Context: an optimization exercise on an open-source flow, tuned for small area, a short achievable clock period and few clock cycles. The choices shown serve that exercise and are no tape-out recipe. Function was checked by simulation only, so behaviour that the tests miss may differ from the original. The series may have gaps, and a smaller design here may also do less where the tests do not look. Power figures rest on the tool's default switching activity, not on a simulated workload.

## flow/run.sh

```bash
#!/bin/bash
# synth_recipe.tcl (not shown) runs the flow's synth.tcl, then flattens the netlist and writes it again
# the make line also repeats each setting of config.mk as NAME=value (left out here)
make -C /OpenROAD-flow-scripts/flow DESIGN_CONFIG=/design/flow/config.mk WORK_HOME=/design/flow/orfs CLKGATE_MAP_FILE= SYNTH_SCRIPT=/design/flow/synth_recipe.tcl finish
```

## flow/config.mk

```make
export PLATFORM = sky130hd
export DESIGN_NAME = VCU
export DESIGN_NICKNAME = VCU
export VERILOG_FILES = /design/flow/design.v
export SDC_FILE = /design/flow/constraint.sdc
export NUM_CORES = 4
export LEC_CHECK = 0
export CAP_MARGIN = 20
export CORE_MARGIN = 2
export CORE_UTILIZATION = 40
export PLACE_DENSITY = 0.6
export SLEW_MARGIN = 20
```

## flow/constraint.sdc

```tcl
create_clock -name core_clock -period 10.0 [get_ports {clk}]
set_input_delay 2.0000 -clock core_clock [delete_from_list [all_inputs] [get_ports {clk}]]
set_output_delay 2.0000 -clock core_clock [all_outputs]
set_load 0.01 [all_outputs]
```

## flow/design.v

```verilog
`timescale 1ns / 1ps
module PE (
    input  [15:0] one, two, neg,           
    input  [31:0] a,                       
    output [3:0][31:0] rows                
);
  wire [31:0] pp [0:16];
  wire [31:0] negrow;
  genvar i;
  generate for (i = 0; i < 16; i = i + 1) begin : g_pp
    wire [31:0] mag = ({32{one[i]}} & a) | ({32{two[i]}} & {a[30:0], 1'b0});
    assign pp[i] = ({32{neg[i]}} ^ mag) << (2 * i);
    assign negrow[2*i]   = neg[i];
    assign negrow[2*i+1] = 1'b0;
  end endgenerate
  assign pp[16] = negrow;
  wire [31:0] l1 [0:11];
  wire [31:0] l2 [0:7];
  wire [31:0] l3 [0:5];
  generate for (i = 0; i < 5; i = i + 1) begin : g_l1
  assign l1[2*i] = (pp[3*i]) ^ (pp[3*i+1]) ^ (pp[3*i+2]); 
  assign l1[2*i+1] = (((pp[3*i]) & (pp[3*i+1])) | ((pp[3*i]) & (pp[3*i+2])) | ((pp[3*i+1]) & (pp[3*i+2]))) << 1;
  end endgenerate
  assign l1[10] = pp[15];
  assign l1[11] = pp[16];
  generate for (i = 0; i < 4; i = i + 1) begin : g_l2
  assign l2[2*i] = (l1[3*i]) ^ (l1[3*i+1]) ^ (l1[3*i+2]); 
  assign l2[2*i+1] = (((l1[3*i]) & (l1[3*i+1])) | ((l1[3*i]) & (l1[3*i+2])) | ((l1[3*i+1]) & (l1[3*i+2]))) << 1;
  end endgenerate
  generate for (i = 0; i < 2; i = i + 1) begin : g_l3
  assign l3[2*i] = (l2[3*i]) ^ (l2[3*i+1]) ^ (l2[3*i+2]); 
  assign l3[2*i+1] = (((l2[3*i]) & (l2[3*i+1])) | ((l2[3*i]) & (l2[3*i+2])) | ((l2[3*i+1]) & (l2[3*i+2]))) << 1;
  end endgenerate
  assign l3[4] = l2[6];
  assign l3[5] = l2[7];
  assign rows[0] = (l3[0]) ^ (l3[1]) ^ (l3[2]); 
  assign rows[1] = (((l3[0]) & (l3[1])) | ((l3[0]) & (l3[2])) | ((l3[1]) & (l3[2]))) << 1;
  assign rows[2] = (l3[3]) ^ (l3[4]) ^ (l3[5]); 
  assign rows[3] = (((l3[3]) & (l3[4])) | ((l3[3]) & (l3[5])) | ((l3[4]) & (l3[5]))) << 1;
endmodule
`timescale 1ns / 1ps
module VCU#(
    parameter NoOfElem = 4,
    parameter wordSize = 32,
    parameter memDepthC = 32,
    localparam memDepth = memDepthC - 2,
    localparam insSpace = 8  
)
(
    input clk,
    input RESET,
    input memWRTDone,
    input [wordSize - 1:0] BRAMdataIn,  
    output logic [wordSize-1: 0] BRAMDataOut,  
    output logic [memDepth-1+2:0]BRAMaddrByte,
    output logic [3:0]BRAMWREN,
    output logic BRAMENMEM,
    output logic done
);
    localparam [2:0] C_NOP = 3'd0, C_TERM = 3'd1, C_LDRF = 3'd2, C_LDROW = 3'd3,
                     C_MUL = 3'd4, C_AS = 3'd5, C_JMP = 3'd6;
    logic        mwd_r;      
    logic        run;        
    logic [2:0]  cls;        
    logic [23:0] fld;        
    logic [2:0]  ncls;       
    logic [23:0] nfld;
    logic [6:0]  cnt;        
    logic [3:0]  ph;         
    logic [29:0] pc;
    logic [29:0] addr;       
    logic        we;         
    logic        rf_valid;   
    logic [3:0]  wcnt;       
    logic [2:0]  ldp;        
    logic [31:0] inreg;      
    logic [31:0] dout;       
    logic [15:0] d_one, d_two, d_neg;    
    logic [3:0][31:0] s1;    
    logic [31:0] accA, accB, accC, accD;
    logic [15:0][31:0] rf;   
    assign BRAMaddrByte = {addr, 2'b00};
    assign BRAMWREN = {4{we}};
    assign BRAMENMEM = 1'b1;
    assign BRAMDataOut = dout;
    logic [2:0] in_cls;      
    always_comb begin
        case (inreg[31:24])
            8'h01: in_cls = C_TERM;
            8'h04: in_cls = C_LDRF;
            8'h08: in_cls = C_LDROW;
            8'h0c: in_cls = C_MUL;
            8'h0f: in_cls = C_AS;
            8'h10: in_cls = C_JMP;
            default: in_cls = C_NOP;
        endcase
    end
    wire is_mul = (cls == C_MUL);
    wire is_as  = (cls == C_AS);
    wire [1:0] op = fld[23:22];
    wire [10:0] fr = fld[21:11];
    wire [10:0] fw = fld[10:0];
    wire aligned = is_mul ? (ph[1:0] == 2'd0) : (is_as ? (ph[1:0] == 2'd2) : 1'b1);
    wire stall = run && (cnt == 7'd0) && !aligned;
    logic [6:0] lastc;
    always_comb begin
        case (cls)
            C_LDRF:  lastc = 7'd17;
            C_LDROW: lastc = 7'd4;
            C_MUL:   lastc = 7'd69;
            C_AS:    lastc = 7'd35;
            default: lastc = 7'd3;   
        endcase
    end
    wire last = run && (cls != C_TERM) && (cnt == lastc);
    wire [6:0] mu = cnt - 7'd17;
    wire mul_wr = is_mul && (cnt >= 7'd17) && (cnt <= 7'd69) &&
                  (mu[3:0] == 4'd0 || mu[3:0] == 4'd1 || mu[3:0] == 4'd2 || mu[3:0] == 4'd4);
    wire as_rd = is_as && !stall && (cnt <= 7'd3 || (cnt >= 7'd8 && cnt <= 7'd11) ||
                 (cnt >= 7'd20 && cnt <= 7'd23) || (cnt >= 7'd28 && cnt <= 7'd31));
    wire as_wr = is_as && ((cnt >= 7'd4 && cnt <= 7'd7) || (cnt >= 7'd12 && cnt <= 7'd15) ||
                 (cnt >= 7'd24 && cnt <= 7'd27) || (cnt >= 7'd32 && cnt <= 7'd35));
    wire mul_rd = is_mul && !stall && (cnt[1:0] == 2'd0) && (cnt <= 7'd60);
    wire ldrf_rd = (cls == C_LDRF) && (cnt >= 7'd1) && (cnt <= 7'd16);
    wire ldrow_rd = (cls == C_LDROW) && (cnt >= 7'd1) && (cnt <= 7'd4);
    wire fetch = run && !stall &&
                 ((cnt == 7'd0 && (cls == C_NOP || cls == C_JMP || cls == C_LDRF || cls == C_LDROW)) ||
                  (cnt == 7'd1 && is_mul) || (cnt == 7'd16 && is_as));
    wire nload = run && (((cls == C_LDRF || cls == C_LDROW) && cnt == 7'd3) ||
                         (is_mul && cnt == 7'd4) || (is_as && cnt == 7'd19));
    wire wr = run && (mul_wr || as_wr);
    wire [3:0] e_p3 = ph + 4'd3;
    wire [3:0] e_p2 = ph + 4'd2;
    wire [3:0] e_m2 = ph - 4'd2;
    wire [1:0] jj = ph[3:2] + 2'd1;
    logic [29:0] base;
    logic [5:0]  off;
    always_comb begin
        base = pc;
        off = 6'd0;
        if (run) begin
            if (ldrf_rd) begin
                base = {6'd0, fld};
                off = {e_p3[3:2], 2'b00, e_p3[1:0]};
            end else if (ldrow_rd) begin
                base = {6'd0, fld};
                off = {4'd0, cnt[1:0] - 2'd1};
            end else if (mul_rd) begin
                base = {19'd0, fr};
                off = {cnt[5:4], 2'b00, ~jj};
            end else if (as_rd) begin
                base = {19'd0, fr};
                off = {e_p2[3:2], 2'b00, e_p2[1:0]};
            end else if (mul_wr) begin
                base = {19'd0, fw};
                off = {wcnt[3:2], 2'b00, wcnt[1:0]};
            end else if (as_wr) begin
                base = {19'd0, fw};
                off = {e_m2[3:2], 2'b00, e_m2[1:0]};
            end else if (cls == C_JMP) begin
                base = {20'd0, fld[9:0]};
            end
        end
    end
    always_ff @(posedge clk or negedge RESET) begin
        if (!RESET) begin
            mwd_r <= 1'b0;
            run <= 1'b0;
            done <= 1'b0;
            cls <= C_NOP;
            fld <= 24'd0;
            ncls <= C_NOP;
            nfld <= 24'd0;
            cnt <= 7'd0;
            ph <= 4'd0;
            pc <= 30'd0;
            addr <= 30'd0;
            we <= 1'b0;
            rf_valid <= 1'b0;
            wcnt <= 4'd0;
            ldp <= 3'd0;
        end else begin
            mwd_r <= memWRTDone;
            ph <= ph + 4'd1;
            addr <= base + {24'd0, off};
            we <= wr;
            ldp <= {ldp[1:0], run && ldrf_rd};
            if (!run) begin
                if (!done && mwd_r) begin
                    run <= 1'b1;
                    cls <= C_NOP;
                    cnt <= 7'd3;
                    pc <= 30'd1;
                end
            end else begin
                if (cls == C_TERM) begin
                    done <= 1'b1;
                    run <= 1'b0;
                end
                if (fetch)
                    pc <= base + 30'd1;
                if (nload) begin
                    ncls <= in_cls;
                    nfld <= inreg[23:0];
                end
                if (cls == C_LDRF && cnt == 7'd0)
                    rf_valid <= 1'b1;
                if (mul_wr)
                    wcnt <= wcnt + 4'd1;
                if (last) begin
                    cnt <= 7'd0;
                    wcnt <= 4'd0;
                    if (cls == C_NOP || cls == C_JMP) begin
                        cls <= in_cls;
                        fld <= inreg[23:0];
                    end else begin
                        cls <= ncls;
                        fld <= nfld;
                    end
                end else if (!stall) begin
                    cnt <= cnt + 7'd1;
                end
            end
        end
    end
    wire dig_mul = run && is_mul && (cnt[1:0] == 2'd3) && (cnt <= 7'd63);
    wire dig_as  = run && is_as && (cnt == 7'd0);
    logic [15:0] e_one, e_two, e_neg;
    wire [32:0] bx = {inreg, 1'b0};
    genvar gi;
    generate for (gi = 0; gi < 16; gi = gi + 1) begin : g_enc
        assign e_one[gi] = bx[2*gi+1] ^ bx[2*gi];
        assign e_two[gi] = (bx[2*gi+2] & ~bx[2*gi+1] & ~bx[2*gi]) |
                           (~bx[2*gi+2] & bx[2*gi+1] & bx[2*gi]);
        assign e_neg[gi] = bx[2*gi+2] & ~(bx[2*gi+1] & bx[2*gi]);
    end endgenerate
    always_ff @(posedge clk) begin
        if (dig_mul) begin
            d_one <= rf_valid ? e_one : 16'd0;
            d_two <= rf_valid ? e_two : 16'd0;
            d_neg <= rf_valid ? e_neg : 16'd0;
        end else if (dig_as) begin
            d_one <= {15'd0, rf_valid};
            d_two <= 16'd0;
            d_neg <= {15'd0, op == 2'd1 || op == 2'd2};
        end
    end
    logic [3:0][31:0] s1_d;
    PE pe (.one(d_one), .two(d_two), .neg(d_neg), .a(rf[0]), .rows(s1_d));
    wire [6:0] v = cnt - 7'd5;
    wire first = (v[3:2] == 2'd0);
    wire [31:0] acc_in = is_mul ? (first ? 32'd0 : accD) :
                         (is_as ? (inreg ^ {32{op[0]}}) : 32'd0);
    wire cin = is_as && op[0];
    wire [31:0] t1s = s1[0] ^ s1[1] ^ s1[2];
    wire [31:0] t1c = ((s1[0] & s1[1]) | (s1[0] & s1[2]) | (s1[1] & s1[2])) << 1;
    wire [31:0] t2s = t1s ^ t1c ^ s1[3];
    wire [31:0] t2c = ((t1s & t1c) | (t1s & s1[3]) | (t1c & s1[3])) << 1;
    wire [31:0] t3s = t2s ^ t2c ^ acc_in;
    wire [31:0] t3m = (t2s & t2c) | (t2s & acc_in) | (t2c & acc_in);
    wire [31:0] t3c = {t3m[30:0], cin};
    wire [31:0] s2out = t3s + t3c;
    wire sel_s2 = is_mul && !cnt[2];
    always_ff @(posedge clk) begin
        inreg <= BRAMdataIn;
        s1 <= s1_d;
        accA <= s2out;
        accB <= accA;
        accC <= accB;
        accD <= accC;
        dout <= sel_s2 ? s2out : accA;
        for (int i = 0; i < 15; i = i + 1)
            rf[i] <= rf[i + 1];
        rf[15] <= ldp[2] ? inreg : rf[0];
    end
endmodule
```

Run 1, top view of the die:
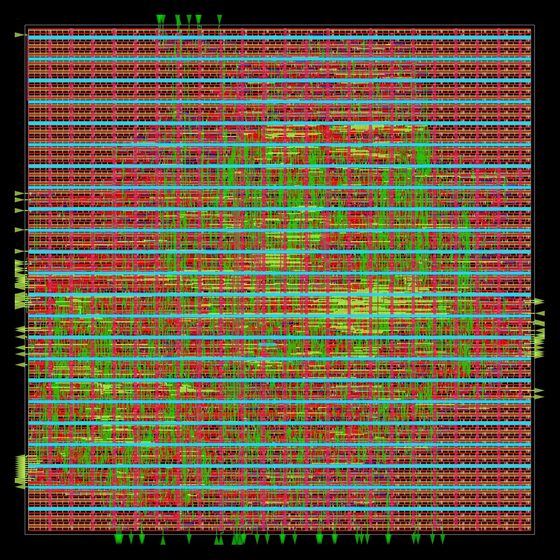
Routed Wire Length: 101000 um
post-route cell area: 46480 um2

Run 1, routed metal, one color a layer:
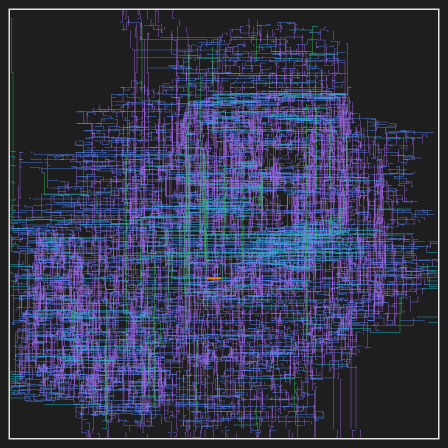
[met3] cyan | wire length: 7780 um
[met5] orange | wire length: 9.20 um
[met4] green | wire length: 3470 um
[met1] blue | wire length: 43.7 mm
[met2] purple | wire length: 46.0 mm
overall via count from detail_route: 25500
total routing resource utilization after global routing: 0.1945
final routed wire length divided by cell count: 20.39 um

Run 1, metal 1:
Cells faint in the background.
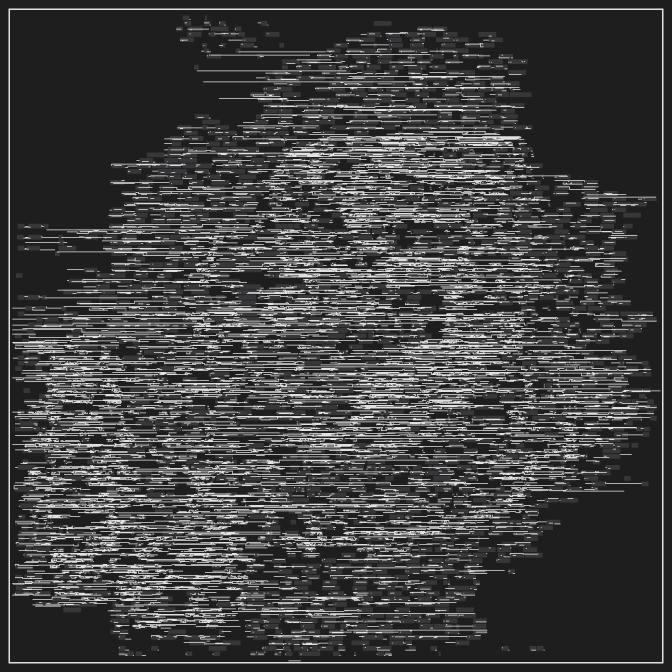
longest straight run: 105 um
wire length on this layer: 43.7 mm
share of all routed wire: 43%
nets with wire on the layer: 3605
main direction: horizontal
met1 usage: 0.2588

==> run 1: per-stage QoR <==
step | hold WS (ps) | area (um2) | utilization
floorplan | 309.6 | 40830 | -
global placement | 309.7 | 43130 | 0.4251
detailed placement | 312.1 | 43130 | 0.4251
CTS | 314.4 | 46450 | 0.4579
global route | 323.0 | 46480 | 0.4582
finish | 314.7 | 46480 | 0.4582
==> run 1: registers in the layout, indices dropped and copies added, names as in the netlist, 30 cells and up <==
| register | cells |
|---|---|
| addr | 30 |
| rf | 512 |
| accA | 32 |
| accB | 32 |
| pc | 30 |
| accD | 32 |
| dout | 32 |
| s1 | 89 |
| accC | 32 |
| inreg | 32 |
==> run 1: Yosys cell counts (all sizes together), types with 8 or more instances <==
cell type	n
nor3b	23
nand2b	11
and3	19
ha	142
buf	71
nor3	28
nor2b	10
mux2	90
edfxtp	48
a31oi	16
o31ai	13
fa	227
nand4	21
inv	225
xnor2	219
nand2	138
dfxtp	793
a22oi	275
nor4	9
a211oi	11
mux2i	29
or3	11
a21o	19
nand3	60
nor2	125
dfrtp	137
o21ai	102
clkbuf	174
and2	23
xor2	202
o211ai	8
o21a	10
a22o	13
a21oi	71
==> run 1: worst max-delay path: cells and delay by family (launching register included) <==
kind                     cells  cell delay [ps]
AO/OA/AOI/OAI               12             3200
adder cells (fa/ha/maj)      3              980
buffers and inverters        1              400
flip-flops                   1              690
AND/OR/NAND/NOR              3              810
==> run 1: layout by cell type (no fill, tap or decap), types with 26 or more instances in the layout <==
cell	n
mux2_2	90
a22oi_1	275
clkdlybuf4s50_1	100
ha_1	142
clkbuf_16	105
nand3_1	59
nor3_1	26
xnor2_1	219
fa_1	227
buf_4	70
nor2_1	123
nand2_1	138
mux2i_1	29
xor2_1	202
dfxtp_1	791
dfrtp_1	136
o21ai_0	97
inv_1	225
a21oi_1	70
edfxtp_1	48
==> run 1: power by group through the flow <==
stage                     Sequential, W  Clock, W  Combinational (W)
after CTS                       0.00508   0.00379            0.00434
after global placement          0.00515         0            0.00428
final                           0.00507   0.00370            0.00431
after detailed placement        0.00515         0            0.00431
after floorplan                 0.00496         0            0.00311
after global routing            0.00514   0.00395            0.00483
==> run 1: cell type report <==
class / instances / area share
Clock buffer: 138 / 0.06156
Tap cell: 1368 / 0.03683
Inverter: 226 / 0.01825
Sequential cell: 978 / 0.4464
Clock inverter: 46 / 0.01001
Multi-Input combinational cell: 2027 / 0.3933
Timing Repair Buffer: 173 / 0.03365
==> run 1: logic make-up (layout without fill, tap and decap cells) <==
group	count (synthesis)	count (layout)	share of synthesized area
buffers and inverters	471	583	0.04514
multiplexers	119	119	0.03193
other	2	3	0.0001839
flip-flops	978	978	0.5081
XOR/XNOR	421	421	0.09031
AND/OR/NAND/NOR	510	510	0.06389
AO/OA/AOI/OAI	605	605	0.1057
adder cells (fa/ha/maj)	369	369	0.1548
==> run 1: per-layer routing <==
metal | vias to the layer above | routed length [um] | track usage
li1 | 11770 | - | -
met1 | 12630 | 43730 | 0.2588
met2 | 911 | 46050 | 0.3067
met3 | 184 | 7781 | 0.04601
met4 | 2 | 3473 | 0.07514
met5 | - | 9 | 0
==> run 1: final timing paths <==
kind | depth (start not counted) | endpoint | slack, ps | from
setup / recovery | 19 | dout[30] | 3830 | cls[2]
hold / removal | 0 | rf[215] | 310 | rf[247]
setup reg to reg | 19 | dout[30] | 3830 | cls[2]
hold reg to reg | 0 | rf[215] | 310 | rf[247]
max in group asynchronous | 2 | fld[22] | 7430 | RESET
min in group asynchronous | 1 | addr[0] | 1380 | RESET
==> run notes, run 1 <==
* Mapped cell area at 40830 um2
* Cell type with the largest total area after synthesis: dfxtp_1
* Number of nets in the layout at about 3900
* Outcome: no timing/DRC/antenna violations
* Number of flops mapped to enable cells by yosys at 48
* Area of combinational cells with multiple inputs at ~18000 um2
* Weighted congestion at the end of routability-driven global placement at 0.8924
* Hold WC Path Type: flop to flop
* Max IR drop VDD at 0.2387 mV
* Detail-routed via count per cell at 5.145
* Number of buffers inserted during clock tree synthesis at 98
* Element type at the critical path end: flop
* Post-cts gate resize count at 0
* Net switching power figure at around 0.0045 W
* Number of cells after detailed placement at 4770
* RSZ-0062 raised after global routing: no
* Clk network pwr share at 0.283
* Actual slew at the worst max-slew pin at 1053 ps
* Number of cell rows at 117
* Initial Util at 0.4025
* Grt total ovfl at 0
* Aggregate negative setup slack at 0 ps
* Number of distinct library cell variants in the gate-level netlist after synthesis at 97
* Critical path class: flop to flop
* Cells along the critical path: nor3b_1 > o31ai_1 > a31oi_2 > buf_4 > nand2_1 > o21ai_0 > ha_1 > ha_1 > fa_1 > a211oi_1 > nor2_1 > o311ai_0 > a31oi_1 > a221o_1 > a21oi_1 > o21ai_0 > a21o_1 > o32a_1 > a21oi_1
* Async set-reset flop share out of synthesis at 0.1401
* Worst slew margin relative to its limit at 0.2982
* Vias in the first global route at 25430
* Critical Path Max Stage Delay at approximately 700 ps
* Power Total at 0.01308 W
* Share of the synthesized area in the top cell type at 0.3888
* Post-Place Worst Slack at 3887 ps
* Number of max-cap violations at 0
* Total number of yosys warnings at 2
* Wire length of the first global-routing pass at ~150000 um
* Drc violations at 0
* Top post-synthesis cells by area: dfxtp_1 (39%), fa_1 (11%), dfrtp_1 (8.4%)
* Die boundary width at 323.5 um
* DP HPWL at 68440 um
* Seq pwr share at 0.388
* Final hold violation count at 0
* Layout Area Growth over Synthesis at 13.84%
* Switching Fraction at 0.3443
* Post-CTS setup buffers at 0
* Clk pin slew, worst setup/hold paths at 70 ps
* Minimum clock period after layout at 6168 ps
* Area of the die at 104600 um2
* Pwr per Cell Area at 281.5 nW/um2
* Latest clock arrival within the worst-skew pair at 700 ps
* Maximum number of pins on one net before global-route repair at 90
* Vertical die dimension at 323.5 um
* # H-tree levels at 3
* TritonCTS clock tree: yes
* Area of all sequential standard cells at about 21000 um2
* Bufs on Longest Clock Path at 3
* Maximum fanout along the worst path at 32
* Layout cell share with drive strength beyond 1 at 0.1051
* Count of hold buffers inserted by post-cts repair at 0
* Root Driver: clkbuf_16
* Leakage Power at 18.99 nW
* Kind of launch point of the worst setup path: flop
* Main synth FF type: dfxtp_1
* Worst-case setup margin in the final layout at 3832 ps
* DRC marker count from the first detailed-route iteration at 2194
* Number of nets with antenna violations after detailed routing at 0
* Final Cycle Share at 0.6168
* Num Clock Sinks at 978
* Placeable core region at between 100000 and 150000 um2
* Antenna diodes at 0
* Antenna violations before repair at 4
* Internal cell power at about 0.0086 W
* Logic gate share of total power at 0.330
* Maximum clock skew at final layout at 47.20 ps
* Detailed-routing iteration count for the pre-antenna-repair pass at 6
* Gate count of the mapped netlist at between 3000 and 4000
* Number of port buffers at 101
* Fill cell count at about 9200
* Count of placed standard cells in the final layout, fillers left out at 4956
* Upper clock frequency limit at between 150 and 200 MHz
* Final-report setup violation count at 0
* Slowest cell on the critical path: dfrtp_1
* Worst EP arrival at 6780 ps
* Sequential area share after synthesis at 0.5081
* Worst endpoint required time at 10610 ps
* Number of max-slew violations in the final report at 0
* Post-synthesis average cell area at 11.75 um2
* Register bit count reported by yosys at slightly below 1000
* Total I/O pin count at ~110
Testbench counts for the RTL of run 1, summed over its fixed seeds: cycles 42,819.
Run 1, sequential cells colored by netlist name:
The bar under the picture is 100 um long. Other sequential cells in the stronger gray, the rest of the logic in the fainter gray.
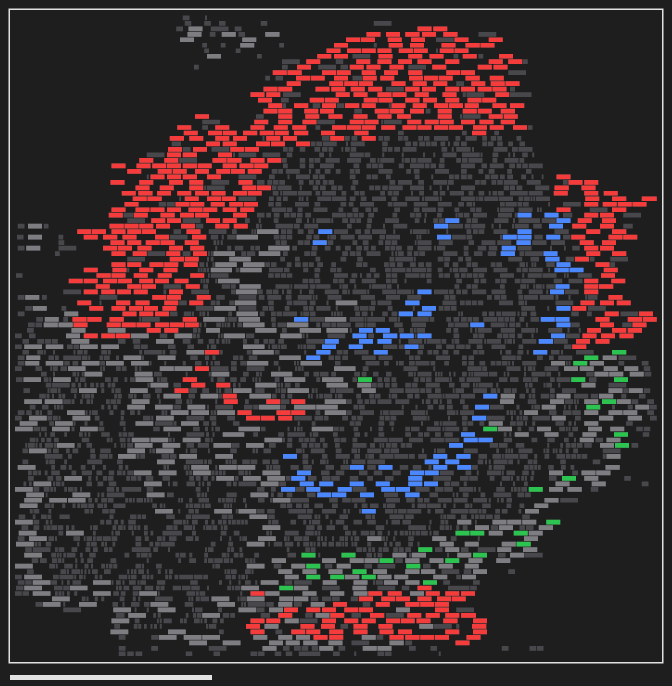

==> run 2: a larger rewrite; changed files in full <==
==> flow/design.v <==
`timescale 1ns / 1ps
module PE (
    input  [15:0] one, two, neg,           
    input  [31:0] a,                       
    output [3:0][31:0] rows                
);
  wire [31:0] pp [0:16];
  wire [31:0] negrow;
  genvar i;
  generate for (i = 0; i < 16; i = i + 1) begin : g_pp
    wire [31:0] mag = ({32{one[i]}} & a) | ({32{two[i]}} & {a[30:0], 1'b0});
    assign pp[i] = ({32{neg[i]}} ^ mag) << (2 * i);
    assign negrow[2*i]   = neg[i];
    assign negrow[2*i+1] = 1'b0;
  end endgenerate
  assign pp[16] = negrow;
  wire [31:0] l1 [0:11];
  wire [31:0] l2 [0:7];
  wire [31:0] l3 [0:5];
  generate for (i = 0; i < 5; i = i + 1) begin : g_l1
  assign l1[2*i] = (pp[3*i]) ^ (pp[3*i+1]) ^ (pp[3*i+2]); 
  assign l1[2*i+1] = (((pp[3*i]) & (pp[3*i+1])) | ((pp[3*i]) & (pp[3*i+2])) | ((pp[3*i+1]) & (pp[3*i+2]))) << 1;
  end endgenerate
  assign l1[10] = pp[15];
  assign l1[11] = pp[16];
  generate for (i = 0; i < 4; i = i + 1) begin : g_l2
  assign l2[2*i] = (l1[3*i]) ^ (l1[3*i+1]) ^ (l1[3*i+2]); 
  assign l2[2*i+1] = (((l1[3*i]) & (l1[3*i+1])) | ((l1[3*i]) & (l1[3*i+2])) | ((l1[3*i+1]) & (l1[3*i+2]))) << 1;
  end endgenerate
  generate for (i = 0; i < 2; i = i + 1) begin : g_l3
  assign l3[2*i] = (l2[3*i]) ^ (l2[3*i+1]) ^ (l2[3*i+2]); 
  assign l3[2*i+1] = (((l2[3*i]) & (l2[3*i+1])) | ((l2[3*i]) & (l2[3*i+2])) | ((l2[3*i+1]) & (l2[3*i+2]))) << 1;
  end endgenerate
  assign l3[4] = l2[6];
  assign l3[5] = l2[7];
  assign rows[0] = (l3[0]) ^ (l3[1]) ^ (l3[2]); 
  assign rows[1] = (((l3[0]) & (l3[1])) | ((l3[0]) & (l3[2])) | ((l3[1]) & (l3[2]))) << 1;
  assign rows[2] = (l3[3]) ^ (l3[4]) ^ (l3[5]); 
  assign rows[3] = (((l3[3]) & (l3[4])) | ((l3[3]) & (l3[5])) | ((l3[4]) & (l3[5]))) << 1;
endmodule
`timescale 1ns / 1ps
module VCU#(
    parameter NoOfElem = 4,
    parameter wordSize = 32,
    parameter memDepthC = 32,
    localparam memDepth = memDepthC - 2,
    localparam insSpace = 8  
)
(
    input clk,
    input RESET,
    input memWRTDone,
    input [wordSize - 1:0] BRAMdataIn,  
    output logic [wordSize-1: 0] BRAMDataOut,  
    output logic [memDepth-1+2:0]BRAMaddrByte,
    output logic [3:0]BRAMWREN,
    output logic BRAMENMEM,
    output logic done
);
    logic        mwd_r;      
    logic        run;        
    logic        k_term, k_ldrf, k_ldrow, k_mul, k_as, k_jmp;
    logic [23:0] fld;        
    logic [5:0]  nk;         
    logic [23:0] nfld;
    logic [6:0]  cnt;        
    logic [3:0]  ph;         
    logic [29:0] pc;
    logic [29:0] addr;       
    logic        we;         
    logic        rf_valid;   
    logic [3:0]  wcnt;       
    logic [2:0]  ldp;        
    logic        sa_acc, sa_x, sa_xinv, sa_cin;   
    logic [31:0] inreg;      
    logic [31:0] dout;       
    logic [15:0] d_one, d_two, d_neg;    
    logic [3:0][31:0] s1;    
    logic [31:0] accA, accB, accC, accD;
    logic [15:0][31:0] rf;   
    assign BRAMaddrByte = {addr, 2'b00};
    assign BRAMWREN = {4{we}};
    assign BRAMENMEM = 1'b1;
    assign BRAMDataOut = dout;
    wire [7:0] iop = inreg[31:24];
    wire [5:0] in_k = {iop == 8'h01, iop == 8'h04, iop == 8'h08,
                       iop == 8'h0c, iop == 8'h0f, iop == 8'h10};
    wire k_nop = !(k_term || k_ldrf || k_ldrow || k_mul || k_as || k_jmp);
    wire [1:0] op = fld[23:22];
    wire [10:0] fr = fld[21:11];
    wire [10:0] fw = fld[10:0];
    wire stall = (cnt == 7'd0) && ((k_mul && ph[1:0] != 2'd0) || (k_as && ph[1:0] != 2'd2));
    wire last = run && ((k_ldrf && cnt == 7'd17) || (k_ldrow && cnt == 7'd4) ||
                        (k_mul && cnt == 7'd69) || (k_as && cnt == 7'd35) ||
                        ((k_nop || k_jmp) && cnt == 7'd3));
    wire [6:0] mu = cnt - 7'd18;
    wire mul_wr = k_mul && ((cnt >= 7'd18 && cnt <= 7'd54 &&
                             (mu[3:0] == 4'd0 || mu[3:0] == 4'd1 || mu[3:0] == 4'd3 || mu[3:0] == 4'd4)) ||
                            cnt >= 7'd66);
    wire mul_selB = k_mul && cnt <= 7'd54 && (mu[3:0] == 4'd3 || mu[3:0] == 4'd4);
    wire mul_rd = k_mul && !stall && (cnt[1:0] == 2'd0) && (cnt <= 7'd60);
    wire as_rd = k_as && !stall && (cnt <= 7'd3 || (cnt >= 7'd8 && cnt <= 7'd11) ||
                 (cnt >= 7'd20 && cnt <= 7'd23) || (cnt >= 7'd28 && cnt <= 7'd31));
    wire as_wr = k_as && ((cnt >= 7'd4 && cnt <= 7'd7) || (cnt >= 7'd12 && cnt <= 7'd15) ||
                 (cnt >= 7'd24 && cnt <= 7'd27) || (cnt >= 7'd32 && cnt <= 7'd35));
    wire ldrf_rd = k_ldrf && (cnt >= 7'd1) && (cnt <= 7'd16);
    wire ldrow_rd = k_ldrow && (cnt >= 7'd1) && (cnt <= 7'd4);
    wire fetch = run && !stall &&
                 ((cnt == 7'd0 && (k_nop || k_jmp || k_ldrf || k_ldrow)) ||
                  (cnt == 7'd1 && k_mul) || (cnt == 7'd16 && k_as));
    wire nload = ((k_ldrf || k_ldrow) && cnt == 7'd3) || (k_mul && cnt == 7'd4) ||
                 (k_as && cnt == 7'd19);
    wire wr = run && (mul_wr || as_wr);
    wire [3:0] e_p3 = ph + 4'd3;
    wire [3:0] e_p2 = ph + 4'd2;
    wire [3:0] e_m2 = ph - 4'd2;
    wire [1:0] jj = ph[3:2] + 2'd1;
    logic [29:0] base;
    logic [5:0]  off;
    always_comb begin
        base = run ? pc : 30'd0;
        off = 6'd0;
        if (run) begin
            if (ldrf_rd) begin
                base = {6'd0, fld};
                off = {e_p3[3:2], 2'b00, e_p3[1:0]};
            end else if (ldrow_rd) begin
                base = {6'd0, fld};
                off = {4'd0, cnt[1:0] - 2'd1};
            end else if (mul_rd) begin
                base = {19'd0, fr};
                off = {cnt[5:4], 2'b00, ~jj};
            end else if (as_rd) begin
                base = {19'd0, fr};
                off = {e_p2[3:2], 2'b00, e_p2[1:0]};
            end else if (mul_wr) begin
                base = {19'd0, fw};
                off = {wcnt[3:2], 2'b00, wcnt[1:0]};
            end else if (as_wr) begin
                base = {19'd0, fw};
                off = {e_m2[3:2], 2'b00, e_m2[1:0]};
            end else if (k_jmp) begin
                base = {20'd0, fld[9:0]};
            end
        end
    end
    always_ff @(posedge clk or negedge RESET) begin
        if (!RESET) begin
            mwd_r <= 1'b0;
            run <= 1'b0;
            done <= 1'b0;
            {k_term, k_ldrf, k_ldrow, k_mul, k_as, k_jmp} <= 6'd0;
            ph <= 4'd0;
            addr <= 30'd0;
            we <= 1'b0;
            rf_valid <= 1'b0;
        end else begin
            mwd_r <= memWRTDone;
            ph <= ph + 4'd1;
            addr <= base + {24'd0, off};
            we <= wr;
            if (!run) begin
                if (!done && mwd_r) begin
                    run <= 1'b1;
                    {k_term, k_ldrf, k_ldrow, k_mul, k_as, k_jmp} <= 6'd0;
                end
            end else begin
                if (k_term) begin
                    done <= 1'b1;
                    run <= 1'b0;
                end
                if (k_ldrf && cnt == 7'd0)
                    rf_valid <= 1'b1;
                if (last)
                    {k_term, k_ldrf, k_ldrow, k_mul, k_as, k_jmp} <= (k_nop || k_jmp) ? in_k : nk;
            end
        end
    end
    always_ff @(posedge clk) begin
        ldp <= {ldp[1:0], run && ldrf_rd};
        dout <= mul_selB ? accB : accA;
        if (!run) begin
            cnt <= 7'd3;
            pc <= 30'd1;
        end else begin
            if (fetch)
                pc <= base + 30'd1;
            if (nload) begin
                nk <= in_k;
                nfld <= inreg[23:0];
            end
            if (mul_wr)
                wcnt <= wcnt + 4'd1;
            if (last) begin
                cnt <= 7'd0;
                wcnt <= 4'd0;
                fld <= (k_nop || k_jmp) ? inreg[23:0] : nfld;
            end else if (!stall) begin
                cnt <= cnt + 7'd1;
            end
        end
    end
    wire dig_mul = k_mul && (cnt[1:0] == 2'd3) && (cnt <= 7'd63);
    wire dig_as  = k_as && (cnt == 7'd0);
    logic [15:0] e_one, e_two, e_neg;
    wire [32:0] bx = {inreg, 1'b0};
    genvar gi;
    generate for (gi = 0; gi < 16; gi = gi + 1) begin : g_enc
        assign e_one[gi] = bx[2*gi+1] ^ bx[2*gi];
        assign e_two[gi] = (bx[2*gi+2] & ~bx[2*gi+1] & ~bx[2*gi]) |
                           (~bx[2*gi+2] & bx[2*gi+1] & bx[2*gi]);
        assign e_neg[gi] = bx[2*gi+2] & ~(bx[2*gi+1] & bx[2*gi]);
    end endgenerate
    always_ff @(posedge clk) begin
        if (dig_mul) begin
            d_one <= rf_valid ? e_one : 16'd0;
            d_two <= rf_valid ? e_two : 16'd0;
            d_neg <= rf_valid ? e_neg : 16'd0;
        end else if (dig_as) begin
            d_one <= {15'd0, rf_valid};
            d_two <= 16'd0;
            d_neg <= {15'd0, op == 2'd1 || op == 2'd2};
        end
    end
    logic [3:0][31:0] s1_d;
    PE pe (.one(d_one), .two(d_two), .neg(d_neg), .a(rf[0]), .rows(s1_d));
    wire [6:0] v = cnt - 7'd4;
    always_ff @(posedge clk) begin
        s1 <= s1_d;
        sa_acc <= k_mul && (v[3:2] != 2'd0);
        sa_x <= k_as;
        sa_xinv <= op[0];
        sa_cin <= k_as && op[0];
    end
    wire [31:0] acc_in = ({32{sa_acc}} & accD) | ({32{sa_x}} & (inreg ^ {32{sa_xinv}}));
    wire [31:0] t1s = s1[0] ^ s1[1] ^ s1[2];
    wire [31:0] t1c = ((s1[0] & s1[1]) | (s1[0] & s1[2]) | (s1[1] & s1[2])) << 1;
    wire [31:0] t2s = t1s ^ t1c ^ s1[3];
    wire [31:0] t2c = ((t1s & t1c) | (t1s & s1[3]) | (t1c & s1[3])) << 1;
    wire [31:0] t3s = t2s ^ t2c ^ acc_in;
    wire [31:0] t3m = (t2s & t2c) | (t2s & acc_in) | (t2c & acc_in);
    wire [31:0] t3c = {t3m[30:0], sa_cin};
    wire [31:0] s2out = t3s + t3c;
    always_ff @(posedge clk) begin
        inreg <= BRAMdataIn;
        accA <= s2out;
        accB <= accA;
        accC <= accB;
        accD <= accC;
        for (int i = 0; i < 15; i = i + 1)
            rf[i] <= rf[i + 1];
        rf[15] <= ldp[2] ? inreg : rf[0];
    end
endmodule
Run 2, sequential cells colored by netlist name:
The bar under the picture is 100 um long. Other sequential cells in the stronger gray, the rest of the logic in the fainter gray.
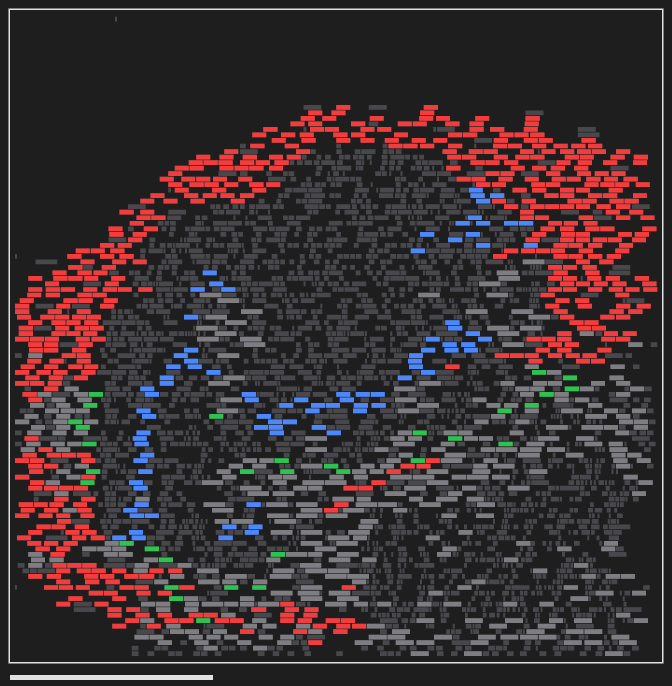
[s1] blue | flops: 89
[accD] green | flops: 32
[rf] red | flops: 512 | where: all over the die
area of all sequential standard cells: 21080 um2
final standard cell utilization of the core: 0.4559

Run 2, logic cells by family:
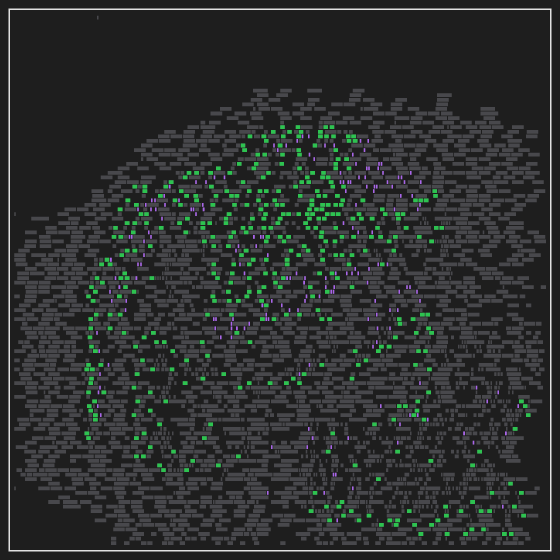
[inverters] purple | cells: 187
[XOR/XNOR gates] green | cells: 422
count of placed standard cells in the final layout, fillers left out: 4716
proportion of cell area occupied by multi-input gates: 0.3866
commonest non-fill, non-tap cell in the layout: dfxtp_1

==> run notes, run 2 <==
* Wire length of the first global-routing pass at 151300 um
* TritonCTS clock tree: yes
* Fill cell count at approximately 9000
* Final-report setup violation count at 0
* DP HPWL at 66720 um
* Cells along the critical path: buf_4 > xor2_1 > a22o_1 > ha_1 > ha_1 > fa_1 > a211oi_1 > o21ai_0 > and3_1 > a221o_1 > a2111oi_0 > nor4_1 > o221ai_1 > o2111ai_1 > a21oi_1 > xnor2_1
* Worst R2R Path Depth at 16
* Instance area at placement at between 40000 and 50000 um2
* Grt met3 use at 0.02865
* Internal cell power at 0.01116 W
* Cell count of the worst hold path at 0
* Vertical die dimension at 321.4 um
* Root Driver: clkbuf_16
* Register bit count reported by yosys at a little under 1000
* Critical path class: flop to flop
* Minimum clock period after layout at approximately 5600 ps
* Post-CTS setup buffers at 0
* Met1 usage at 0.2838
* Post-synthesis compound-gate area fraction at 0.1002
* Total routing resource utilization after global routing at 0.1913
* Clk network pwr share at 0.197
* Seq pwr share at 0.328
* Hold WC Path Type: flop to flop
* M2 GR Usage at 0.2846
* Number of buffers inserted during clock tree synthesis at 93
* Final Cycle Share at 0.5617
* Upper clock frequency limit at between 150 and 200 MHz
* Vias in the first global route at 24790
* Area share of fa/ha/maj cells after synthesis at 0.1578
* Area share of xor/xnor cells in the synthesized design at 0.09175
* Number of nets with antenna violations after detailed routing at 0
* Area of the die at roughly 100000 um2
* Outcome: no timing/DRC/antenna violations
* Worst EP arrival at 6220 ps
* Post-route cell area at ~46000 um2
* Crit Reg-Reg Endpoint: accA[30]
* Async set-reset flop share out of synthesis at 0.04555
* Post-cts gate resize count at 0
* Antenna violations before repair at 1
* Leakage Power at 17.85 nW
* # H-tree levels at 3
* Slowest cell on the critical path: a2111oi_0
* Num Clock Sinks at 988
* Busiest metal layer after global routing: met2
* Synth Area in Simple Gates at 0.06035
* Combinational family with the most area after synthesis: adder cells
* Power Total at 0.01824 W
* Registers with the most flip-flops: rf: 512 flops, s1: 89 flops
* Bufs on Longest Clock Path at 3
* Share of synthesized area spent on multiplexers at 0.02662
* Number of port buffers at 101
* Cell type with the largest total area after synthesis: dfxtp_1
* Clk pin slew, worst setup/hold paths at 70 ps
* Placeable core region at 100000 um2
* Worst slew margin relative to its limit at 0.1977
* Drc violations at 0
* Gate count of the mapped netlist at 3313
* Largest register by flop count: rf
* Number of flip-flops under the largest register name at just over 500
* Number of distinct library cell variants in the gate-level netlist after synthesis at 96
* Layout cell share with drive strength beyond 1 at 0.09719
* Logic gate share of total power at 0.475
* Most used cell along the critical path: ha_1
* Net switching power figure at 0.007084 W
* Weighted congestion at the end of routability-driven global placement at ~0.9
* Kind of launch point of the worst setup path: flop
* Final routed wire length divided by cell count at 20.92 um
* Aggregate negative setup slack at 0 ps
* Maximum number of pins on one net before global-route repair at 74
* Number of max-cap violations at 0
* Share of the synthesized area in the top cell type at 0.4159
* Latest clock arrival within the worst-skew pair at 670 ps
* Total I/O pin count at about 110
* Number of flops mapped to enable cells by yosys at 106
* Detail-routed via count per cell at 5.251
* Count of hold buffers inserted by post-cts repair at 0
* DRC marker count from the first detailed-route iteration at 2357
* Actual slew at the worst max-slew pin at 1173 ps
* Element type at the critical path end: flop
* Synth top cells by count: dfxtp_1 (837), a22oi_1 (260), fa_1 (227)
* RSZ-0062 raised after global routing: no
* Leading cell type by number of instances after synthesis: dfxtp_1
* End point of the most critical hold path: accD[24]
* Worst-case setup margin in the final layout at 4383 ps
* Overall via count from detail_route at 24760
* Number of max-slew violations in the final report at 0
* Maximum fanout along the worst path at 32
* Max IR drop VDD at roughly 0.27 mV
* Initial Util at 0.4028
* Switching Fraction at 0.3883
* Number of cells after detailed placement at about 4500
* Area of combinational cells with multiple inputs at 17630 um2
* Mapped cell area at 40280 um2
* Worst endpoint required time at 10600 ps
* Grt total ovfl at 0
* Worst flop-to-flop path startpoint: sa_xinv
* Number of cell rows at 116
* Sequential area share after synthesis at 0.5229
* Critical Path Max Stage Delay at 1000 ps
* Routed Wire Length at 98650 um
* Number of nets in the layout at 3746
* Final hold violation count at 0
* Post-Place Worst Slack at about 4500 ps
* Worst min-delay path startpoint: accC[24]
* Commonest non-fill, non-tap cells in the layout: dfxtp_1 (832), a22oi_1 (260), fa_1 (227), xor2_1 (214), xnor2_1 (208)
* Layout Area Growth over Synthesis at 13.17%
* Maximum clock skew at final layout at between 30 and 40 ps
* Pwr per Cell Area at 400.1 nW/um2
* Post-synthesis average cell area at between 10 and 15 um2
* Detailed-routing iteration count for the pre-antenna-repair pass at 5
* Setup slack of the most critical reg-to-reg path at between 4000 and 5000 ps
* Total number of yosys warnings at 2
* Die boundary width at 321.4 um
* Main synth FF type: dfxtp_1
* Top post-synthesis cells by area: dfxtp_1 (42%), fa_1 (11%), edfxtp_1 (7.9%)
Testbench counts for the RTL of run 2, summed over its fixed seeds: cycles 42,819.
run 2: logic make-up (layout without fill, tap and decap cells):
group / after synthesis / after routing
xor+xnor: 422 / 422
flops: 988 / 988
compound gates: 553 / 553
simple gates: 470 / 470
mux: 96 / 96
buf+inv: 410 / 512
other cells: 2 / 5
fa+ha+maj: 372 / 372
run 2: worst max-delay path, delay by kind of cell (launching register included):
family | cells | cell delay [ps]
AO/OA/AOI/OAI | 8 | 2980
adder cells (fa/ha/maj) | 3 | 1010
buffers and inverters | 1 | 480
AND/OR/NAND/NOR | 2 | 460
flip-flops | 1 | 310
XOR/XNOR | 2 | 270
run 2: layer usage:
layer | routed length (um) | part of all wire
met1 | 46420 | 0.47
met2 | 43000 | 0.44
met3 | 6481 | 0.066
met4 | 2753 | 0.028
met5 | 0 | 0
run 2: area by class of cell:
cell class              instances  area share
multi-input cells            1916      0.3866
clock inverters                49     0.01312
clock buffers                 123     0.05618
diodes                          2   0.0001098
repair buffers                153     0.03068
flip-flops and latches        988      0.4623
well taps                    1298     0.03562
inverters                     187     0.01540
run 2: worst max-delay path by stage:
stage,start,endpoint,slack (ps),depth (start not counted)
floorplan,sa_xinv,accA[30],5470,17
global placement,sa_xinv,accA[30],4490,16
detailed placement,sa_xinv,accA[30],4510,16
CTS,sa_xinv,accA[30],4450,16
global route,sa_xinv,accA[30],4130,16
finish,sa_xinv,accA[30],4380,16
run 2: metrics by stage:
| stage | hold slack [ps] | util |
|---|---|---|
| CTS | 310.4 | 0.4558 |
| global placement | 309.7 | 0.4242 |
| finish | 301.7 | 0.4559 |
| global route | 321.1 | 0.4558 |
| floorplan | 309.6 | - |
| detailed placement | 312.1 | 0.4242 |
run 2: power groups by stage:
stage / clock network [W] / logic (W) / registers [W]
floorplan: 0 / 0.00623 / 0.00576
global placement: 0 / 0.00863 / 0.00604
detailed placement: 0 / 0.00869 / 0.00606
CTS: 0.00369 / 0.00876 / 0.00599
global route: 0.00384 / 0.00980 / 0.00610
finish: 0.00359 / 0.00867 / 0.00598
Run 2, routed metal, one color a layer:
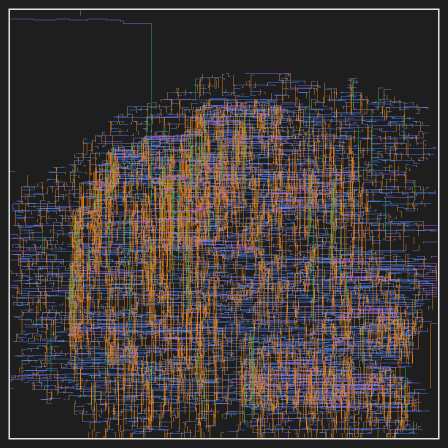

## Run 3: files that changed since run 2, shown whole
==> flow/design.v <==
`timescale 1ns / 1ps
module PE (
    input  [15:0] one, two, neg,           
    input  [31:0] a,                       
    output [5:0][31:0] rows                
);
  wire [31:0] pp [0:16];
  wire [31:0] negrow;
  genvar i;
  generate for (i = 0; i < 16; i = i + 1) begin : g_pp
    wire [31:0] mag = ({32{one[i]}} & a) | ({32{two[i]}} & {a[30:0], 1'b0});
    assign pp[i] = ({32{neg[i]}} ^ mag) << (2 * i);
    assign negrow[2*i]   = neg[i];
    assign negrow[2*i+1] = 1'b0;
  end endgenerate
  assign pp[16] = negrow;
  wire [31:0] l1 [0:11];
  wire [31:0] l2 [0:7];
  generate for (i = 0; i < 5; i = i + 1) begin : g_l1
  assign l1[2*i] = (pp[3*i]) ^ (pp[3*i+1]) ^ (pp[3*i+2]); 
  assign l1[2*i+1] = (((pp[3*i]) & (pp[3*i+1])) | ((pp[3*i]) & (pp[3*i+2])) | ((pp[3*i+1]) & (pp[3*i+2]))) << 1;
  end endgenerate
  assign l1[10] = pp[15];
  assign l1[11] = pp[16];
  generate for (i = 0; i < 4; i = i + 1) begin : g_l2
  assign l2[2*i] = (l1[3*i]) ^ (l1[3*i+1]) ^ (l1[3*i+2]); 
  assign l2[2*i+1] = (((l1[3*i]) & (l1[3*i+1])) | ((l1[3*i]) & (l1[3*i+2])) | ((l1[3*i+1]) & (l1[3*i+2]))) << 1;
  end endgenerate
  assign rows[0] = (l2[0]) ^ (l2[1]) ^ (l2[2]); 
  assign rows[1] = (((l2[0]) & (l2[1])) | ((l2[0]) & (l2[2])) | ((l2[1]) & (l2[2]))) << 1;
  assign rows[2] = (l2[3]) ^ (l2[4]) ^ (l2[5]); 
  assign rows[3] = (((l2[3]) & (l2[4])) | ((l2[3]) & (l2[5])) | ((l2[4]) & (l2[5]))) << 1;
  assign rows[4] = l2[6];
  assign rows[5] = l2[7];
endmodule
`timescale 1ns / 1ps
module VCU#(
    parameter NoOfElem = 4,
    parameter wordSize = 32,
    parameter memDepthC = 32,
    localparam memDepth = memDepthC - 2,
    localparam insSpace = 8  
)
(
    input clk,
    input RESET,
    input memWRTDone,
    input [wordSize - 1:0] BRAMdataIn,  
    output logic [wordSize-1: 0] BRAMDataOut,  
    output logic [memDepth-1+2:0]BRAMaddrByte,
    output logic [3:0]BRAMWREN,
    output logic BRAMENMEM,
    output logic done
);
    localparam K_TERM = 5, K_LDRF = 4, K_LDROW = 3, K_MUL = 2, K_AS = 1, K_JMP = 0;
    logic        mwd_r;      
    logic        run;        
    logic [5:0]  k;          
    logic [23:0] fld;        
    logic [5:0]  nk;         
    logic [23:0] nfld;
    logic [6:0]  cnt;        
    logic [3:0]  ph;         
    logic [29:0] pc;
    logic [29:0] addr;       
    logic        we;         
    logic        rf_valid;   
    logic [3:0]  wcnt;       
    logic [2:0]  ldp;        
    logic        p_last, p_stall, p_fetch, p_nload, p_rda, p_rdr, p_wr, p_jmpf;
    logic        p_mulwr, p_selB, p_digm, p_diga, p_ldrd, p_term, p_rfv;
    logic [5:0]  p_off;
    logic        sa_acc;     
    logic [31:0] inreg;      
    logic [31:0] dout;       
    logic [15:0] d_one, d_two, d_neg;    
    logic [5:0][31:0] r1;    
    logic [31:0] r2s, r2c;   
    logic [31:0] accA, accB, accC;
    logic [15:0][31:0] rf;   
    assign BRAMaddrByte = {addr, 2'b00};
    assign BRAMWREN = {4{we}};
    assign BRAMENMEM = 1'b1;
    assign BRAMDataOut = dout;
    wire [7:0] iop = inreg[31:24];
    wire [5:0] in_k = {iop == 8'h01, iop == 8'h04, iop == 8'h08,
                       iop == 8'h0c, iop == 8'h0f, iop == 8'h10};
    wire k_nop = ~|k;
    wire [5:0] newk = (k_nop || k[K_JMP]) ? in_k : nk;
    wire [1:0] op = fld[23:22];
    logic        run_n;
    logic [5:0]  k_n;
    logic [6:0]  cnt_n;
    always_comb begin
        run_n = run;
        k_n = k;
        cnt_n = cnt;
        if (!run) begin
            if (!done && mwd_r) begin
                run_n = 1'b1;
                k_n = 6'd0;
                cnt_n = 7'd3;
            end
        end else begin
            if (p_term)
                run_n = 1'b0;
            if (p_last) begin
                k_n = newk;
                cnt_n = 7'd0;
            end else if (!p_stall) begin
                cnt_n = cnt + 7'd1;
            end
        end
    end
    wire [3:0] wcnt_n = p_last ? 4'd0 : (wcnt + {3'd0, p_mulwr});
    wire [3:0] ph_n = ph + 4'd1;
    wire n_nop = ~|k_n;
    wire n_mul = k_n[K_MUL], n_as = k_n[K_AS], n_ldrf = k_n[K_LDRF];
    wire n_ldrow = k_n[K_LDROW], n_jmp = k_n[K_JMP], n_term = k_n[K_TERM];
    wire c0 = (cnt_n == 7'd0);
    wire stall_n = run_n && c0 && ((n_mul && ph_n[1:0] != 2'd0) ||
                                   (n_as && (ph_n[1:0] != 2'd3 || ldp[0])));
    wire last_n = run_n && ((n_ldrf && cnt_n == 7'd17) || (n_ldrow && cnt_n == 7'd4) ||
                            (n_mul && cnt_n == 7'd70) || (n_as && cnt_n == 7'd35) ||
                            ((n_nop || n_jmp) && cnt_n == 7'd3));
    wire fetch_n = run_n && !stall_n &&
                   ((c0 && (n_nop || n_jmp || n_ldrf || n_ldrow)) ||
                    (cnt_n == 7'd1 && n_mul) || (cnt_n == 7'd16 && n_as));
    wire nload_n = run_n && (((n_ldrf || n_ldrow) && cnt_n == 7'd3) ||
                             (n_mul && cnt_n == 7'd4) || (n_as && cnt_n == 7'd19));
    wire ldrf_rd_n = run_n && n_ldrf && cnt_n >= 7'd1 && cnt_n <= 7'd16;
    wire ldrow_rd_n = run_n && n_ldrow && cnt_n >= 7'd1 && cnt_n <= 7'd4;
    wire mul_rd_n = run_n && n_mul && !stall_n && cnt_n[1:0] == 2'd0 && cnt_n <= 7'd60;
    wire as_rd_n = run_n && n_as && !stall_n &&
                   (cnt_n <= 7'd3 || (cnt_n >= 7'd8 && cnt_n <= 7'd11) ||
                    (cnt_n >= 7'd20 && cnt_n <= 7'd23) || (cnt_n >= 7'd28 && cnt_n <= 7'd31));
    wire as_wr_n = run_n && n_as &&
                   ((cnt_n >= 7'd4 && cnt_n <= 7'd7) || (cnt_n >= 7'd12 && cnt_n <= 7'd15) ||
                    (cnt_n >= 7'd24 && cnt_n <= 7'd27) || (cnt_n >= 7'd32 && cnt_n <= 7'd35));
    wire [6:0] mu_n = cnt_n - 7'd19;
    wire mu_b = (mu_n[3:0] == 4'd2 || mu_n[3:0] == 4'd3 || mu_n[3:0] == 4'd4);
    wire mul_wr_n = run_n && n_mul &&
                    ((cnt_n >= 7'd19 && cnt_n <= 7'd55 && (mu_n[3:0] == 4'd0 || mu_b)) ||
                     cnt_n >= 7'd67);
    wire selB_n = n_mul && cnt_n <= 7'd55 && mu_b;
    wire digm_n = run_n && n_mul && cnt_n[1:0] == 2'd3 && cnt_n <= 7'd63;
    wire diga_n = run_n && n_as && c0;
    wire [3:0] e_ldrf = ph_n + 4'd3;
    wire [3:0] e_asr = ph_n + 4'd1;
    wire [3:0] e_asw = ph_n - 4'd3;
    wire [1:0] jj = ph_n[3:2] + 2'd1;
    logic [5:0] off_n;
    always_comb begin
        off_n = 6'd0;
        if (ldrf_rd_n)
            off_n = {e_ldrf[3:2], 2'b00, e_ldrf[1:0]};
        else if (ldrow_rd_n)
            off_n = {4'd0, cnt_n[1:0] - 2'd1};
        else if (mul_rd_n)
            off_n = {cnt_n[5:4], 2'b00, ~jj};
        else if (as_rd_n)
            off_n = {e_asr[3:2], 2'b00, e_asr[1:0]};
        else if (mul_wr_n)
            off_n = {wcnt_n[3:2], 2'b00, wcnt_n[1:0]};
        else if (as_wr_n)
            off_n = {e_asw[3:2], 2'b00, e_asw[1:0]};
    end
    wire [29:0] fbase = p_jmpf ? {20'd0, fld[9:0]} : pc;
    wire [29:0] base = p_rda ? {6'd0, fld} :
                       p_rdr ? {19'd0, fld[21:11]} :
                       p_wr  ? {19'd0, fld[10:0]} :
                       (run ? fbase : 30'd0);
    always_ff @(posedge clk or negedge RESET) begin
        if (!RESET) begin
            mwd_r <= 1'b0;
            run <= 1'b0;
            done <= 1'b0;
            k <= 6'd0;
            ph <= 4'd0;
            addr <= 30'd0;
            we <= 1'b0;
            rf_valid <= 1'b0;
            {p_last, p_stall, p_fetch, p_nload, p_rda, p_rdr, p_wr, p_jmpf} <= 8'd0;
            {p_mulwr, p_selB, p_digm, p_diga, p_ldrd, p_term, p_rfv} <= 7'd0;
            p_off <= 6'd0;
        end else begin
            mwd_r <= memWRTDone;
            run <= run_n;
            k <= k_n;
            ph <= ph_n;
            addr <= base + {24'd0, p_off};
            we <= p_wr;
            if (p_term)
                done <= 1'b1;
            if (p_rfv)
                rf_valid <= 1'b1;
            p_last <= last_n;
            p_stall <= stall_n;
            p_fetch <= fetch_n;
            p_nload <= nload_n;
            p_rda <= ldrf_rd_n || ldrow_rd_n;
            p_rdr <= mul_rd_n || as_rd_n;
            p_wr <= mul_wr_n || as_wr_n;
            p_jmpf <= fetch_n && n_jmp;
            p_mulwr <= mul_wr_n;
            p_selB <= selB_n;
            p_digm <= digm_n;
            p_diga <= diga_n;
            p_ldrd <= ldrf_rd_n;
            p_term <= run_n && n_term;
            p_rfv <= run_n && n_ldrf && c0;
            p_off <= off_n;
        end
    end
    always_ff @(posedge clk) begin
        cnt <= cnt_n;
        wcnt <= wcnt_n;
        ldp <= {ldp[1:0], p_ldrd};
        dout <= p_selB ? accB : accA;
        if (!run)
            pc <= 30'd1;
        else if (p_fetch)
            pc <= fbase + 30'd1;
        if (p_nload) begin
            nk <= in_k;
            nfld <= inreg[23:0];
        end
        if (p_last)
            fld <= (k_nop || k[K_JMP]) ? inreg[23:0] : nfld;
    end
    logic [15:0] e_one, e_two, e_neg;
    wire [32:0] bx = {inreg, 1'b0};
    genvar gi;
    generate for (gi = 0; gi < 16; gi = gi + 1) begin : g_enc
        assign e_one[gi] = bx[2*gi+1] ^ bx[2*gi];
        assign e_two[gi] = (bx[2*gi+2] & ~bx[2*gi+1] & ~bx[2*gi]) |
                           (~bx[2*gi+2] & bx[2*gi+1] & bx[2*gi]);
        assign e_neg[gi] = bx[2*gi+2] & ~(bx[2*gi+1] & bx[2*gi]);
    end endgenerate
    always_ff @(posedge clk) begin
        if (p_digm) begin
            d_one <= rf_valid ? e_one : 16'd0;
            d_two <= rf_valid ? e_two : 16'd0;
            d_neg <= rf_valid ? e_neg : 16'd0;
        end else if (p_diga) begin
            d_one <= {15'd0, rf_valid};
            d_two <= 16'd0;
            d_neg <= {15'd0, op == 2'd1 || op == 2'd2};
        end
    end
    logic [5:0][31:0] r1_d;
    PE pe (.one(d_one), .two(d_two), .neg(d_neg), .a(rf[0]), .rows(r1_d));
    wire [6:0] v = cnt - 7'd4;
    wire [31:0] acc_in = {32{sa_acc}} & accC;
    wire [31:0] a0 = (r1[0]) ^ (r1[1]) ^ (r1[2]); 
    wire [31:0] a1 = (((r1[0]) & (r1[1])) | ((r1[0]) & (r1[2])) | ((r1[1]) & (r1[2]))) << 1;
    wire [31:0] a2 = (r1[3]) ^ (r1[4]) ^ (r1[5]); 
    wire [31:0] a3 = (((r1[3]) & (r1[4])) | ((r1[3]) & (r1[5])) | ((r1[4]) & (r1[5]))) << 1;
    wire [31:0] b0 = (a0) ^ (a1) ^ (a2); 
    wire [31:0] b1 = (((a0) & (a1)) | ((a0) & (a2)) | ((a1) & (a2))) << 1;
    wire [31:0] c0s = (b0) ^ (b1) ^ (a3); 
    wire [31:0] c1s = (((b0) & (b1)) | ((b0) & (a3)) | ((b1) & (a3))) << 1;
    wire [31:0] r2s_d = (c0s) ^ (c1s) ^ (acc_in); 
    wire [31:0] r2c_d = (((c0s) & (c1s)) | ((c0s) & (acc_in)) | ((c1s) & (acc_in))) << 1;
    wire [31:0] xin = {32{k[K_AS]}} & (inreg ^ {32{op[0]}});
    wire [31:0] d0s = r2s ^ r2c ^ xin;
    wire [31:0] d0m = (r2s & r2c) | (r2s & xin) | (r2c & xin);
    wire [31:0] d0c = {d0m[30:0], k[K_AS] && op[0]};
    wire [31:0] s3out = d0s + d0c;
    always_ff @(posedge clk) begin
        inreg <= BRAMdataIn;
        r1 <= r1_d;
        sa_acc <= k[K_MUL] && (v[3:2] != 2'd0);
        r2s <= r2s_d;
        r2c <= r2c_d;
        accA <= s3out;
        accB <= accA;
        accC <= accB;
        for (int i = 0; i < 15; i = i + 1)
            rf[i] <= rf[i + 1];
        rf[15] <= ldp[2] ? inreg : rf[0];
    end
endmodule
Run 3, routed metal, one color a layer:
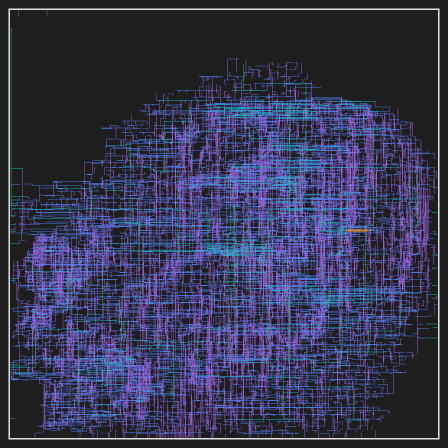
final routed wire length divided by cell count: 19.99 um
total routing resource utilization after global routing: 0.1858

==> run notes, run 3 <==
* Number of max-cap violations at 0
* Number of max-slew violations in the final report at 0
* Registers with the most flip-flops: rf: 512 flops, r1: 112 flops
* Maximum clock skew at final layout at 42.53 ps
* Element type at the critical path end: flop
* Num Clock Sinks at 1058
* Net switching power figure at 0.004906 W
* Kind of launch point of the worst setup path: flop
* Main synth FF type: dfxtp_1
* Detailed-routing iteration count for the pre-antenna-repair pass at 8
* Number of buffers inserted during clock tree synthesis at 102
* Hold WC Path Type: flop to flop
* Top post-synthesis cells by area: dfxtp_1 (41%), fa_1 (12%), edfxtp_1 (7.1%)
* Antenna violations before repair at 4
* Worst EP arrival at between 5000 and 6000 ps
* Latest clock arrival within the worst-skew pair at ~700 ps
* Max IR drop VDD at 0.2984 mV
* Largest register by flop count: rf
* DRT met1 WL at 48410 um
* Share of the synthesized area in the top cell type at 0.4122
* Wire length of the first global-routing pass at roughly 160000 um
* Bufs on Longest Clock Path at 3
* TritonCTS clock tree: yes
* Count of hold buffers inserted by post-cts repair at 0
* Number of flip-flops under the largest register name at around 500
* Register bit count reported by yosys at 1058
* Overall via count from detail_route at 26150
* Commonest non-fill, non-tap cells in the layout: dfxtp_1 (888), inv_1 (365), a22oi_1 (269), fa_1 (257), xor2_1 (223)
* Final hold violation count at 0
* Seq pwr share at 0.399
* DP HPWL at a little over 70000 um
* Leading cell type by number of instances after synthesis: dfxtp_1
* Maximum number of pins on one net before global-route repair at 65
* Die boundary width at 333.1 um
* Pwr per Cell Area at between 200 and 300 nW/um2
* Leakage Power at 20.28 nW
* Clk pin slew, worst setup/hold paths at 70 ps
* Antenna diodes at 0
* Outcome: no timing/DRC/antenna violations
* Fill cell count at 9805
* Post-Place Worst Slack at between 4000 and 5000 ps
* Logic gate share of total power at 0.320
* Met2 WL post-DR at 46450 um
* Post-synthesis average cell area at 11.83 um2
* Initial Util at 0.4041
* # H-tree levels at 3
* Total I/O pin count at around 110
* Clk network pwr share at 0.281
* Grt total ovfl at 0
* Switching Fraction at 0.3342
* Weighted congestion at the end of routability-driven global placement at 0.8590
* Sequential area share after synthesis at 0.5198
* Mapped cell area at 43320 um2
* Root Driver: clkbuf_16
* Number of flops mapped to enable cells by yosys at 102
* Area of the die at 111000 um2
* Worst endpoint required time at 10570 ps
* RSZ-0062 raised after global routing: no
* Vias in the first global route at 26050
* Number of port buffers at a little over 100
* Vertical die dimension at 333.1 um
* Upper clock frequency limit at 197.0 MHz
* Number of nets in the layout at 4131
* Detail-routed via count per cell at 5.042
* Gate count of the mapped netlist at 3662
* DRC marker count from the first detailed-route iteration at 2256
* Total number of yosys warnings at 2
* Actual slew at the worst max-slew pin at 1164 ps
* Layout cell share with drive strength beyond 1 at 0.09487
* Worst-case setup margin in the final layout at 4925 ps
* Placeable core region at approximately 110000 um2
* Synth top cells by count: dfxtp_1 (892), inv_1 (365), a22oi_1 (269)
* Number of nets with antenna violations after detailed routing at 0
* Number of distinct library cell variants in the gate-level netlist after synthesis at 96
* Minimum clock period after layout at about 5000 ps
* Aggregate negative setup slack at 0 ps
* Post-CTS setup buffers at 0
* Number of cell rows at 120
* Async set-reset flop share out of synthesis at 0.06049
* Wire length on met3 at roughly 6600 um
* Layout Area Growth over Synthesis at 13.68%
* Worst slew margin relative to its limit at 0.2229
* Maximum fanout along the worst path at 21
* Highest signal layer in the routed design: met5
* Commonest non-fill, non-tap cell in the layout: dfxtp_1
* Cell type with the largest total area after synthesis: dfxtp_1
* Critical path class: flop to flop
* Routed Wire Length at 103700 um
* Final Cycle Share at 0.5075
* Final-report setup violation count at 0
* Drc violations at 0
* Internal cell power at 0.009773 W
* Post-cts gate resize count at 0
Testbench counts for the RTL of run 3, summed over its fixed seeds: cycles 43,236.
Run 3, logic cells by family:
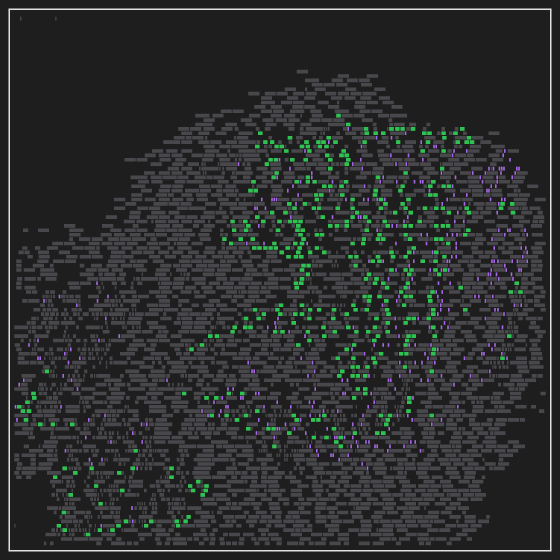
[inverters] purple | cells: 367
[XOR/XNOR gates] green | cells: 408
count of placed standard cells in the final layout, fillers left out: 5187
proportion of cell area occupied by multi-input gates: 0.3763

## run 3: changes by cell type after synthesis, moves of 10 or more
cell	change
nand3_1	-19
dfrtp_1	+19
o21ai_0	+18
fa_1	+30
nand2_1	+22
inv_1	+178
xnor2_1	-23
dfxtp_1	+55
a22o_1	-33
mux2i_1	+10
and2_1	+51
## run 3: path summary, 6_finish.rpt
path                            cells past startpoint       end  slack [ps]  startpoint
worst max-delay path                               15  accA[29]        4930     fld[22]
worst min-delay path                                0   rf[177]         310     rf[209]
worst max register to register                     15  accA[29]        4930     fld[22]
worst min register to register                      0   rf[177]         310     rf[209]
max in group asynchronous                           2    p_jmpf        7880       RESET
min in group asynchronous                           2  addr[27]        1510       RESET
## run 3: stage by stage
step                      total power [W]  area (um2)  utilization  instances  hold WS [ps]
after floorplan                  0.008919       43330            -       3663         309.6
final                             0.01468       49250       0.4594       5187         313.3
after global placement            0.01058       45560       0.4250       4996         309.8
after CTS                         0.01487       49250       0.4594       5187         305.9
after detailed placement          0.01069       45580       0.4251       4997         312.1
after global routing              0.01564       49250       0.4594       5187         320.6
## run 3: logic make-up (layout without fill, tap and decap cells)
| kind of cell | Yosys count | in the layout | synth area share |
|---|---|---|---|
| other | 2 | 3 | 0.0001733 |
| DFF | 1058 | 1058 | 0.5198 |
| muxes | 109 | 109 | 0.02784 |
| xor gates and xnor gates | 408 | 408 | 0.08248 |
| and+or+nand+nor | 541 | 541 | 0.06567 |
| buffers and inverters | 586 | 707 | 0.05265 |
| AOI/OAI and AO/OA | 560 | 560 | 0.09187 |
| adders and majority gates | 398 | 398 | 0.1595 |
## run 3: cell type report
class	instances	area [um2]	share of cell area
inverter	367	1378	0.02797
tap	1403	1755	0.03564
timing repair buffer	150	1381	0.02805
clock inverter	54	773.2	0.01570
multi-input combinational	2019	18530	0.3763
clock buffer	136	2904	0.05896
sequential	1058	22530	0.4574
## run 3: metal layers
layer	up-vias	track usage
li1	12180	-
met1	12960	0.2666
met2	852	0.2883
met3	161	0.03483
met4	2	0.04746
met5	-	0
## run 3: power by group through the flow
| stage | clock, W | sequential (W) | combinational [W] |
|---|---|---|---|
| floorplan | 0 | 0.00576 | 0.00315 |
| global placement | 0 | 0.00593 | 0.00465 |
| detailed placement | 0 | 0.00595 | 0.00474 |
| CTS | 0.00422 | 0.00587 | 0.00478 |
| global route | 0.00438 | 0.00596 | 0.00529 |
| finish | 0.00412 | 0.00586 | 0.00469 |
## run 3: worst max-delay path, cell delays in order, from the launching register on
cell and delay (ps):
edfxtp_1 1080, buf_4 450, xor2_1 180, nand2_1 90
fa_1 500, inv_1 40, ha_1 380, nand4_1 150
or3_1 410, o311ai_0 530, buf_4 220, nand2_1 40
o21ai_0 370, o31ai_1 170, o21ba_2 230, xnor2_1 120
Run 3, sequential cells colored by netlist name:
The bar under the picture is 100 um long. Other sequential cells in the stronger gray, the rest of the logic in the fainter gray.
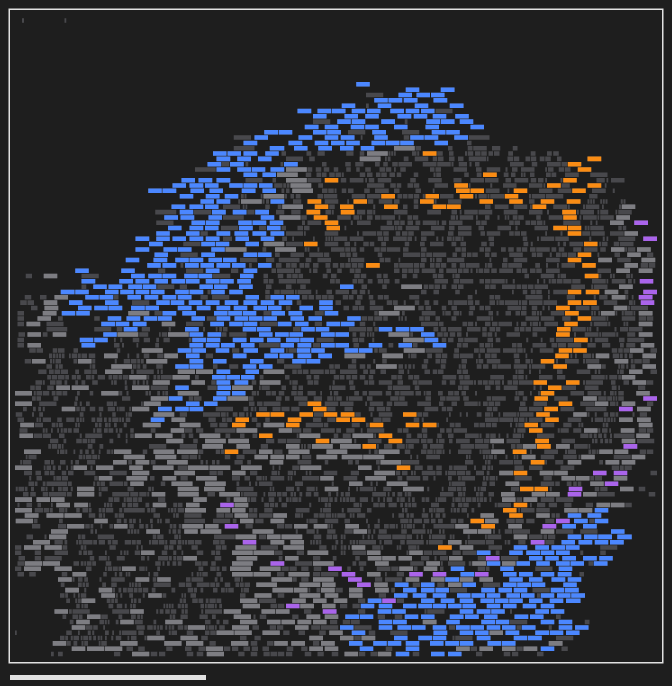

--- run 4 (diff from run 3) ---
--- a/flow/config.mk
+++ b/flow/config.mk
@@ -9,4 +9,5 @@
 export CORE_MARGIN = 2
 export CORE_UTILIZATION = 40
 export PLACE_DENSITY = 0.6
+export SETUP_SLACK_MARGIN = 5
 export SLEW_MARGIN = 20
Run 4, sequential cells colored by netlist name:
The bar under the picture is 100 um long. Other sequential cells in the stronger gray, the rest of the logic in the fainter gray.
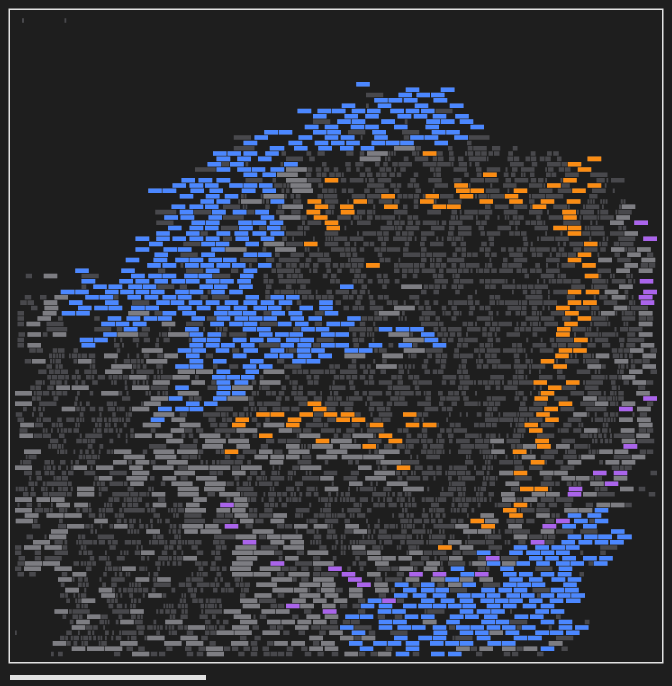
final standard cell utilization of the core: 0.4601
Seq. pwr: 0.00586 W
share of cell area taken by flip-flops and latches: 0.4567

Run 4, top view of the die:
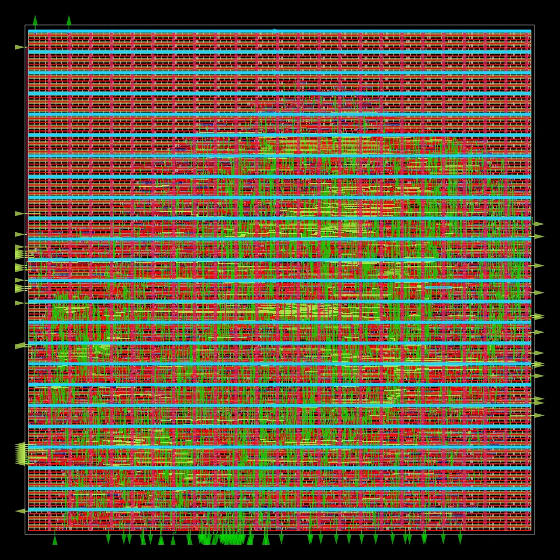
vertical die dimension: 333.1 um
total I/O pin count: 105
area of the die: 111000 um2
die boundary width: 333.1 um

==> run notes, run 4 <==
* Outcome: no timing/DRC/antenna violations
* Wire length of the first global-routing pass at 159100 um
* Area share of fa/ha/maj cells after synthesis at 0.1595
* Sequential area share after synthesis at 0.5198
* Initial Util at 0.4041
* Clk pin slew, worst setup/hold paths at 60 ps
* Post-synthesis compound-gate area fraction at 0.09187
* Antenna violations before repair at 4
* Power Total at between 0.01 and 0.015 W
* Gate count of the mapped netlist at 3662
* Slowest cell on the critical path: dfrtp_1
* Largest register by flop count: rf
* Worst R2R Path Depth at 15
* Post-synthesis average cell area at 11.83 um2
* Top post-synthesis cells by area: dfxtp_1 (41%), fa_1 (12%), edfxtp_1 (7.1%)
* Final routed wire length divided by cell count at between 20 and 25 um
* Number of cell rows at 120
* Max IR drop VDD at 0.3024 mV
* Leakage Power at 20.32 nW
* TritonCTS clock tree: yes
* Maximum fanout along the worst path at 25
* Number of nets in the layout at 4138
* Detail-routed via count per cell at roughly 5.0
* Mapped cell area at 43320 um2
* Cell count of the worst hold path at 0
* Bufs on Longest Clock Path at 3
* Leading cell type by number of instances after synthesis: dfxtp_1
* Commonest non-fill, non-tap cell in the layout: dfxtp_1
* Combinational family with the most area after synthesis: adder cells
* Total number of yosys warnings at 2
* Final Cycle Share at 0.4682
* Kind of launch point of the worst setup path: flop
* Number of cells after detailed placement at 4997
* # H-tree levels at 3
* Critical path class: flop to flop
* Cell type with the largest total area after synthesis: dfxtp_1
* Register bit count reported by yosys at 1058
* Final hold violation count at 0
* Hold WC Path Type: flop to flop
* Latest clock arrival within the worst-skew pair at 700 ps
* Element type at the critical path end: flop
* Overall via count from detail_route at 26230
* Cells along the critical path: buf_4 > nand2_1 > fa_1 > inv_1 > ha_1 > a211oi_1 > o21ai_0 > a211oi_1 > o311ai_0 > buf_4 > nand2_1 > o21ai_0 > o31ai_1 > o211ai_1 > xnor2_1
* Vias in the first global route at between 20000 and 30000
* Worst EP arrival at between 5000 and 6000 ps
* Grt total ovfl at 0
* Share of the synthesized area in the top cell type at 0.4122
* Routed Wire Length at around 100000 um
* Minimum clock period after layout at 4682 ps
* Pwr per Cell Area at 297.7 nW/um2
* Commonest non-fill, non-tap cells in the layout: dfxtp_1 (888), inv_1 (365), a22oi_1 (269), fa_1 (257), xor2_1 (223)
* Share of synthesized area spent on multiplexers at 0.02784
* Maximum clock skew at final layout at approximately 44 ps
* Number of flops mapped to enable cells by yosys at 102
* Actual slew at the worst max-slew pin at 1163 ps
* Number of max-slew violations in the final report at 0
* Root Driver: clkbuf_16
* Number of buffers inserted during clock tree synthesis at 102
* Drc violations at 0
* Area share of xor/xnor cells in the synthesized design at 0.08248
* DP HPWL at 70900 um
* Number of nets with antenna violations after detailed routing at 0
* Registers with the most flip-flops: rf: 512 flops, r1: 112 flops
* Async set-reset flop share out of synthesis at 0.06049
* Synth top cells by count: dfxtp_1 (892), inv_1 (365), a22oi_1 (269)
## run 4: power breakdown
part	total, W	switching [W]	internal (W)
Combinational	0.00470	0.00275	0.00196
Sequential	0.00586	0.000487	0.00537
Clock	0.00412	0.00167	0.00245
## run 4: final timing paths
path,from,endpoint
setup / recovery,k[1],accA[31]
hold / removal,rf[369],rf[337]
setup reg to reg,k[1],accA[31]
hold reg to reg,rf[369],rf[337]
max in group asynchronous,RESET,p_jmpf
min in group asynchronous,RESET,addr[27]
## run 4: layout make-up
type / instances / area (um2)
Timing Repair Buffer: 157 / 1450
Multi-Input combinational cell: 2019 / 18540
Inverter: 367 / 1378
Tap cell: 1403 / 1755
Sequential cell: 1058 / 22530
Fill cell: 9800 / 57880
Clock inverter: 54 / 773.2
Clock buffer: 136 / 2904
## run 4: per-stage QoR
stage	utilization	hold WS (ps)	cell area (um2)
4_1_cts	0.4595	305.9	49260
3_5_place_dp	0.4251	312.1	45580
5_1_grt	0.4601	320.6	49330
3_3_place_gp	0.4250	309.8	45560
6_report	0.4601	312.0	49330
2_1_floorplan	-	309.6	43330
## run 4: critical path: cells and delay by family, from the launching register on
family	cells	cell delay, ps
buffers and inverters	3	670
AOI/OAI and AO/OA	7	2120
and+or+nand+nor	2	170
xor gates and xnor gates	1	140
DFF	1	680
adders and majority gates	2	770
## run 4: cell families after synthesis
| family | after synthesis |
|---|---|
| mux | 109 |
| other cells | 2 |
| flops | 1058 |
| buf+inv | 586 |
| fa+ha+maj | 398 |
| xor+xnor | 408 |
| simple gates | 541 |
| compound gates | 560 |
## run 4: metal layers
metal / vias to the layer above / global-route usage / part of all wire
met5: - / 0 / 0.00014
met4: 2 / 0.04727 / 0.021
met3: 150 / 0.03483 / 0.066
met2: 881 / 0.2883 / 0.45
met1: 13010 / 0.2670 / 0.47
li1: 12180 / - / -
## run 4: repair_timing
action | 4_1_cts | 5_1_grt
setup buffers | 1 | 6
gates resized for setup | 0 | 1
setup endpoints to repair | 2 | 3
Run 4, metal 1:
Cells faint in the background.
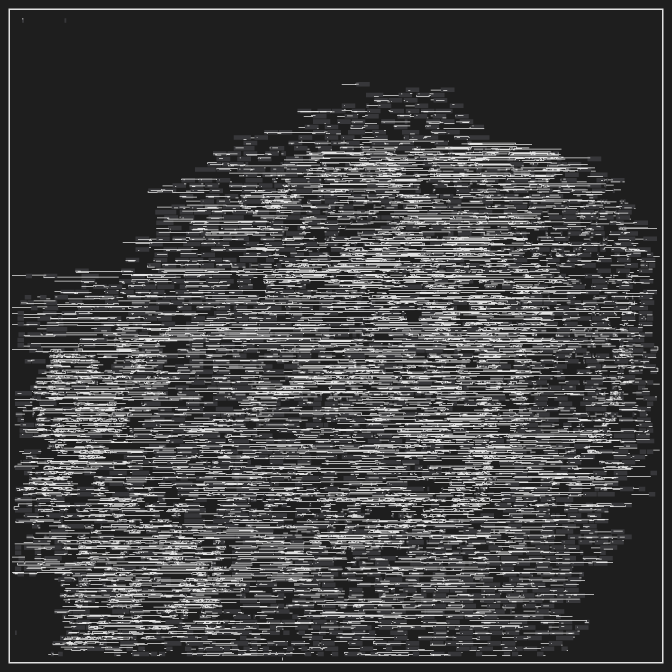

--- run 5 (diff from run 4) ---
==> flow/flow/run.sh (new file) <==
#!/bin/bash
set -euo pipefail
bash standard.sh SETUP_SLACK_MARGIN=6.5 finish > standard_flow.log 2>&1
==> flow/standard.sh (new file) <==
#!/bin/bash
# synth_recipe.tcl (not shown) runs the flow's synth.tcl, then flattens the netlist and writes it again
# the make line also repeats each setting of config.mk as NAME=value (left out here)
make -C /OpenROAD-flow-scripts/flow DESIGN_CONFIG=/design/flow/config.mk WORK_HOME=/design/flow/orfs CLKGATE_MAP_FILE= SYNTH_SCRIPT=/design/flow/synth_recipe.tcl "${@:-finish}"
--- a/flow/config.mk
+++ b/flow/config.mk
@@ -9,5 +9,4 @@
 export CORE_MARGIN = 2
 export CORE_UTILIZATION = 40
 export PLACE_DENSITY = 0.6
-export SETUP_SLACK_MARGIN = 5
 export SLEW_MARGIN = 20
removed: flow/run.sh
Run 5, metal 1:
Cells faint in the background.
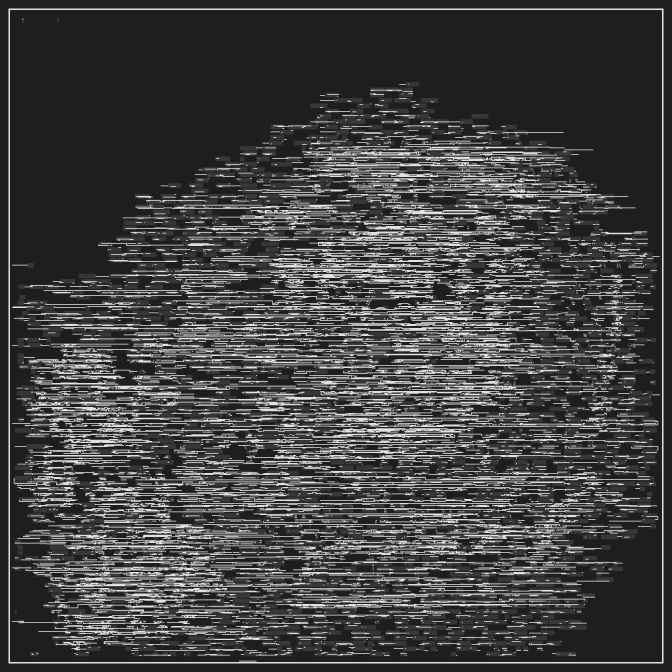
share of all routed wire: 45%
main direction: horizontal
wire length on this layer: 47.0 mm
nets with wire on the layer: 3962
longest straight run: 134 um
Routed Wire Length: 103300 um
met1 usage: 0.2590

Run 5, top view of the die:
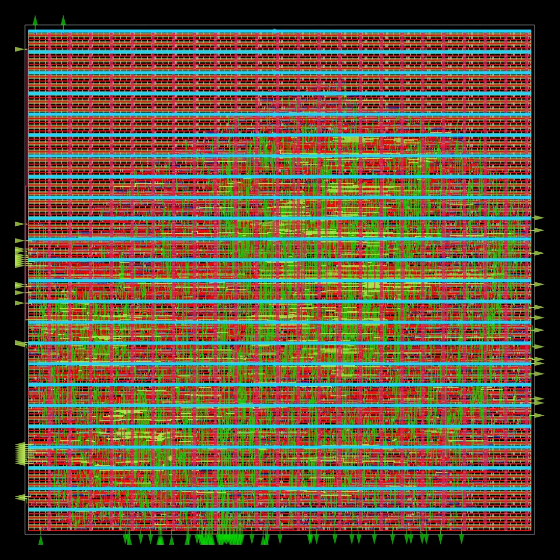
post-route cell area: 50250 um2
count of placed standard cells in the final layout, fillers left out: 5251
final standard cell utilization of the core: 0.4687
number of cell rows: 120

==> run notes, run 5 <==
* Number of flip-flops under the largest register name at roughly 500
* Net switching power figure at just under 0.005 W
* Antenna diodes at 0
* Wire length of the first global-routing pass at around 160000 um
* Number of nets with antenna violations after detailed routing at 0
* Overall via count from detail_route at 26380
* Worst-case setup margin in the final layout at 6309 ps
* Detail-routed via count per cell at 5.024
* Layout cell share with drive strength beyond 1 at 0.1255
* Worst slew margin relative to its limit at 0.1754
* Number of distinct library cell variants in the gate-level netlist after synthesis at 96
* Initial Util at 0.4041
* Largest register by flop count: rf
* Gate count of the mapped netlist at about 3700
* Highest signal layer in the routed design: met4
* Worst EP arrival at 4280 ps
* Number of flops mapped to enable cells by yosys at 102
* Worst endpoint required time at about 11000 ps
* Number of max-cap violations at 0
* Final routed wire length divided by cell count at 19.68 um
* Number of buffers inserted during clock tree synthesis at 103
* TritonCTS clock tree: yes
* Layout Area Growth over Synthesis at 15.98%
* Leakage Power at 20.89 nW
* Fill cell count at 9708
* Total number of yosys warnings at 2
* Maximum fanout along the worst path at 6
* Bufs on Longest Clock Path at 3
* Root Driver: clkbuf_16
* Vias in the first global route at 26730
* Most used cell along the critical path: nand2_1
* Slowest cell on the critical path: fa_1
* Kind of launch point of the worst setup path: flop
* Wire length on met3 at roughly 7300 um
* Placeable core region at 107200 um2
* Outcome: no timing/DRC/antenna violations
* Final-report setup violation count at 0
* Area of the die at 111000 um2
* DRC marker count from the first detailed-route iteration at 2045
* Clk network pwr share at 0.276
* Internal cell power at just under 0.01 W
* Cells along the critical path: buf_6 > bufbuf_16 > xor2_1 > nand2_1 > fa_1 > inv_1 > ha_4 > nand2_1 > o21ai_2 > a211oi_2 > buf_4 > o311ai_4 > nand2_1 > o21ai_2 > o31ai_2 > o21ba_2 > xnor2_1
* Minimum clock period after layout at 3691 ps
* Actual slew at the worst max-slew pin at 1237 ps
* Total I/O pin count at 105
* Detailed-routing iteration count for the pre-antenna-repair pass at 6
* Vertical die dimension at ~330 um
* Worst hold margin at 304.5 ps
* Leading cell type by number of instances after synthesis: dfxtp_1
* RSZ-0062 raised after global routing: yes
* Latest clock arrival within the worst-skew pair at 700 ps
* Num Clock Sinks at 1058
* Met2 WL post-DR at 45820 um
* Pwr per Cell Area at between 200 and 300 nW/um2
* Logic gate share of total power at 0.328
* Element type at the critical path end: flop
* Number of nets in the layout at 4192
* Register bit count reported by yosys at between 1000 and 1500
* Final hold violation count at 0
* # H-tree levels at 3
* Clk pin slew, worst setup/hold paths at 60 ps
* Maximum clock skew at final layout at 38.51 ps
* Synth top cells by count: dfxtp_1 (892), inv_1 (365), a22oi_1 (269)
* Critical Path Max Stage Delay at 500 ps
* Post-Place Worst Slack at 5375 ps
* Top post-synthesis cells by area: dfxtp_1 (41%), fa_1 (12%), edfxtp_1 (7.1%)
* Final Cycle Share at 0.3691
* Hold WC Path Type: flop to flop
* Number of max-slew violations in the final report at 0
* Async set-reset flop share out of synthesis at 0.06049
* Critical path class: flop to flop
* Share of the synthesized area in the top cell type at 0.4122
* Total routing resource utilization after global routing at 0.1845
* Number of port buffers at roughly 100
* Aggregate negative setup slack at 0 ps
* Seq pwr share at 0.396
* Max IR drop VDD at 0.3259 mV
* Maximum number of pins on one net before global-route repair at 65
* DRT met1 WL at roughly 47000 um
* Registers with the most flip-flops: rf: 512 flops, r1: 112 flops
* Post-synthesis average cell area at approximately 12 um2
* DP HPWL at 68600 um
* Area of all sequential standard cells at roughly 23000 um2
* Commonest non-fill, non-tap cell in the layout: dfxtp_1
* Switching Fraction at 0.3338
* Weighted congestion at the end of routability-driven global placement at 0.8537
* Antenna violations before repair at 8
* Sequential area share after synthesis at 0.5198
* Drc violations at 0
* Commonest non-fill, non-tap cells in the layout: dfxtp_1 (884), inv_1 (363), a22oi_1 (269), fa_1 (256), xor2_1 (223)
* Main synth FF type: dfxtp_1
* Area of combinational cells with multiple inputs at around 19000 um2
* Cell type with the largest total area after synthesis: dfxtp_1
* Die boundary width at 333.1 um
* Mapped cell area at 43320 um2
* Number of cells after detailed placement at between 5000 and 6000
* Upper clock frequency limit at 270.9 MHz
* Grt total ovfl at 0
-- run 5: cell counts after synthesis --
No cell type changed its count.
-- run 5: routing by layer --
metal	up-vias	global-route usage
li1	12290	-
met1	12960	0.2590
met2	935	0.2846
met3	195	0.03785
met4	0	0.06008
met5	-	0
-- run 5: critical path, delay by kind of cell (launching register included) --
family                     cells  cell delay [ps]
AOI/OAI and AO/OA              6             1180
adders and majority gates      2              800
buffers and inverters          4              640
DFF                            1              400
xor gates and xnor gates       2              290
and+or+nand+nor                3              290
-- run 5: cells by family (layout without fill, tap and decap cells) --
group	after synthesis	in the layout	share of synthesized area
mux	109	109	0.02784
xor+xnor	408	408	0.08248
buf+inv	586	770	0.05265
other cells	2	3	0.0001733
fa+ha+maj	398	398	0.1595
simple gates	541	542	0.06567
flops	1058	1058	0.5198
compound gates	560	560	0.09187
-- run 5: final cells by class --
| type | count | share of cell area |
|---|---|---|
| timing repair buffer | 209 | 0.03772 |
| inverter | 367 | 0.02742 |
| sequential | 1058 | 0.4486 |
| tap | 1403 | 0.03494 |
| multi-input combinational | 2020 | 0.3784 |
| clock inverter | 51 | 0.01337 |
| clock buffer | 143 | 0.05956 |
-- run 5: timing repair --
item                       CTS  global route
gates resized for setup    132            40
pin swaps                   23            20
setup endpoints to repair  119            45
cloned                       2             3
hold endpoints to repair     0             0
hold buffers                 0             0
buffers inserted            22            23
-- run 5: stage by stage --
step / power, W / area [um2]
after floorplan: 0.008930 / 43380
after global placement: 0.01043 / 45660
after detailed placement: 0.01050 / 45690
after CTS: 0.01473 / 49800
after global routing: 0.01572 / 50250
final: 0.01470 / 50250
-- run 5: power by group through the flow --
stage	Clock [W]	Combinational, W	Sequential [W]
after CTS	0.00416	0.00474	0.00583
after floorplan	0	0.00317	0.00576
final	0.00405	0.00482	0.00582
after global routing	0.00432	0.00547	0.00593
after global placement	0	0.00453	0.00590
after detailed placement	0	0.00458	0.00592
-- run 5: worst paths after layout --
check | slack [ps] | endpoint | cells after the start | start
setup / recovery | 6310 | accA[29] | 17 | fld[22]
hold / removal | 300 | rf[326] | 0 | rf[358]
setup reg to reg | 6310 | accA[29] | 17 | fld[22]
hold reg to reg | 300 | rf[326] | 0 | rf[358]
max in group asynchronous | 7850 | p_rda | 2 | RESET
min in group asynchronous | 1520 | addr[27] | 2 | RESET
Run 5, routed metal, one color a layer:
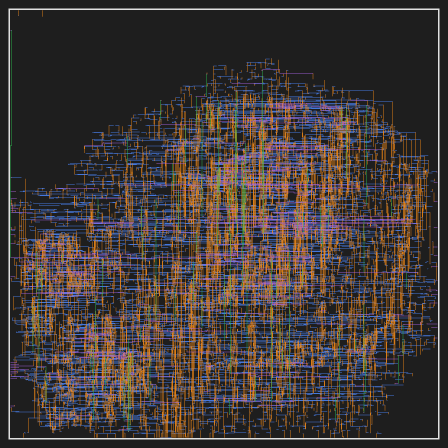

--- run 6 (diff from run 5) ---
==> flow/flow/run.sh (replaced) <==
#!/bin/bash
set -euo pipefail
bash standard.sh SETUP_SLACK_MARGIN=7.2 finish > standard_flow.log 2>&1
Run 6, routed metal, one color a layer:
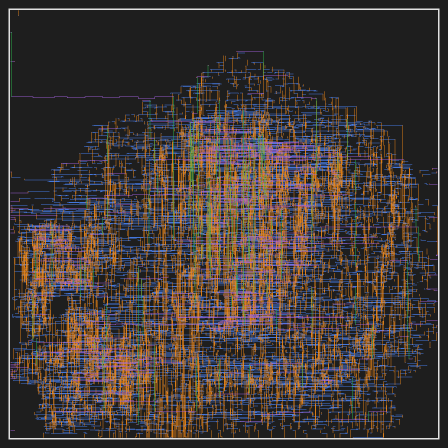
total routing resource utilization after global routing: 0.1921
final routed wire length divided by cell count: 19.94 um
overall via count from detail_route: 27290
Routed Wire Length: 107900 um

Run 6, metal 1:
Cells faint in the background.
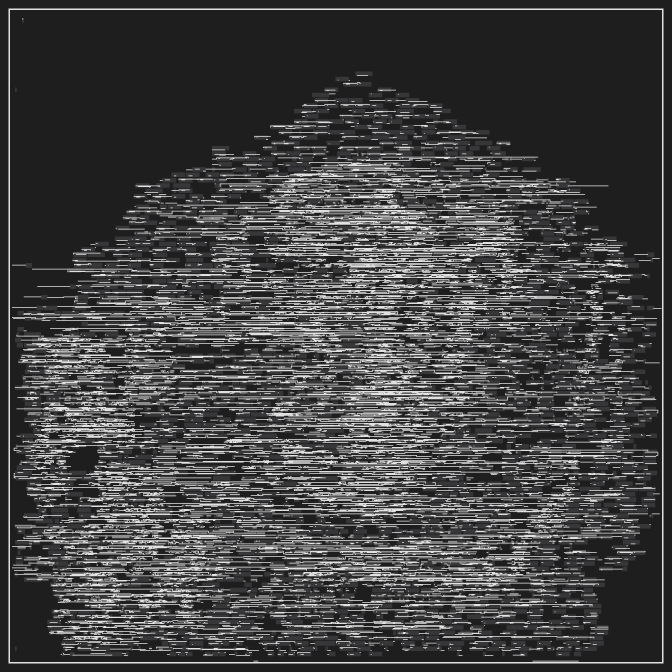
met1 usage: 0.2645

==> run notes, run 6 <==
* Maximum number of pins on one net before global-route repair at 65
* Initial Util at 0.4041
* Area share of xor/xnor cells in the synthesized design at 0.08248
* Leading cell type by number of instances after synthesis: dfxtp_1
* Total I/O pin count at ~110
* Number of cell rows at 120
* Worst slew margin relative to its limit at 0.3357
* Gate count of the mapped netlist at 3662
* Number of flops mapped to enable cells by yosys at between 100 and 150
* Commonest non-fill, non-tap cell in the layout: dfxtp_1
* Minimum clock period after layout at 3745 ps
* Post-synthesis compound-gate area fraction at 0.09187
* Detailed-routing iteration count for the pre-antenna-repair pass at 6
* Cell count of the worst hold path at 0
* Number of port buffers at 101
* Number of flip-flops under the largest register name at 512
* Antenna violations before repair at 0
* Top post-synthesis cells by area: dfxtp_1 (41%), fa_1 (12%), edfxtp_1 (7.1%)
* Die boundary width at 333.1 um
* Worst EP arrival at approximately 4300 ps
* Element type at the critical path end: flop
* Synth top cells by count: dfxtp_1 (892), inv_1 (365), a22oi_1 (269)
* Share of synthesized area spent on multiplexers at 0.02784
* Main synth FF type: dfxtp_1
* RSZ-0062 raised after global routing: yes
* Vertical die dimension at 333.1 um
* Number of buffers inserted during clock tree synthesis at 102
* Share of the synthesized area in the top cell type at 0.4122
* Total number of yosys warnings at 2
* Number of max-slew violations in the final report at 0
* Combinational family with the most area after synthesis: adder cells
* Registers with the most flip-flops: rf: 512 flops, r1: 112 flops
* Outcome: no timing/DRC/antenna violations
* Pwr per Cell Area at about 290 nW/um2
* Actual slew at the worst max-slew pin at 995.1 ps
* Number of nets with antenna violations after detailed routing at 0
* Worst R2R Path Depth at 18
* Bufs on Longest Clock Path at 3
* DRC marker count from the first detailed-route iteration at 2132
* Post-synthesis average cell area at between 10 and 15 um2
* Number of nets in the layout at 4351
* Area of the die at 111000 um2
* Register bit count reported by yosys at 1058
* Mapped cell area at 43320 um2
* Num Clock Sinks at 1058
* Number of max-cap violations at 0
* Grt total ovfl at 0
* Async set-reset flop share out of synthesis at 0.06049
* Final standard cell utilization of the core at 0.5010
* TritonCTS clock tree: yes
* Antenna diodes at 0
* Synth Area in Simple Gates at 0.06567
* Fill cell count at 9364
* Maximum fanout along the worst path at 7
* Number of distinct library cell variants in the gate-level netlist after synthesis at 96
* Hold WC Path Type: flop to flop
* Detail-routed via count per cell at approximately 5.0
* Final Cycle Share at 0.3745
* Maximum clock skew at final layout at about 50 ps
* Kind of launch point of the worst setup path: flop
* Area of combinational cells with multiple inputs at 20550 um2
* Clk pin slew, worst setup/hold paths at 60 ps
* Largest register by flop count: rf
* # H-tree levels at 3
* Max IR drop VDD at around 0.32 mV
* Layout cell share with drive strength beyond 1 at 0.2521
* Aggregate negative setup slack at 0 ps
* Critical Path Max Stage Delay at 510 ps
* Slowest cell on the critical path: fa_1
* Root Driver: clkbuf_16
* Latest clock arrival within the worst-skew pair at about 700 ps
* Weighted congestion at the end of routability-driven global placement at 0.8505
* Final hold violation count at 0
* Drc violations at 0
* Cell type with the largest total area after synthesis: dfxtp_1
* Upper clock frequency limit at ~270 MHz
* Area of all sequential standard cells at roughly 23000 um2
* Wire length of the first global-routing pass at approximately 170000 um
* Cells along the critical path: buf_6 > buf_12 > xor2_2 > nand2_1 > fa_1 > inv_2 > fa_2 > a21o_1 > nand2_2 > a21oi_2 > o41a_1 > buf_4 > buf_6 > a21o_1 > a21oi_2 > o21a_1 > o21bai_1 > xor2_1
* Worst endpoint required time at 10570 ps
* Final-report setup violation count at 0
* Critical path class: flop to flop
* Placeable core region at 107200 um2
* Vias in the first global route at roughly 28000
* Layout Area Growth over Synthesis at 23.97%
* Commonest non-fill, non-tap cells in the layout: dfxtp_1 (865), inv_1 (328), fa_1 (225), xor2_1 (208), a22oi_1 (181)
* Sequential area share after synthesis at 0.5198
* Area share of fa/ha/maj cells after synthesis at 0.1595
* DP HPWL at between 60000 and 70000 um
* Leakage Power at 22.13 nW
run 6: changes by cell type in the layout (fill, tap and decap cells not counted), moves of 29 or more:
cell and delta:
buf_6 +63, dlygate4sd2_1 -67, a22oi_1 -88, buf_4 +71
inv_2 +34, buf_2 +41, buf_12 +33, xnor2_2 +29
inv_1 -35, fa_1 -31, fa_2 +31, a22oi_2 +88
xnor2_1 -29
run 6: cell type report:
type / instances / share of cell area
Sequential cell: 1058 / 0.4205
Multi-Input combinational cell: 2020 / 0.3826
Tap cell: 1403 / 0.03268
Clock inverter: 66 / 0.01451
Timing Repair Buffer: 369 / 0.07168
Clock buffer: 127 / 0.05227
Inverter: 367 / 0.02569
run 6: critical path, delay by kind of cell, from the launching register on:
family	cells	cell delay [ps]
AO/OA/AOI/OAI	7	1270
buffers and inverters	5	670
AND/OR/NAND/NOR	2	150
flip-flops	1	380
adder cells (fa/ha/maj)	2	850
XOR/XNOR	2	290
run 6: path summary, 6_finish.rpt:
| path | from | to | slack [ps] |
|---|---|---|---|
| setup / recovery | fld[22] | accA[14] | 6250 |
| hold / removal | rf[68] | rf[36] | 310 |
| setup reg to reg | fld[22] | accA[14] | 6250 |
| hold reg to reg | rf[68] | rf[36] | 310 |
| max in group asynchronous | RESET | p_last | 7780 |
| min in group asynchronous | RESET | addr[8] | 1530 |
run 6: report_power, final:
| part | internal (W) | switching (W) |
|---|---|---|
| sequential | 0.00538 | 0.000472 |
| combinational | 0.00247 | 0.00301 |
| clock | 0.00233 | 0.00168 |
run 6: per-layer routing:
metal,vias up,global-route usage,wire [um]
met1,13540,0.2645,48080
li1,12620,-,-
met2,923,0.3023,48970
met4,0,0.05998,3331
met3,216,0.04134,7511
met5,-,0,0
run 6: kinds of logic after synthesis:
kind of cell / after synthesis
adder cells (fa/ha/maj): 398
buffers and inverters: 586
multiplexers: 109
AO/OA/AOI/OAI: 560
AND/OR/NAND/NOR: 541
flip-flops: 1058
other: 2
XOR/XNOR: 408
run 6: stage by stage:
stage	instances	instance area (um2)	total power [W]	hold WS (ps)	setup slack, ps
floorplan	3663	43720	0.009069	309.6	6480
global placement	4999	45840	0.01051	309.5	5315
detailed placement	4999	45840	0.01060	312.1	5248
CTS	5364	52360	0.01520	313.4	6277
global route	5410	53710	0.01638	315.9	6131
finish	5410	53710	0.01533	309.8	6255
run 6: timing repair:
| item | in CTS | in global routing |
|---|---|---|
| gates resized for setup | 582 | 233 |
| endpoints found under the setup margin | 220 | 189 |
| endpoints found under the hold margin | 0 | 0 |
| pin swaps | 176 | 180 |
| setup buffers | 158 | 45 |
| gates cloned | 14 | 1 |
| hold buffers | 0 | 0 |
Run 6, logic cells by family:
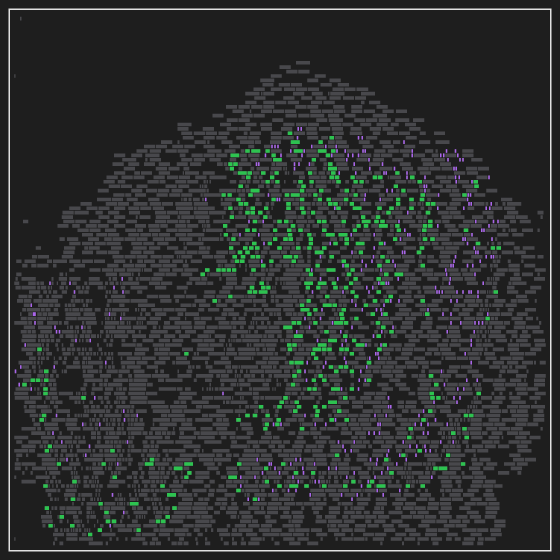

--- run 7 (diff from run 6) ---
--- a/flow/design.v
+++ b/flow/design.v
@@ -71,6 +71,7 @@
     logic        p_mulwr, p_selB, p_digm, p_diga, p_ldrd, p_term, p_rfv;
     logic [5:0]  p_off;
     logic        sa_acc;     
+    logic        sx_x, sx_inv;   
     logic [31:0] inreg;      
     logic [31:0] dout;       
     logic [15:0] d_one, d_two, d_neg;    
@@ -120,7 +121,7 @@
     wire c0 = (cnt_n == 7'd0);
     wire stall_n = run_n && c0 && ((n_mul && ph_n[1:0] != 2'd0) ||
                                    (n_as && (ph_n[1:0] != 2'd3 || ldp[0])));
-    wire last_n = run_n && ((n_ldrf && cnt_n == 7'd17) || (n_ldrow && cnt_n == 7'd4) ||
+    wire last_n = run_n && ((n_ldrf && cnt_n == 7'd16) || (n_ldrow && cnt_n == 7'd4) ||
                             (n_mul && cnt_n == 7'd70) || (n_as && cnt_n == 7'd35) ||
                             ((n_nop || n_jmp) && cnt_n == 7'd3));
     wire fetch_n = run_n && !stall_n &&
@@ -262,15 +263,17 @@
     wire [31:0] c1s = (((b0) & (b1)) | ((b0) & (a3)) | ((b1) & (a3))) << 1;
     wire [31:0] r2s_d = (c0s) ^ (c1s) ^ (acc_in); 
     wire [31:0] r2c_d = (((c0s) & (c1s)) | ((c0s) & (acc_in)) | ((c1s) & (acc_in))) << 1;
-    wire [31:0] xin = {32{k[K_AS]}} & (inreg ^ {32{op[0]}});
+    wire [31:0] xin = {32{sx_x}} & (inreg ^ {32{sx_inv}});
     wire [31:0] d0s = r2s ^ r2c ^ xin;
     wire [31:0] d0m = (r2s & r2c) | (r2s & xin) | (r2c & xin);
-    wire [31:0] d0c = {d0m[30:0], k[K_AS] && op[0]};
+    wire [31:0] d0c = {d0m[30:0], sx_x && sx_inv};
     wire [31:0] s3out = d0s + d0c;
     always_ff @(posedge clk) begin
         inreg <= BRAMdataIn;
         r1 <= r1_d;
         sa_acc <= k[K_MUL] && (v[3:2] != 2'd0);
+        sx_x <= k[K_AS];
+        sx_inv <= op[0];
         r2s <= r2s_d;
         r2c <= r2c_d;
         accA <= s3out;
==> flow/flow/run.sh (replaced) <==
#!/bin/bash
set -euo pipefail
bash standard.sh SETUP_SLACK_MARGIN=6.5 finish > standard_flow.log 2>&1
Run 7, logic cells by family:
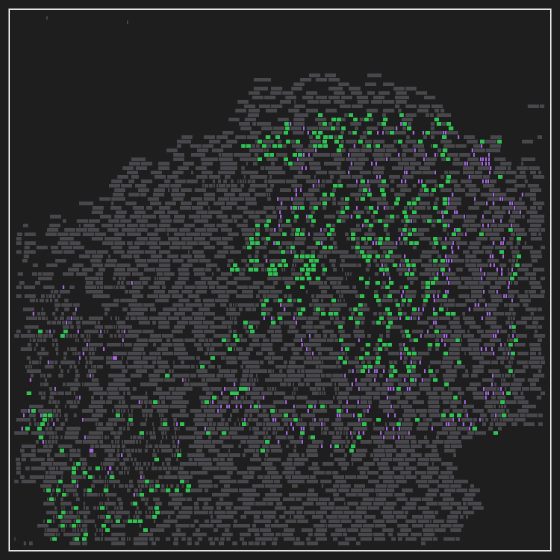
[XOR/XNOR gates] green | cells: 436 | where: all over the die
[inverters] purple | cells: 361
proportion of cell area occupied by multi-input gates: 0.3758
count of placed standard cells in the final layout, fillers left out: 5193

Run 7, sequential cells colored by netlist name:
The bar under the picture is 100 um long. Other sequential cells in the stronger gray, the rest of the logic in the fainter gray.
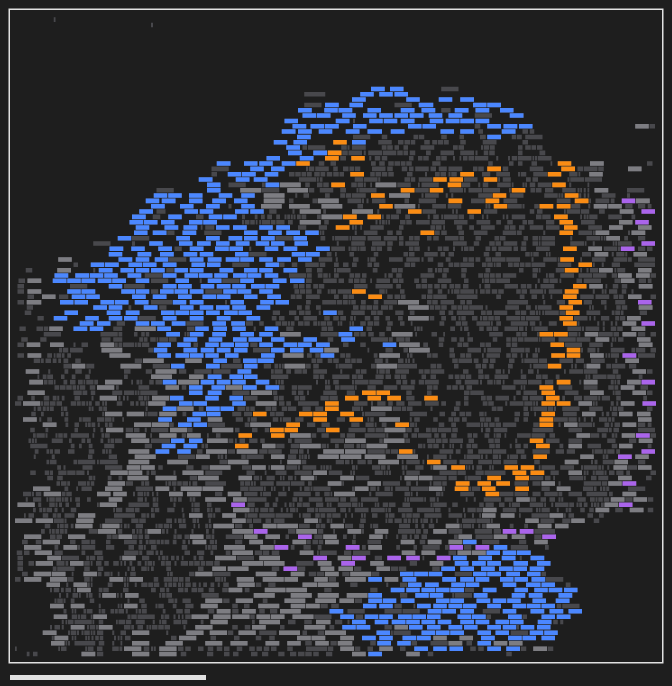
share of cell area taken by flip-flops and latches: 0.4529
final standard cell utilization of the core: 0.4663

==> run notes, run 7 <==
* Max IR drop VDD at around 0.18 mV
* Post-synthesis average cell area at 11.92 um2
* Worst EP arrival at 4120 ps
* Aggregate negative setup slack at 0 ps
* TritonCTS clock tree: yes
* Number of max-slew violations in the final report at 0
* Total routing resource utilization after global routing at 0.1838
* Worst min-delay path startpoint: rf[64]
* Number of nets with antenna violations after detailed routing at 0
* DP HPWL at between 60000 and 70000 um
* Num Clock Sinks at between 1000 and 1500
* Final hold violation count at 0
* Outcome: no timing/DRC/antenna violations
* Weighted congestion at the end of routability-driven global placement at 0.8864
* End point of the most critical hold path: rf[32]
* Bufs on Longest Clock Path at 3
* DRC marker count from the first detailed-route iteration at 2125
* Final-report setup violation count at 0
* Commonest non-fill, non-tap cell in the layout: dfxtp_1
* Latest clock arrival within the worst-skew pair at 690 ps
* Area of all sequential standard cells at about 23000 um2
* Main synth FF type: dfxtp_1
* # H-tree levels at 3
* Root Driver: clkbuf_16
* Leading cell type by number of instances after synthesis: dfxtp_1
* Maximum fanout along the worst path at 6
* Overall via count from detail_route at 26000
* Number of port buffers at 101
* Hold WC Path Type: flop to flop
* Number of cell rows at 120
* Layout Area Growth over Synthesis at 15.52%
* Async set-reset flop share out of synthesis at 0.06038
* Worst slew margin relative to its limit at 0.2839
* Gate count of the mapped netlist at 3626
* Synth top cells by count: dfxtp_1 (894), inv_1 (358), a22oi_1 (280)
* Grt total ovfl at 0
* Minimum clock period after layout at 3550 ps
* Area of combinational cells with multiple inputs at 18760 um2
* Post-Place Worst Slack at 5302 ps
* Die boundary width at 332.7 um
* Maximum clock skew at final layout at between 30 and 40 ps
* Vertical die dimension at between 300 and 400 um
* Commonest non-fill, non-tap cells in the layout: dfxtp_1 (872), inv_1 (355), a22oi_1 (280), fa_1 (256), xor2_1 (225)
* Worst R2R Path Depth at 15
* Count of hold buffers inserted by post-cts repair at 0
* Layout cell share with drive strength beyond 1 at 0.1269
* RSZ-0062 raised after global routing: yes
* Mapped cell area at ~43000 um2
* Number of max-cap violations at 0
* Upper clock frequency limit at 281.7 MHz
* Wire length of the first global-routing pass at roughly 160000 um
* Worst flop-to-flop path startpoint: sx_inv
* Share of the synthesized area in the top cell type at 0.4142
* Placeable core region at 107100 um2
* Area of the die at between 100000 and 150000 um2
* Initial Util at 0.4036
* Routed Wire Length at 102800 um
* Worst endpoint required time at 10570 ps
* Worst-case setup margin in the final layout at between 6000 and 7000 ps
* Top post-synthesis cells by area: dfxtp_1 (41%), fa_1 (12%), edfxtp_1 (7.1%)
* Pwr per Cell Area at a little under 300 nW/um2
* Cell type with the largest total area after synthesis: dfxtp_1
* Maximum number of pins on one net before global-route repair at 65
* Registers with the most flip-flops: rf: 512 flops, r1: 112 flops
* Setup slack of the most critical reg-to-reg path at 6450 ps
* Cell count of the worst hold path at 0
* Number of flops mapped to enable cells by yosys at about 100
* Number of nets in the layout at a little over 4000
* Total I/O pin count at between 100 and 150
* Largest register by flop count: rf
* Antenna violations before repair at 8
* Number of flip-flops under the largest register name at 512
* Fill cell count at 9705
* Critical path class: flop to flop
* Sequential area share after synthesis at 0.5222
* Detailed-routing iteration count for the pre-antenna-repair pass at 6
* Drc violations at 0
* Clk pin slew, worst setup/hold paths at 70 ps
* Final Cycle Share at 0.3550
* Crit Reg-Reg Endpoint: accA[30]
* Kind of launch point of the worst setup path: flop
* Vias in the first global route at 26230
* Actual slew at the worst max-slew pin at 1066 ps
* Leakage Power at 20.59 nW
* Number of distinct library cell variants in the gate-level netlist after synthesis at 102
* Total number of yosys warnings at 2
* Element type at the critical path end: flop
* Detail-routed via count per cell at 5.007
* Register bit count reported by yosys at 1060
* Number of buffers inserted during clock tree synthesis at 102
* Final routed wire length divided by cell count at 19.79 um
Testbench counts for the RTL of run 7, summed over its fixed seeds: cycles 42,677.
-- run 7: changes by cell type in the layout (fill, tap and decap cells not counted), moves of 34 or more --
cell and delta:
a22oi_2 -86, inv_2 -34, nor2_1 +34, a22oi_1 +99, dlygate4sd2_1 +67, buf_2 -41
buf_6 -63, xnor2_1 +53, buf_4 -91
-- run 7: logic make-up after synthesis --
group | share of synthesized area
multiplexers | 0.02696
flip-flops | 0.5222
AO/OA/AOI/OAI | 0.08760
other | 0.0001738
buffers and inverters | 0.05151
adder cells (fa/ha/maj) | 0.1596
XOR/XNOR | 0.08838
AND/OR/NAND/NOR | 0.06362
-- run 7: layer usage --
layer	global-route usage	routed length, um
met1	0.2501	45610
met2	0.2877	46790
met3	0.04303	7209
met5	0	32
met4	0.06170	3127
-- run 7: repair_timing --
item | in CTS | in global routing
pin swaps | 17 | 26
buffers inserted | 12 | 16
setup endpoints to repair | 99 | 28
gates cloned | 1 | 1
gates resized for setup | 123 | 48
-- run 7: cell type report --
type	count	share of cell area
multi-input cells	1989	0.3758
diodes	1	0.00005013
well taps	1403	0.03517
inverters	360	0.02725
clock buffers	139	0.05821
flip-flops and latches	1060	0.4529
clock inverters	52	0.01612
repair buffers	188	0.03437
repair inverters	1	0.0001003
-- run 7: metrics by stage --
step	instances	power, W	area (um2)	util	hold WS (ps)
3_3_place_gp	4970	0.01026	45560	0.4255	309.6
4_1_cts	5174	0.01454	49510	0.4625	291.3
5_1_grt	5192	0.01548	49910	0.4662	303.5
2_1_floorplan	3627	0.008764	43230	-	309.6
3_5_place_dp	4970	0.01033	45560	0.4255	312.0
6_report	5193	0.01447	49910	0.4663	296.1
-- run 7: how the worst max path moves through the flow --
stage	from	end	cells past startpoint
2_1_floorplan	sx_inv	accA[25]	15
3_3_place_gp	sx_inv	accA[24]	14
4_1_cts	sx_inv	accA[29]	13
3_5_place_dp	sx_inv	accA[24]	14
5_1_grt	sx_inv	accA[30]	15
6_report	sx_inv	accA[30]	15
-- run 7: power by group --
part           leakage [nW]  internal (W)  switching (W)  total [W]
Clock                  1.79       0.00243        0.00168    0.00411
Combinational          9.57       0.00193        0.00265    0.00458
Sequential             9.23       0.00535       0.000436    0.00578
-- run 7: worst max-delay path, cell delays in order, from the launching register on --
cell	delay [ps]
dfxtp_4	390
buf_6	150
xor2_1	150
and2_1	160
fa_1	480
ha_4	190
buf_6	120
o21a_1	170
o21a_1	210
or2_4	280
a31oi_4	270
o211ai_1	220
nand3_1	170
o31a_1	260
o21ai_2	80
xor2_1	140
Run 7, metal 1:
Cells faint in the background.
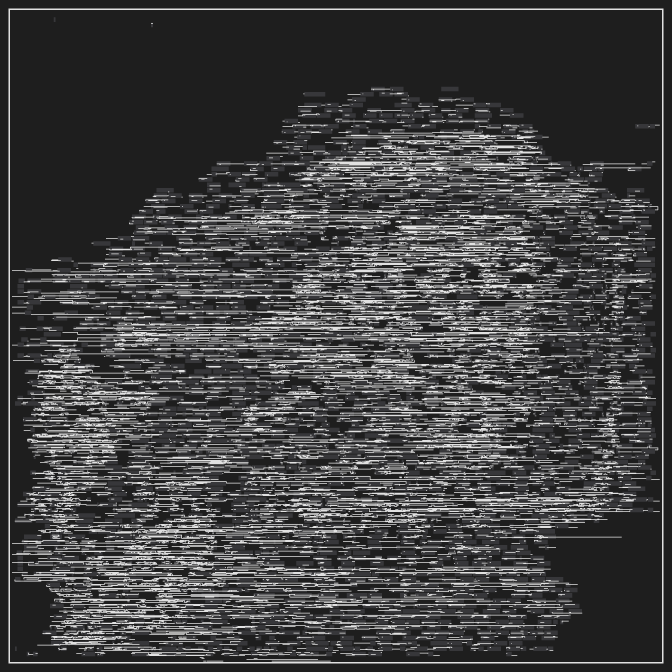

--- run 8 (diff from run 7) ---
==> flow/flow/run.sh (replaced) <==
#!/bin/bash
set -euo pipefail
bash standard.sh SETUP_SLACK_MARGIN=6.5 \
  "CTS_ARGS=-sink_clustering_enable -repair_clock_nets -dont_use_dummy_load -sink_clustering_size 30 -sink_clustering_max_diameter 80" \
  finish > standard_flow.log 2>&1
Run 8, metal 1:
Cells faint in the background.
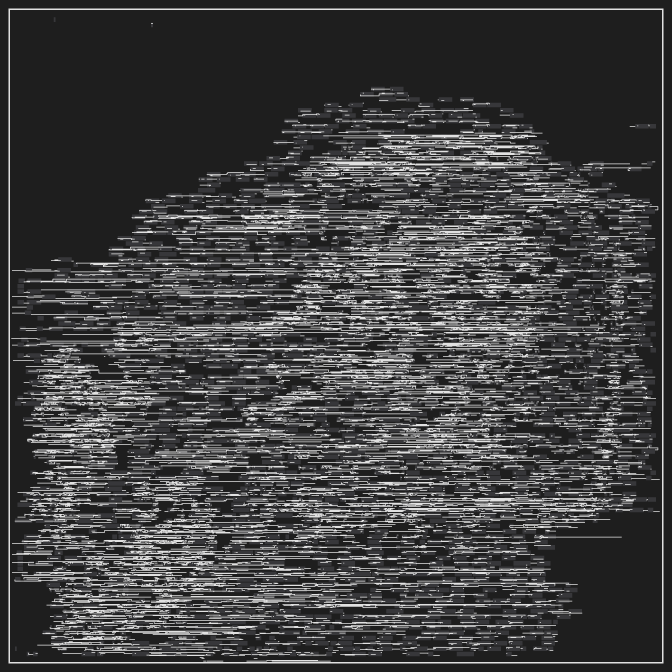
wire length on this layer: 45.2 mm
main direction: horizontal
share of all routed wire: 45%
nets with wire on the layer: 3882
met1 usage: 0.2450
Routed Wire Length: 101400 um
overall via count from detail_route: 25530

==> run notes, run 8 <==
* Outcome: no timing/DRC/antenna violations
* Max IR drop VDD at 0.1787 mV
* Number of port buffers at 101
* Root Driver: clkbuf_16
* Commonest non-fill, non-tap cell in the layout: dfxtp_1
* Placeable core region at between 100000 and 150000 um2
* Synth top cells by count: dfxtp_1 (894), inv_1 (358), a22oi_1 (280)
* Pwr per Cell Area at 263.7 nW/um2
* Total I/O pin count at ~110
* Commonest non-fill, non-tap cells in the layout: dfxtp_1 (871), inv_1 (354), a22oi_1 (280), fa_1 (256), xor2_1 (225)
* Clk pin slew, worst setup/hold paths at 100 ps
* Number of flip-flops under the largest register name at 512
* Final-report setup violation count at 0
* Element type at the critical path end: flop
* Worst endpoint required time at 10580 ps
* Worst slew margin relative to its limit at 0.3641
* Final routed wire length divided by cell count at 20.03 um
* Weighted congestion at the end of routability-driven global placement at ~0.89
* RSZ-0062 raised after global routing: yes
* Critical path class: flop to flop
* Slowest cell on the critical path: or4_4
* Number of max-cap violations at 0
* Leakage Power at 19.45 nW
* Sequential area share after synthesis at 0.5222
* Layout cell share with drive strength beyond 1 at 0.1004
* Registers with the most flip-flops: rf: 512 flops, r1: 112 flops
* Mapped cell area at 43210 um2
* Cell type with the largest total area after synthesis: dfxtp_1
* Number of flops mapped to enable cells by yosys at 102
* Worst-case setup margin in the final layout at 6474 ps
* Grt total ovfl at 0
* Register bit count reported by yosys at 1060
* Upper clock frequency limit at 283.6 MHz
* Num Clock Sinks at 1060
* Critical Path Max Stage Delay at approximately 520 ps
* Async set-reset flop share out of synthesis at 0.06038
* Kind of launch point of the worst setup path: flop
* Top post-synthesis cells by area: dfxtp_1 (41%), fa_1 (12%), edfxtp_1 (7.1%)
* Latest clock arrival within the worst-skew pair at 660 ps
* Post-synthesis average cell area at 11.92 um2
* Share of the synthesized area in the top cell type at 0.4142
* Final hold violation count at 0
* Final standard cell utilization of the core at 0.4438
* Main synth FF type: dfxtp_1
* Initial Util at 0.4036
* Number of nets with antenna violations after detailed routing at 0
* Maximum clock skew at final layout at a little under 70 ps
* Detail-routed via count per cell at 5.045
* Vias in the first global route at 25630
* Number of buffers inserted during clock tree synthesis at 50
* Final Cycle Share at 0.3526
* Hold WC Path Type: flop to flop
* # H-tree levels at 2
* Bufs on Longest Clock Path at 3
* Gate count of the mapped netlist at 3626
* Total number of yosys warnings at 2
* Actual slew at the worst max-slew pin at 953.9 ps
* Total routing resource utilization after global routing at 0.1802
* DP HPWL at 68680 um
* Leading cell type by number of instances after synthesis: dfxtp_1
* TritonCTS clock tree: yes
* Post-Place Worst Slack at 5302 ps
* Maximum fanout along the worst path at 6
* Maximum number of pins on one net before global-route repair at 65
* Number of distinct library cell variants in the gate-level netlist after synthesis at about 100
* Wire length of the first global-routing pass at 153700 um
* Largest register by flop count: rf
* Layout Area Growth over Synthesis at 9.955%
* Fill cell count at 9913
* Worst EP arrival at 4100 ps
* Antenna violations before repair at 10
* Drc violations at 0
* Minimum clock period after layout at 3526 ps
* Number of cell rows at 120
* Number of nets in the layout at between 4000 and 5000
* Number of max-slew violations in the final report at 0
* Aggregate negative setup slack at 0 ps
* Cells along the critical path: buf_6 > xor2_1 > and2_1 > fa_1 > ha_4 > or4_4 > and3_4 > a221o_2 > a21oi_4 > a211oi_4 > a21o_1 > a21oi_2 > xnor2_1
* Detailed-routing iteration count for the pre-antenna-repair pass at 6
* DRC marker count from the first detailed-route iteration at 2154
Run 8, top view of the die:
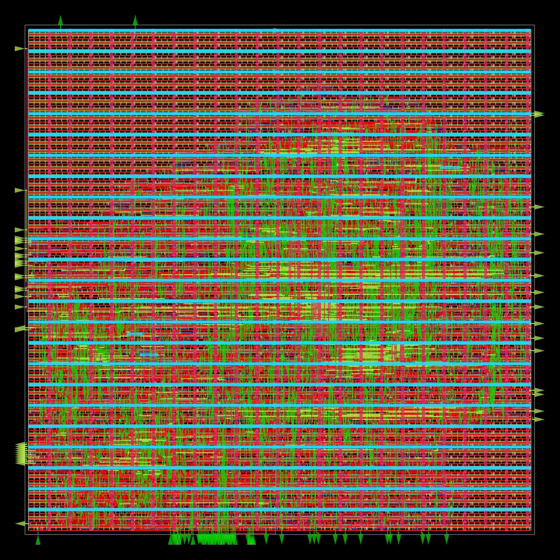
die boundary width: 332.7 um
post-route cell area: 47510 um2
count of placed standard cells in the final layout, fillers left out: 5061
area of the die: 110700 um2
vertical die dimension: 332.7 um

-- run 8: cell counts after synthesis --
No cell type changed its count.
-- run 8: cells by family (layout without fill, tap and decap cells) --
family	Yosys count	after routing	share of synthesized area
AND/OR/NAND/NOR	529	529	0.06362
AO/OA/AOI/OAI	520	520	0.08760
adder cells (fa/ha/maj)	397	397	0.1596
other	2	6	0.0001738
flip-flops	1060	1060	0.5222
buffers and inverters	578	606	0.05151
multiplexers	104	104	0.02696
XOR/XNOR	436	436	0.08838
-- run 8: per-layer routing --
metal	wire, um	track usage	vias to the layer above
met5	29	0	-
met4	3162	0.06219	6
met3	7315	0.04349	170
met2	45660	0.2808	789
met1	45210	0.2450	12670
li1	-	-	11900
-- run 8: report_power, final --
| group | switching (W) | internal [W] | total (W) | leakage, nW |
|---|---|---|---|---|
| Sequential | 0.000432 | 0.00534 | 0.00577 | 9.23 |
| Clock | 0.00125 | 0.000893 | 0.00215 | 0.616 |
| Combinational | 0.00265 | 0.00196 | 0.00461 | 9.60 |
| Total | 0.00434 | 0.00819 | 0.0125 | 19.5 |
-- run 8: what timing repair did --
item	4_1_cts	5_1_grt
endpoints found under the setup margin	94	36
setup buffers	14	21
cloned	1	1
hold buffers	0	0
resized for setup	115	53
pin swaps	15	24
-- run 8: area by class of cell --
class	count	area [um2]	area share
antenna	3	7.507	0.0001580
clock buffer	50	1251	0.02634
inverter	360	1360	0.02863
multi-input combinational	1989	18730	0.3943
sequential	1060	22610	0.4759
tap	1403	1755	0.03695
timing repair buffer	195	1787	0.03761
timing repair inverter	1	5.005	0.0001053
-- run 8: path summary, 6_finish.rpt --
| kind | startpoint | end | slack [ps] | cells past startpoint |
|---|---|---|---|---|
| worst max-delay path | sx_inv | accA[29] | 6470 | 13 |
| worst min-delay path | rf[311] | rf[279] | 280 | 0 |
| worst max register to register | sx_inv | accA[29] | 6470 | 13 |
| worst min register to register | rf[311] | rf[279] | 280 | 0 |
| max in group asynchronous | RESET | p_last | 7830 | 2 |
| min in group asynchronous | RESET | addr[4] | 1540 | 2 |
-- run 8: worst max-delay path, delay by kind of cell (launching register included) --
family / cells / cell delay, ps
AOI/OAI and AO/OA: 5 / 1090
and+or+nand+nor: 3 / 870
adders and majority gates: 2 / 680
DFF: 1 / 410
xor gates and xnor gates: 2 / 270
buffers and inverters: 1 / 150
-- run 8: stage by stage --
| stage | cells | area (um2) | total power, W | hold WS (ps) |
|---|---|---|---|---|
| 2_1_floorplan | 3627 | 43230 | 0.008764 | 309.6 |
| 3_3_place_gp | 4970 | 45560 | 0.01026 | 309.6 |
| 3_5_place_dp | 4970 | 45560 | 0.01033 | 312.0 |
| 4_1_cts | 5035 | 47050 | 0.01253 | 285.0 |
| 5_1_grt | 5059 | 47510 | 0.01349 | 288.9 |
| 6_report | 5061 | 47510 | 0.01253 | 282.4 |

-- afterwards: timing with drivers on the ports --
No port has a modelled driver above. Below, the same layouts with a new extraction and two added sets of constraints. Step 1, drivers: a clkbuf_16 drives clk and a buf_2 each remaining input, both assumed. Step 2, shift: input delay + t, output delay - t, t = (earliest + latest rising clock arrival at the registers) / 2. This alone moves slack from input paths to output paths. a / b / c = no drivers / after step 1 / after step 2; a / b = the first two.
run | t, ns | slack for setup (ns) | worst setup path at the end | clock arrival spread, ns | worst register clock-pin slew, ns
run 1 | 0.744 | 3.832 / 3.832 / 3.832 | register to register | 0.048 / 0.048 | 0.07 / 0.07
run 2 | 0.724 | 4.383 / 4.383 / 4.383 | register to register | 0.033 / 0.033 | 0.08 / 0.08
run 3 | 0.748 | 4.925 / 4.925 / 4.925 | register to register | 0.044 / 0.044 | 0.07 / 0.07
run 4 | 0.750 | 5.318 / 5.318 / 5.318 | register to register | 0.046 / 0.046 | 0.07 / 0.07
run 5 | 0.752 | 6.309 / 6.309 / 6.309 | register to register | 0.039 / 0.039 | 0.07 / 0.07
run 6 | 0.741 | 6.255 / 6.255 / 6.255 | register to register | 0.050 / 0.050 | 0.07 / 0.07
run 7 | 0.743 | 6.450 / 6.450 / 6.450 | register to register | 0.040 / 0.040 | 0.07 / 0.07
run 8 | 0.691 | 6.474 / 6.472 / 6.474 | register to register | 0.068 / 0.068 | 0.11 / 0.11
After both steps every run listed still meets setup and hold.
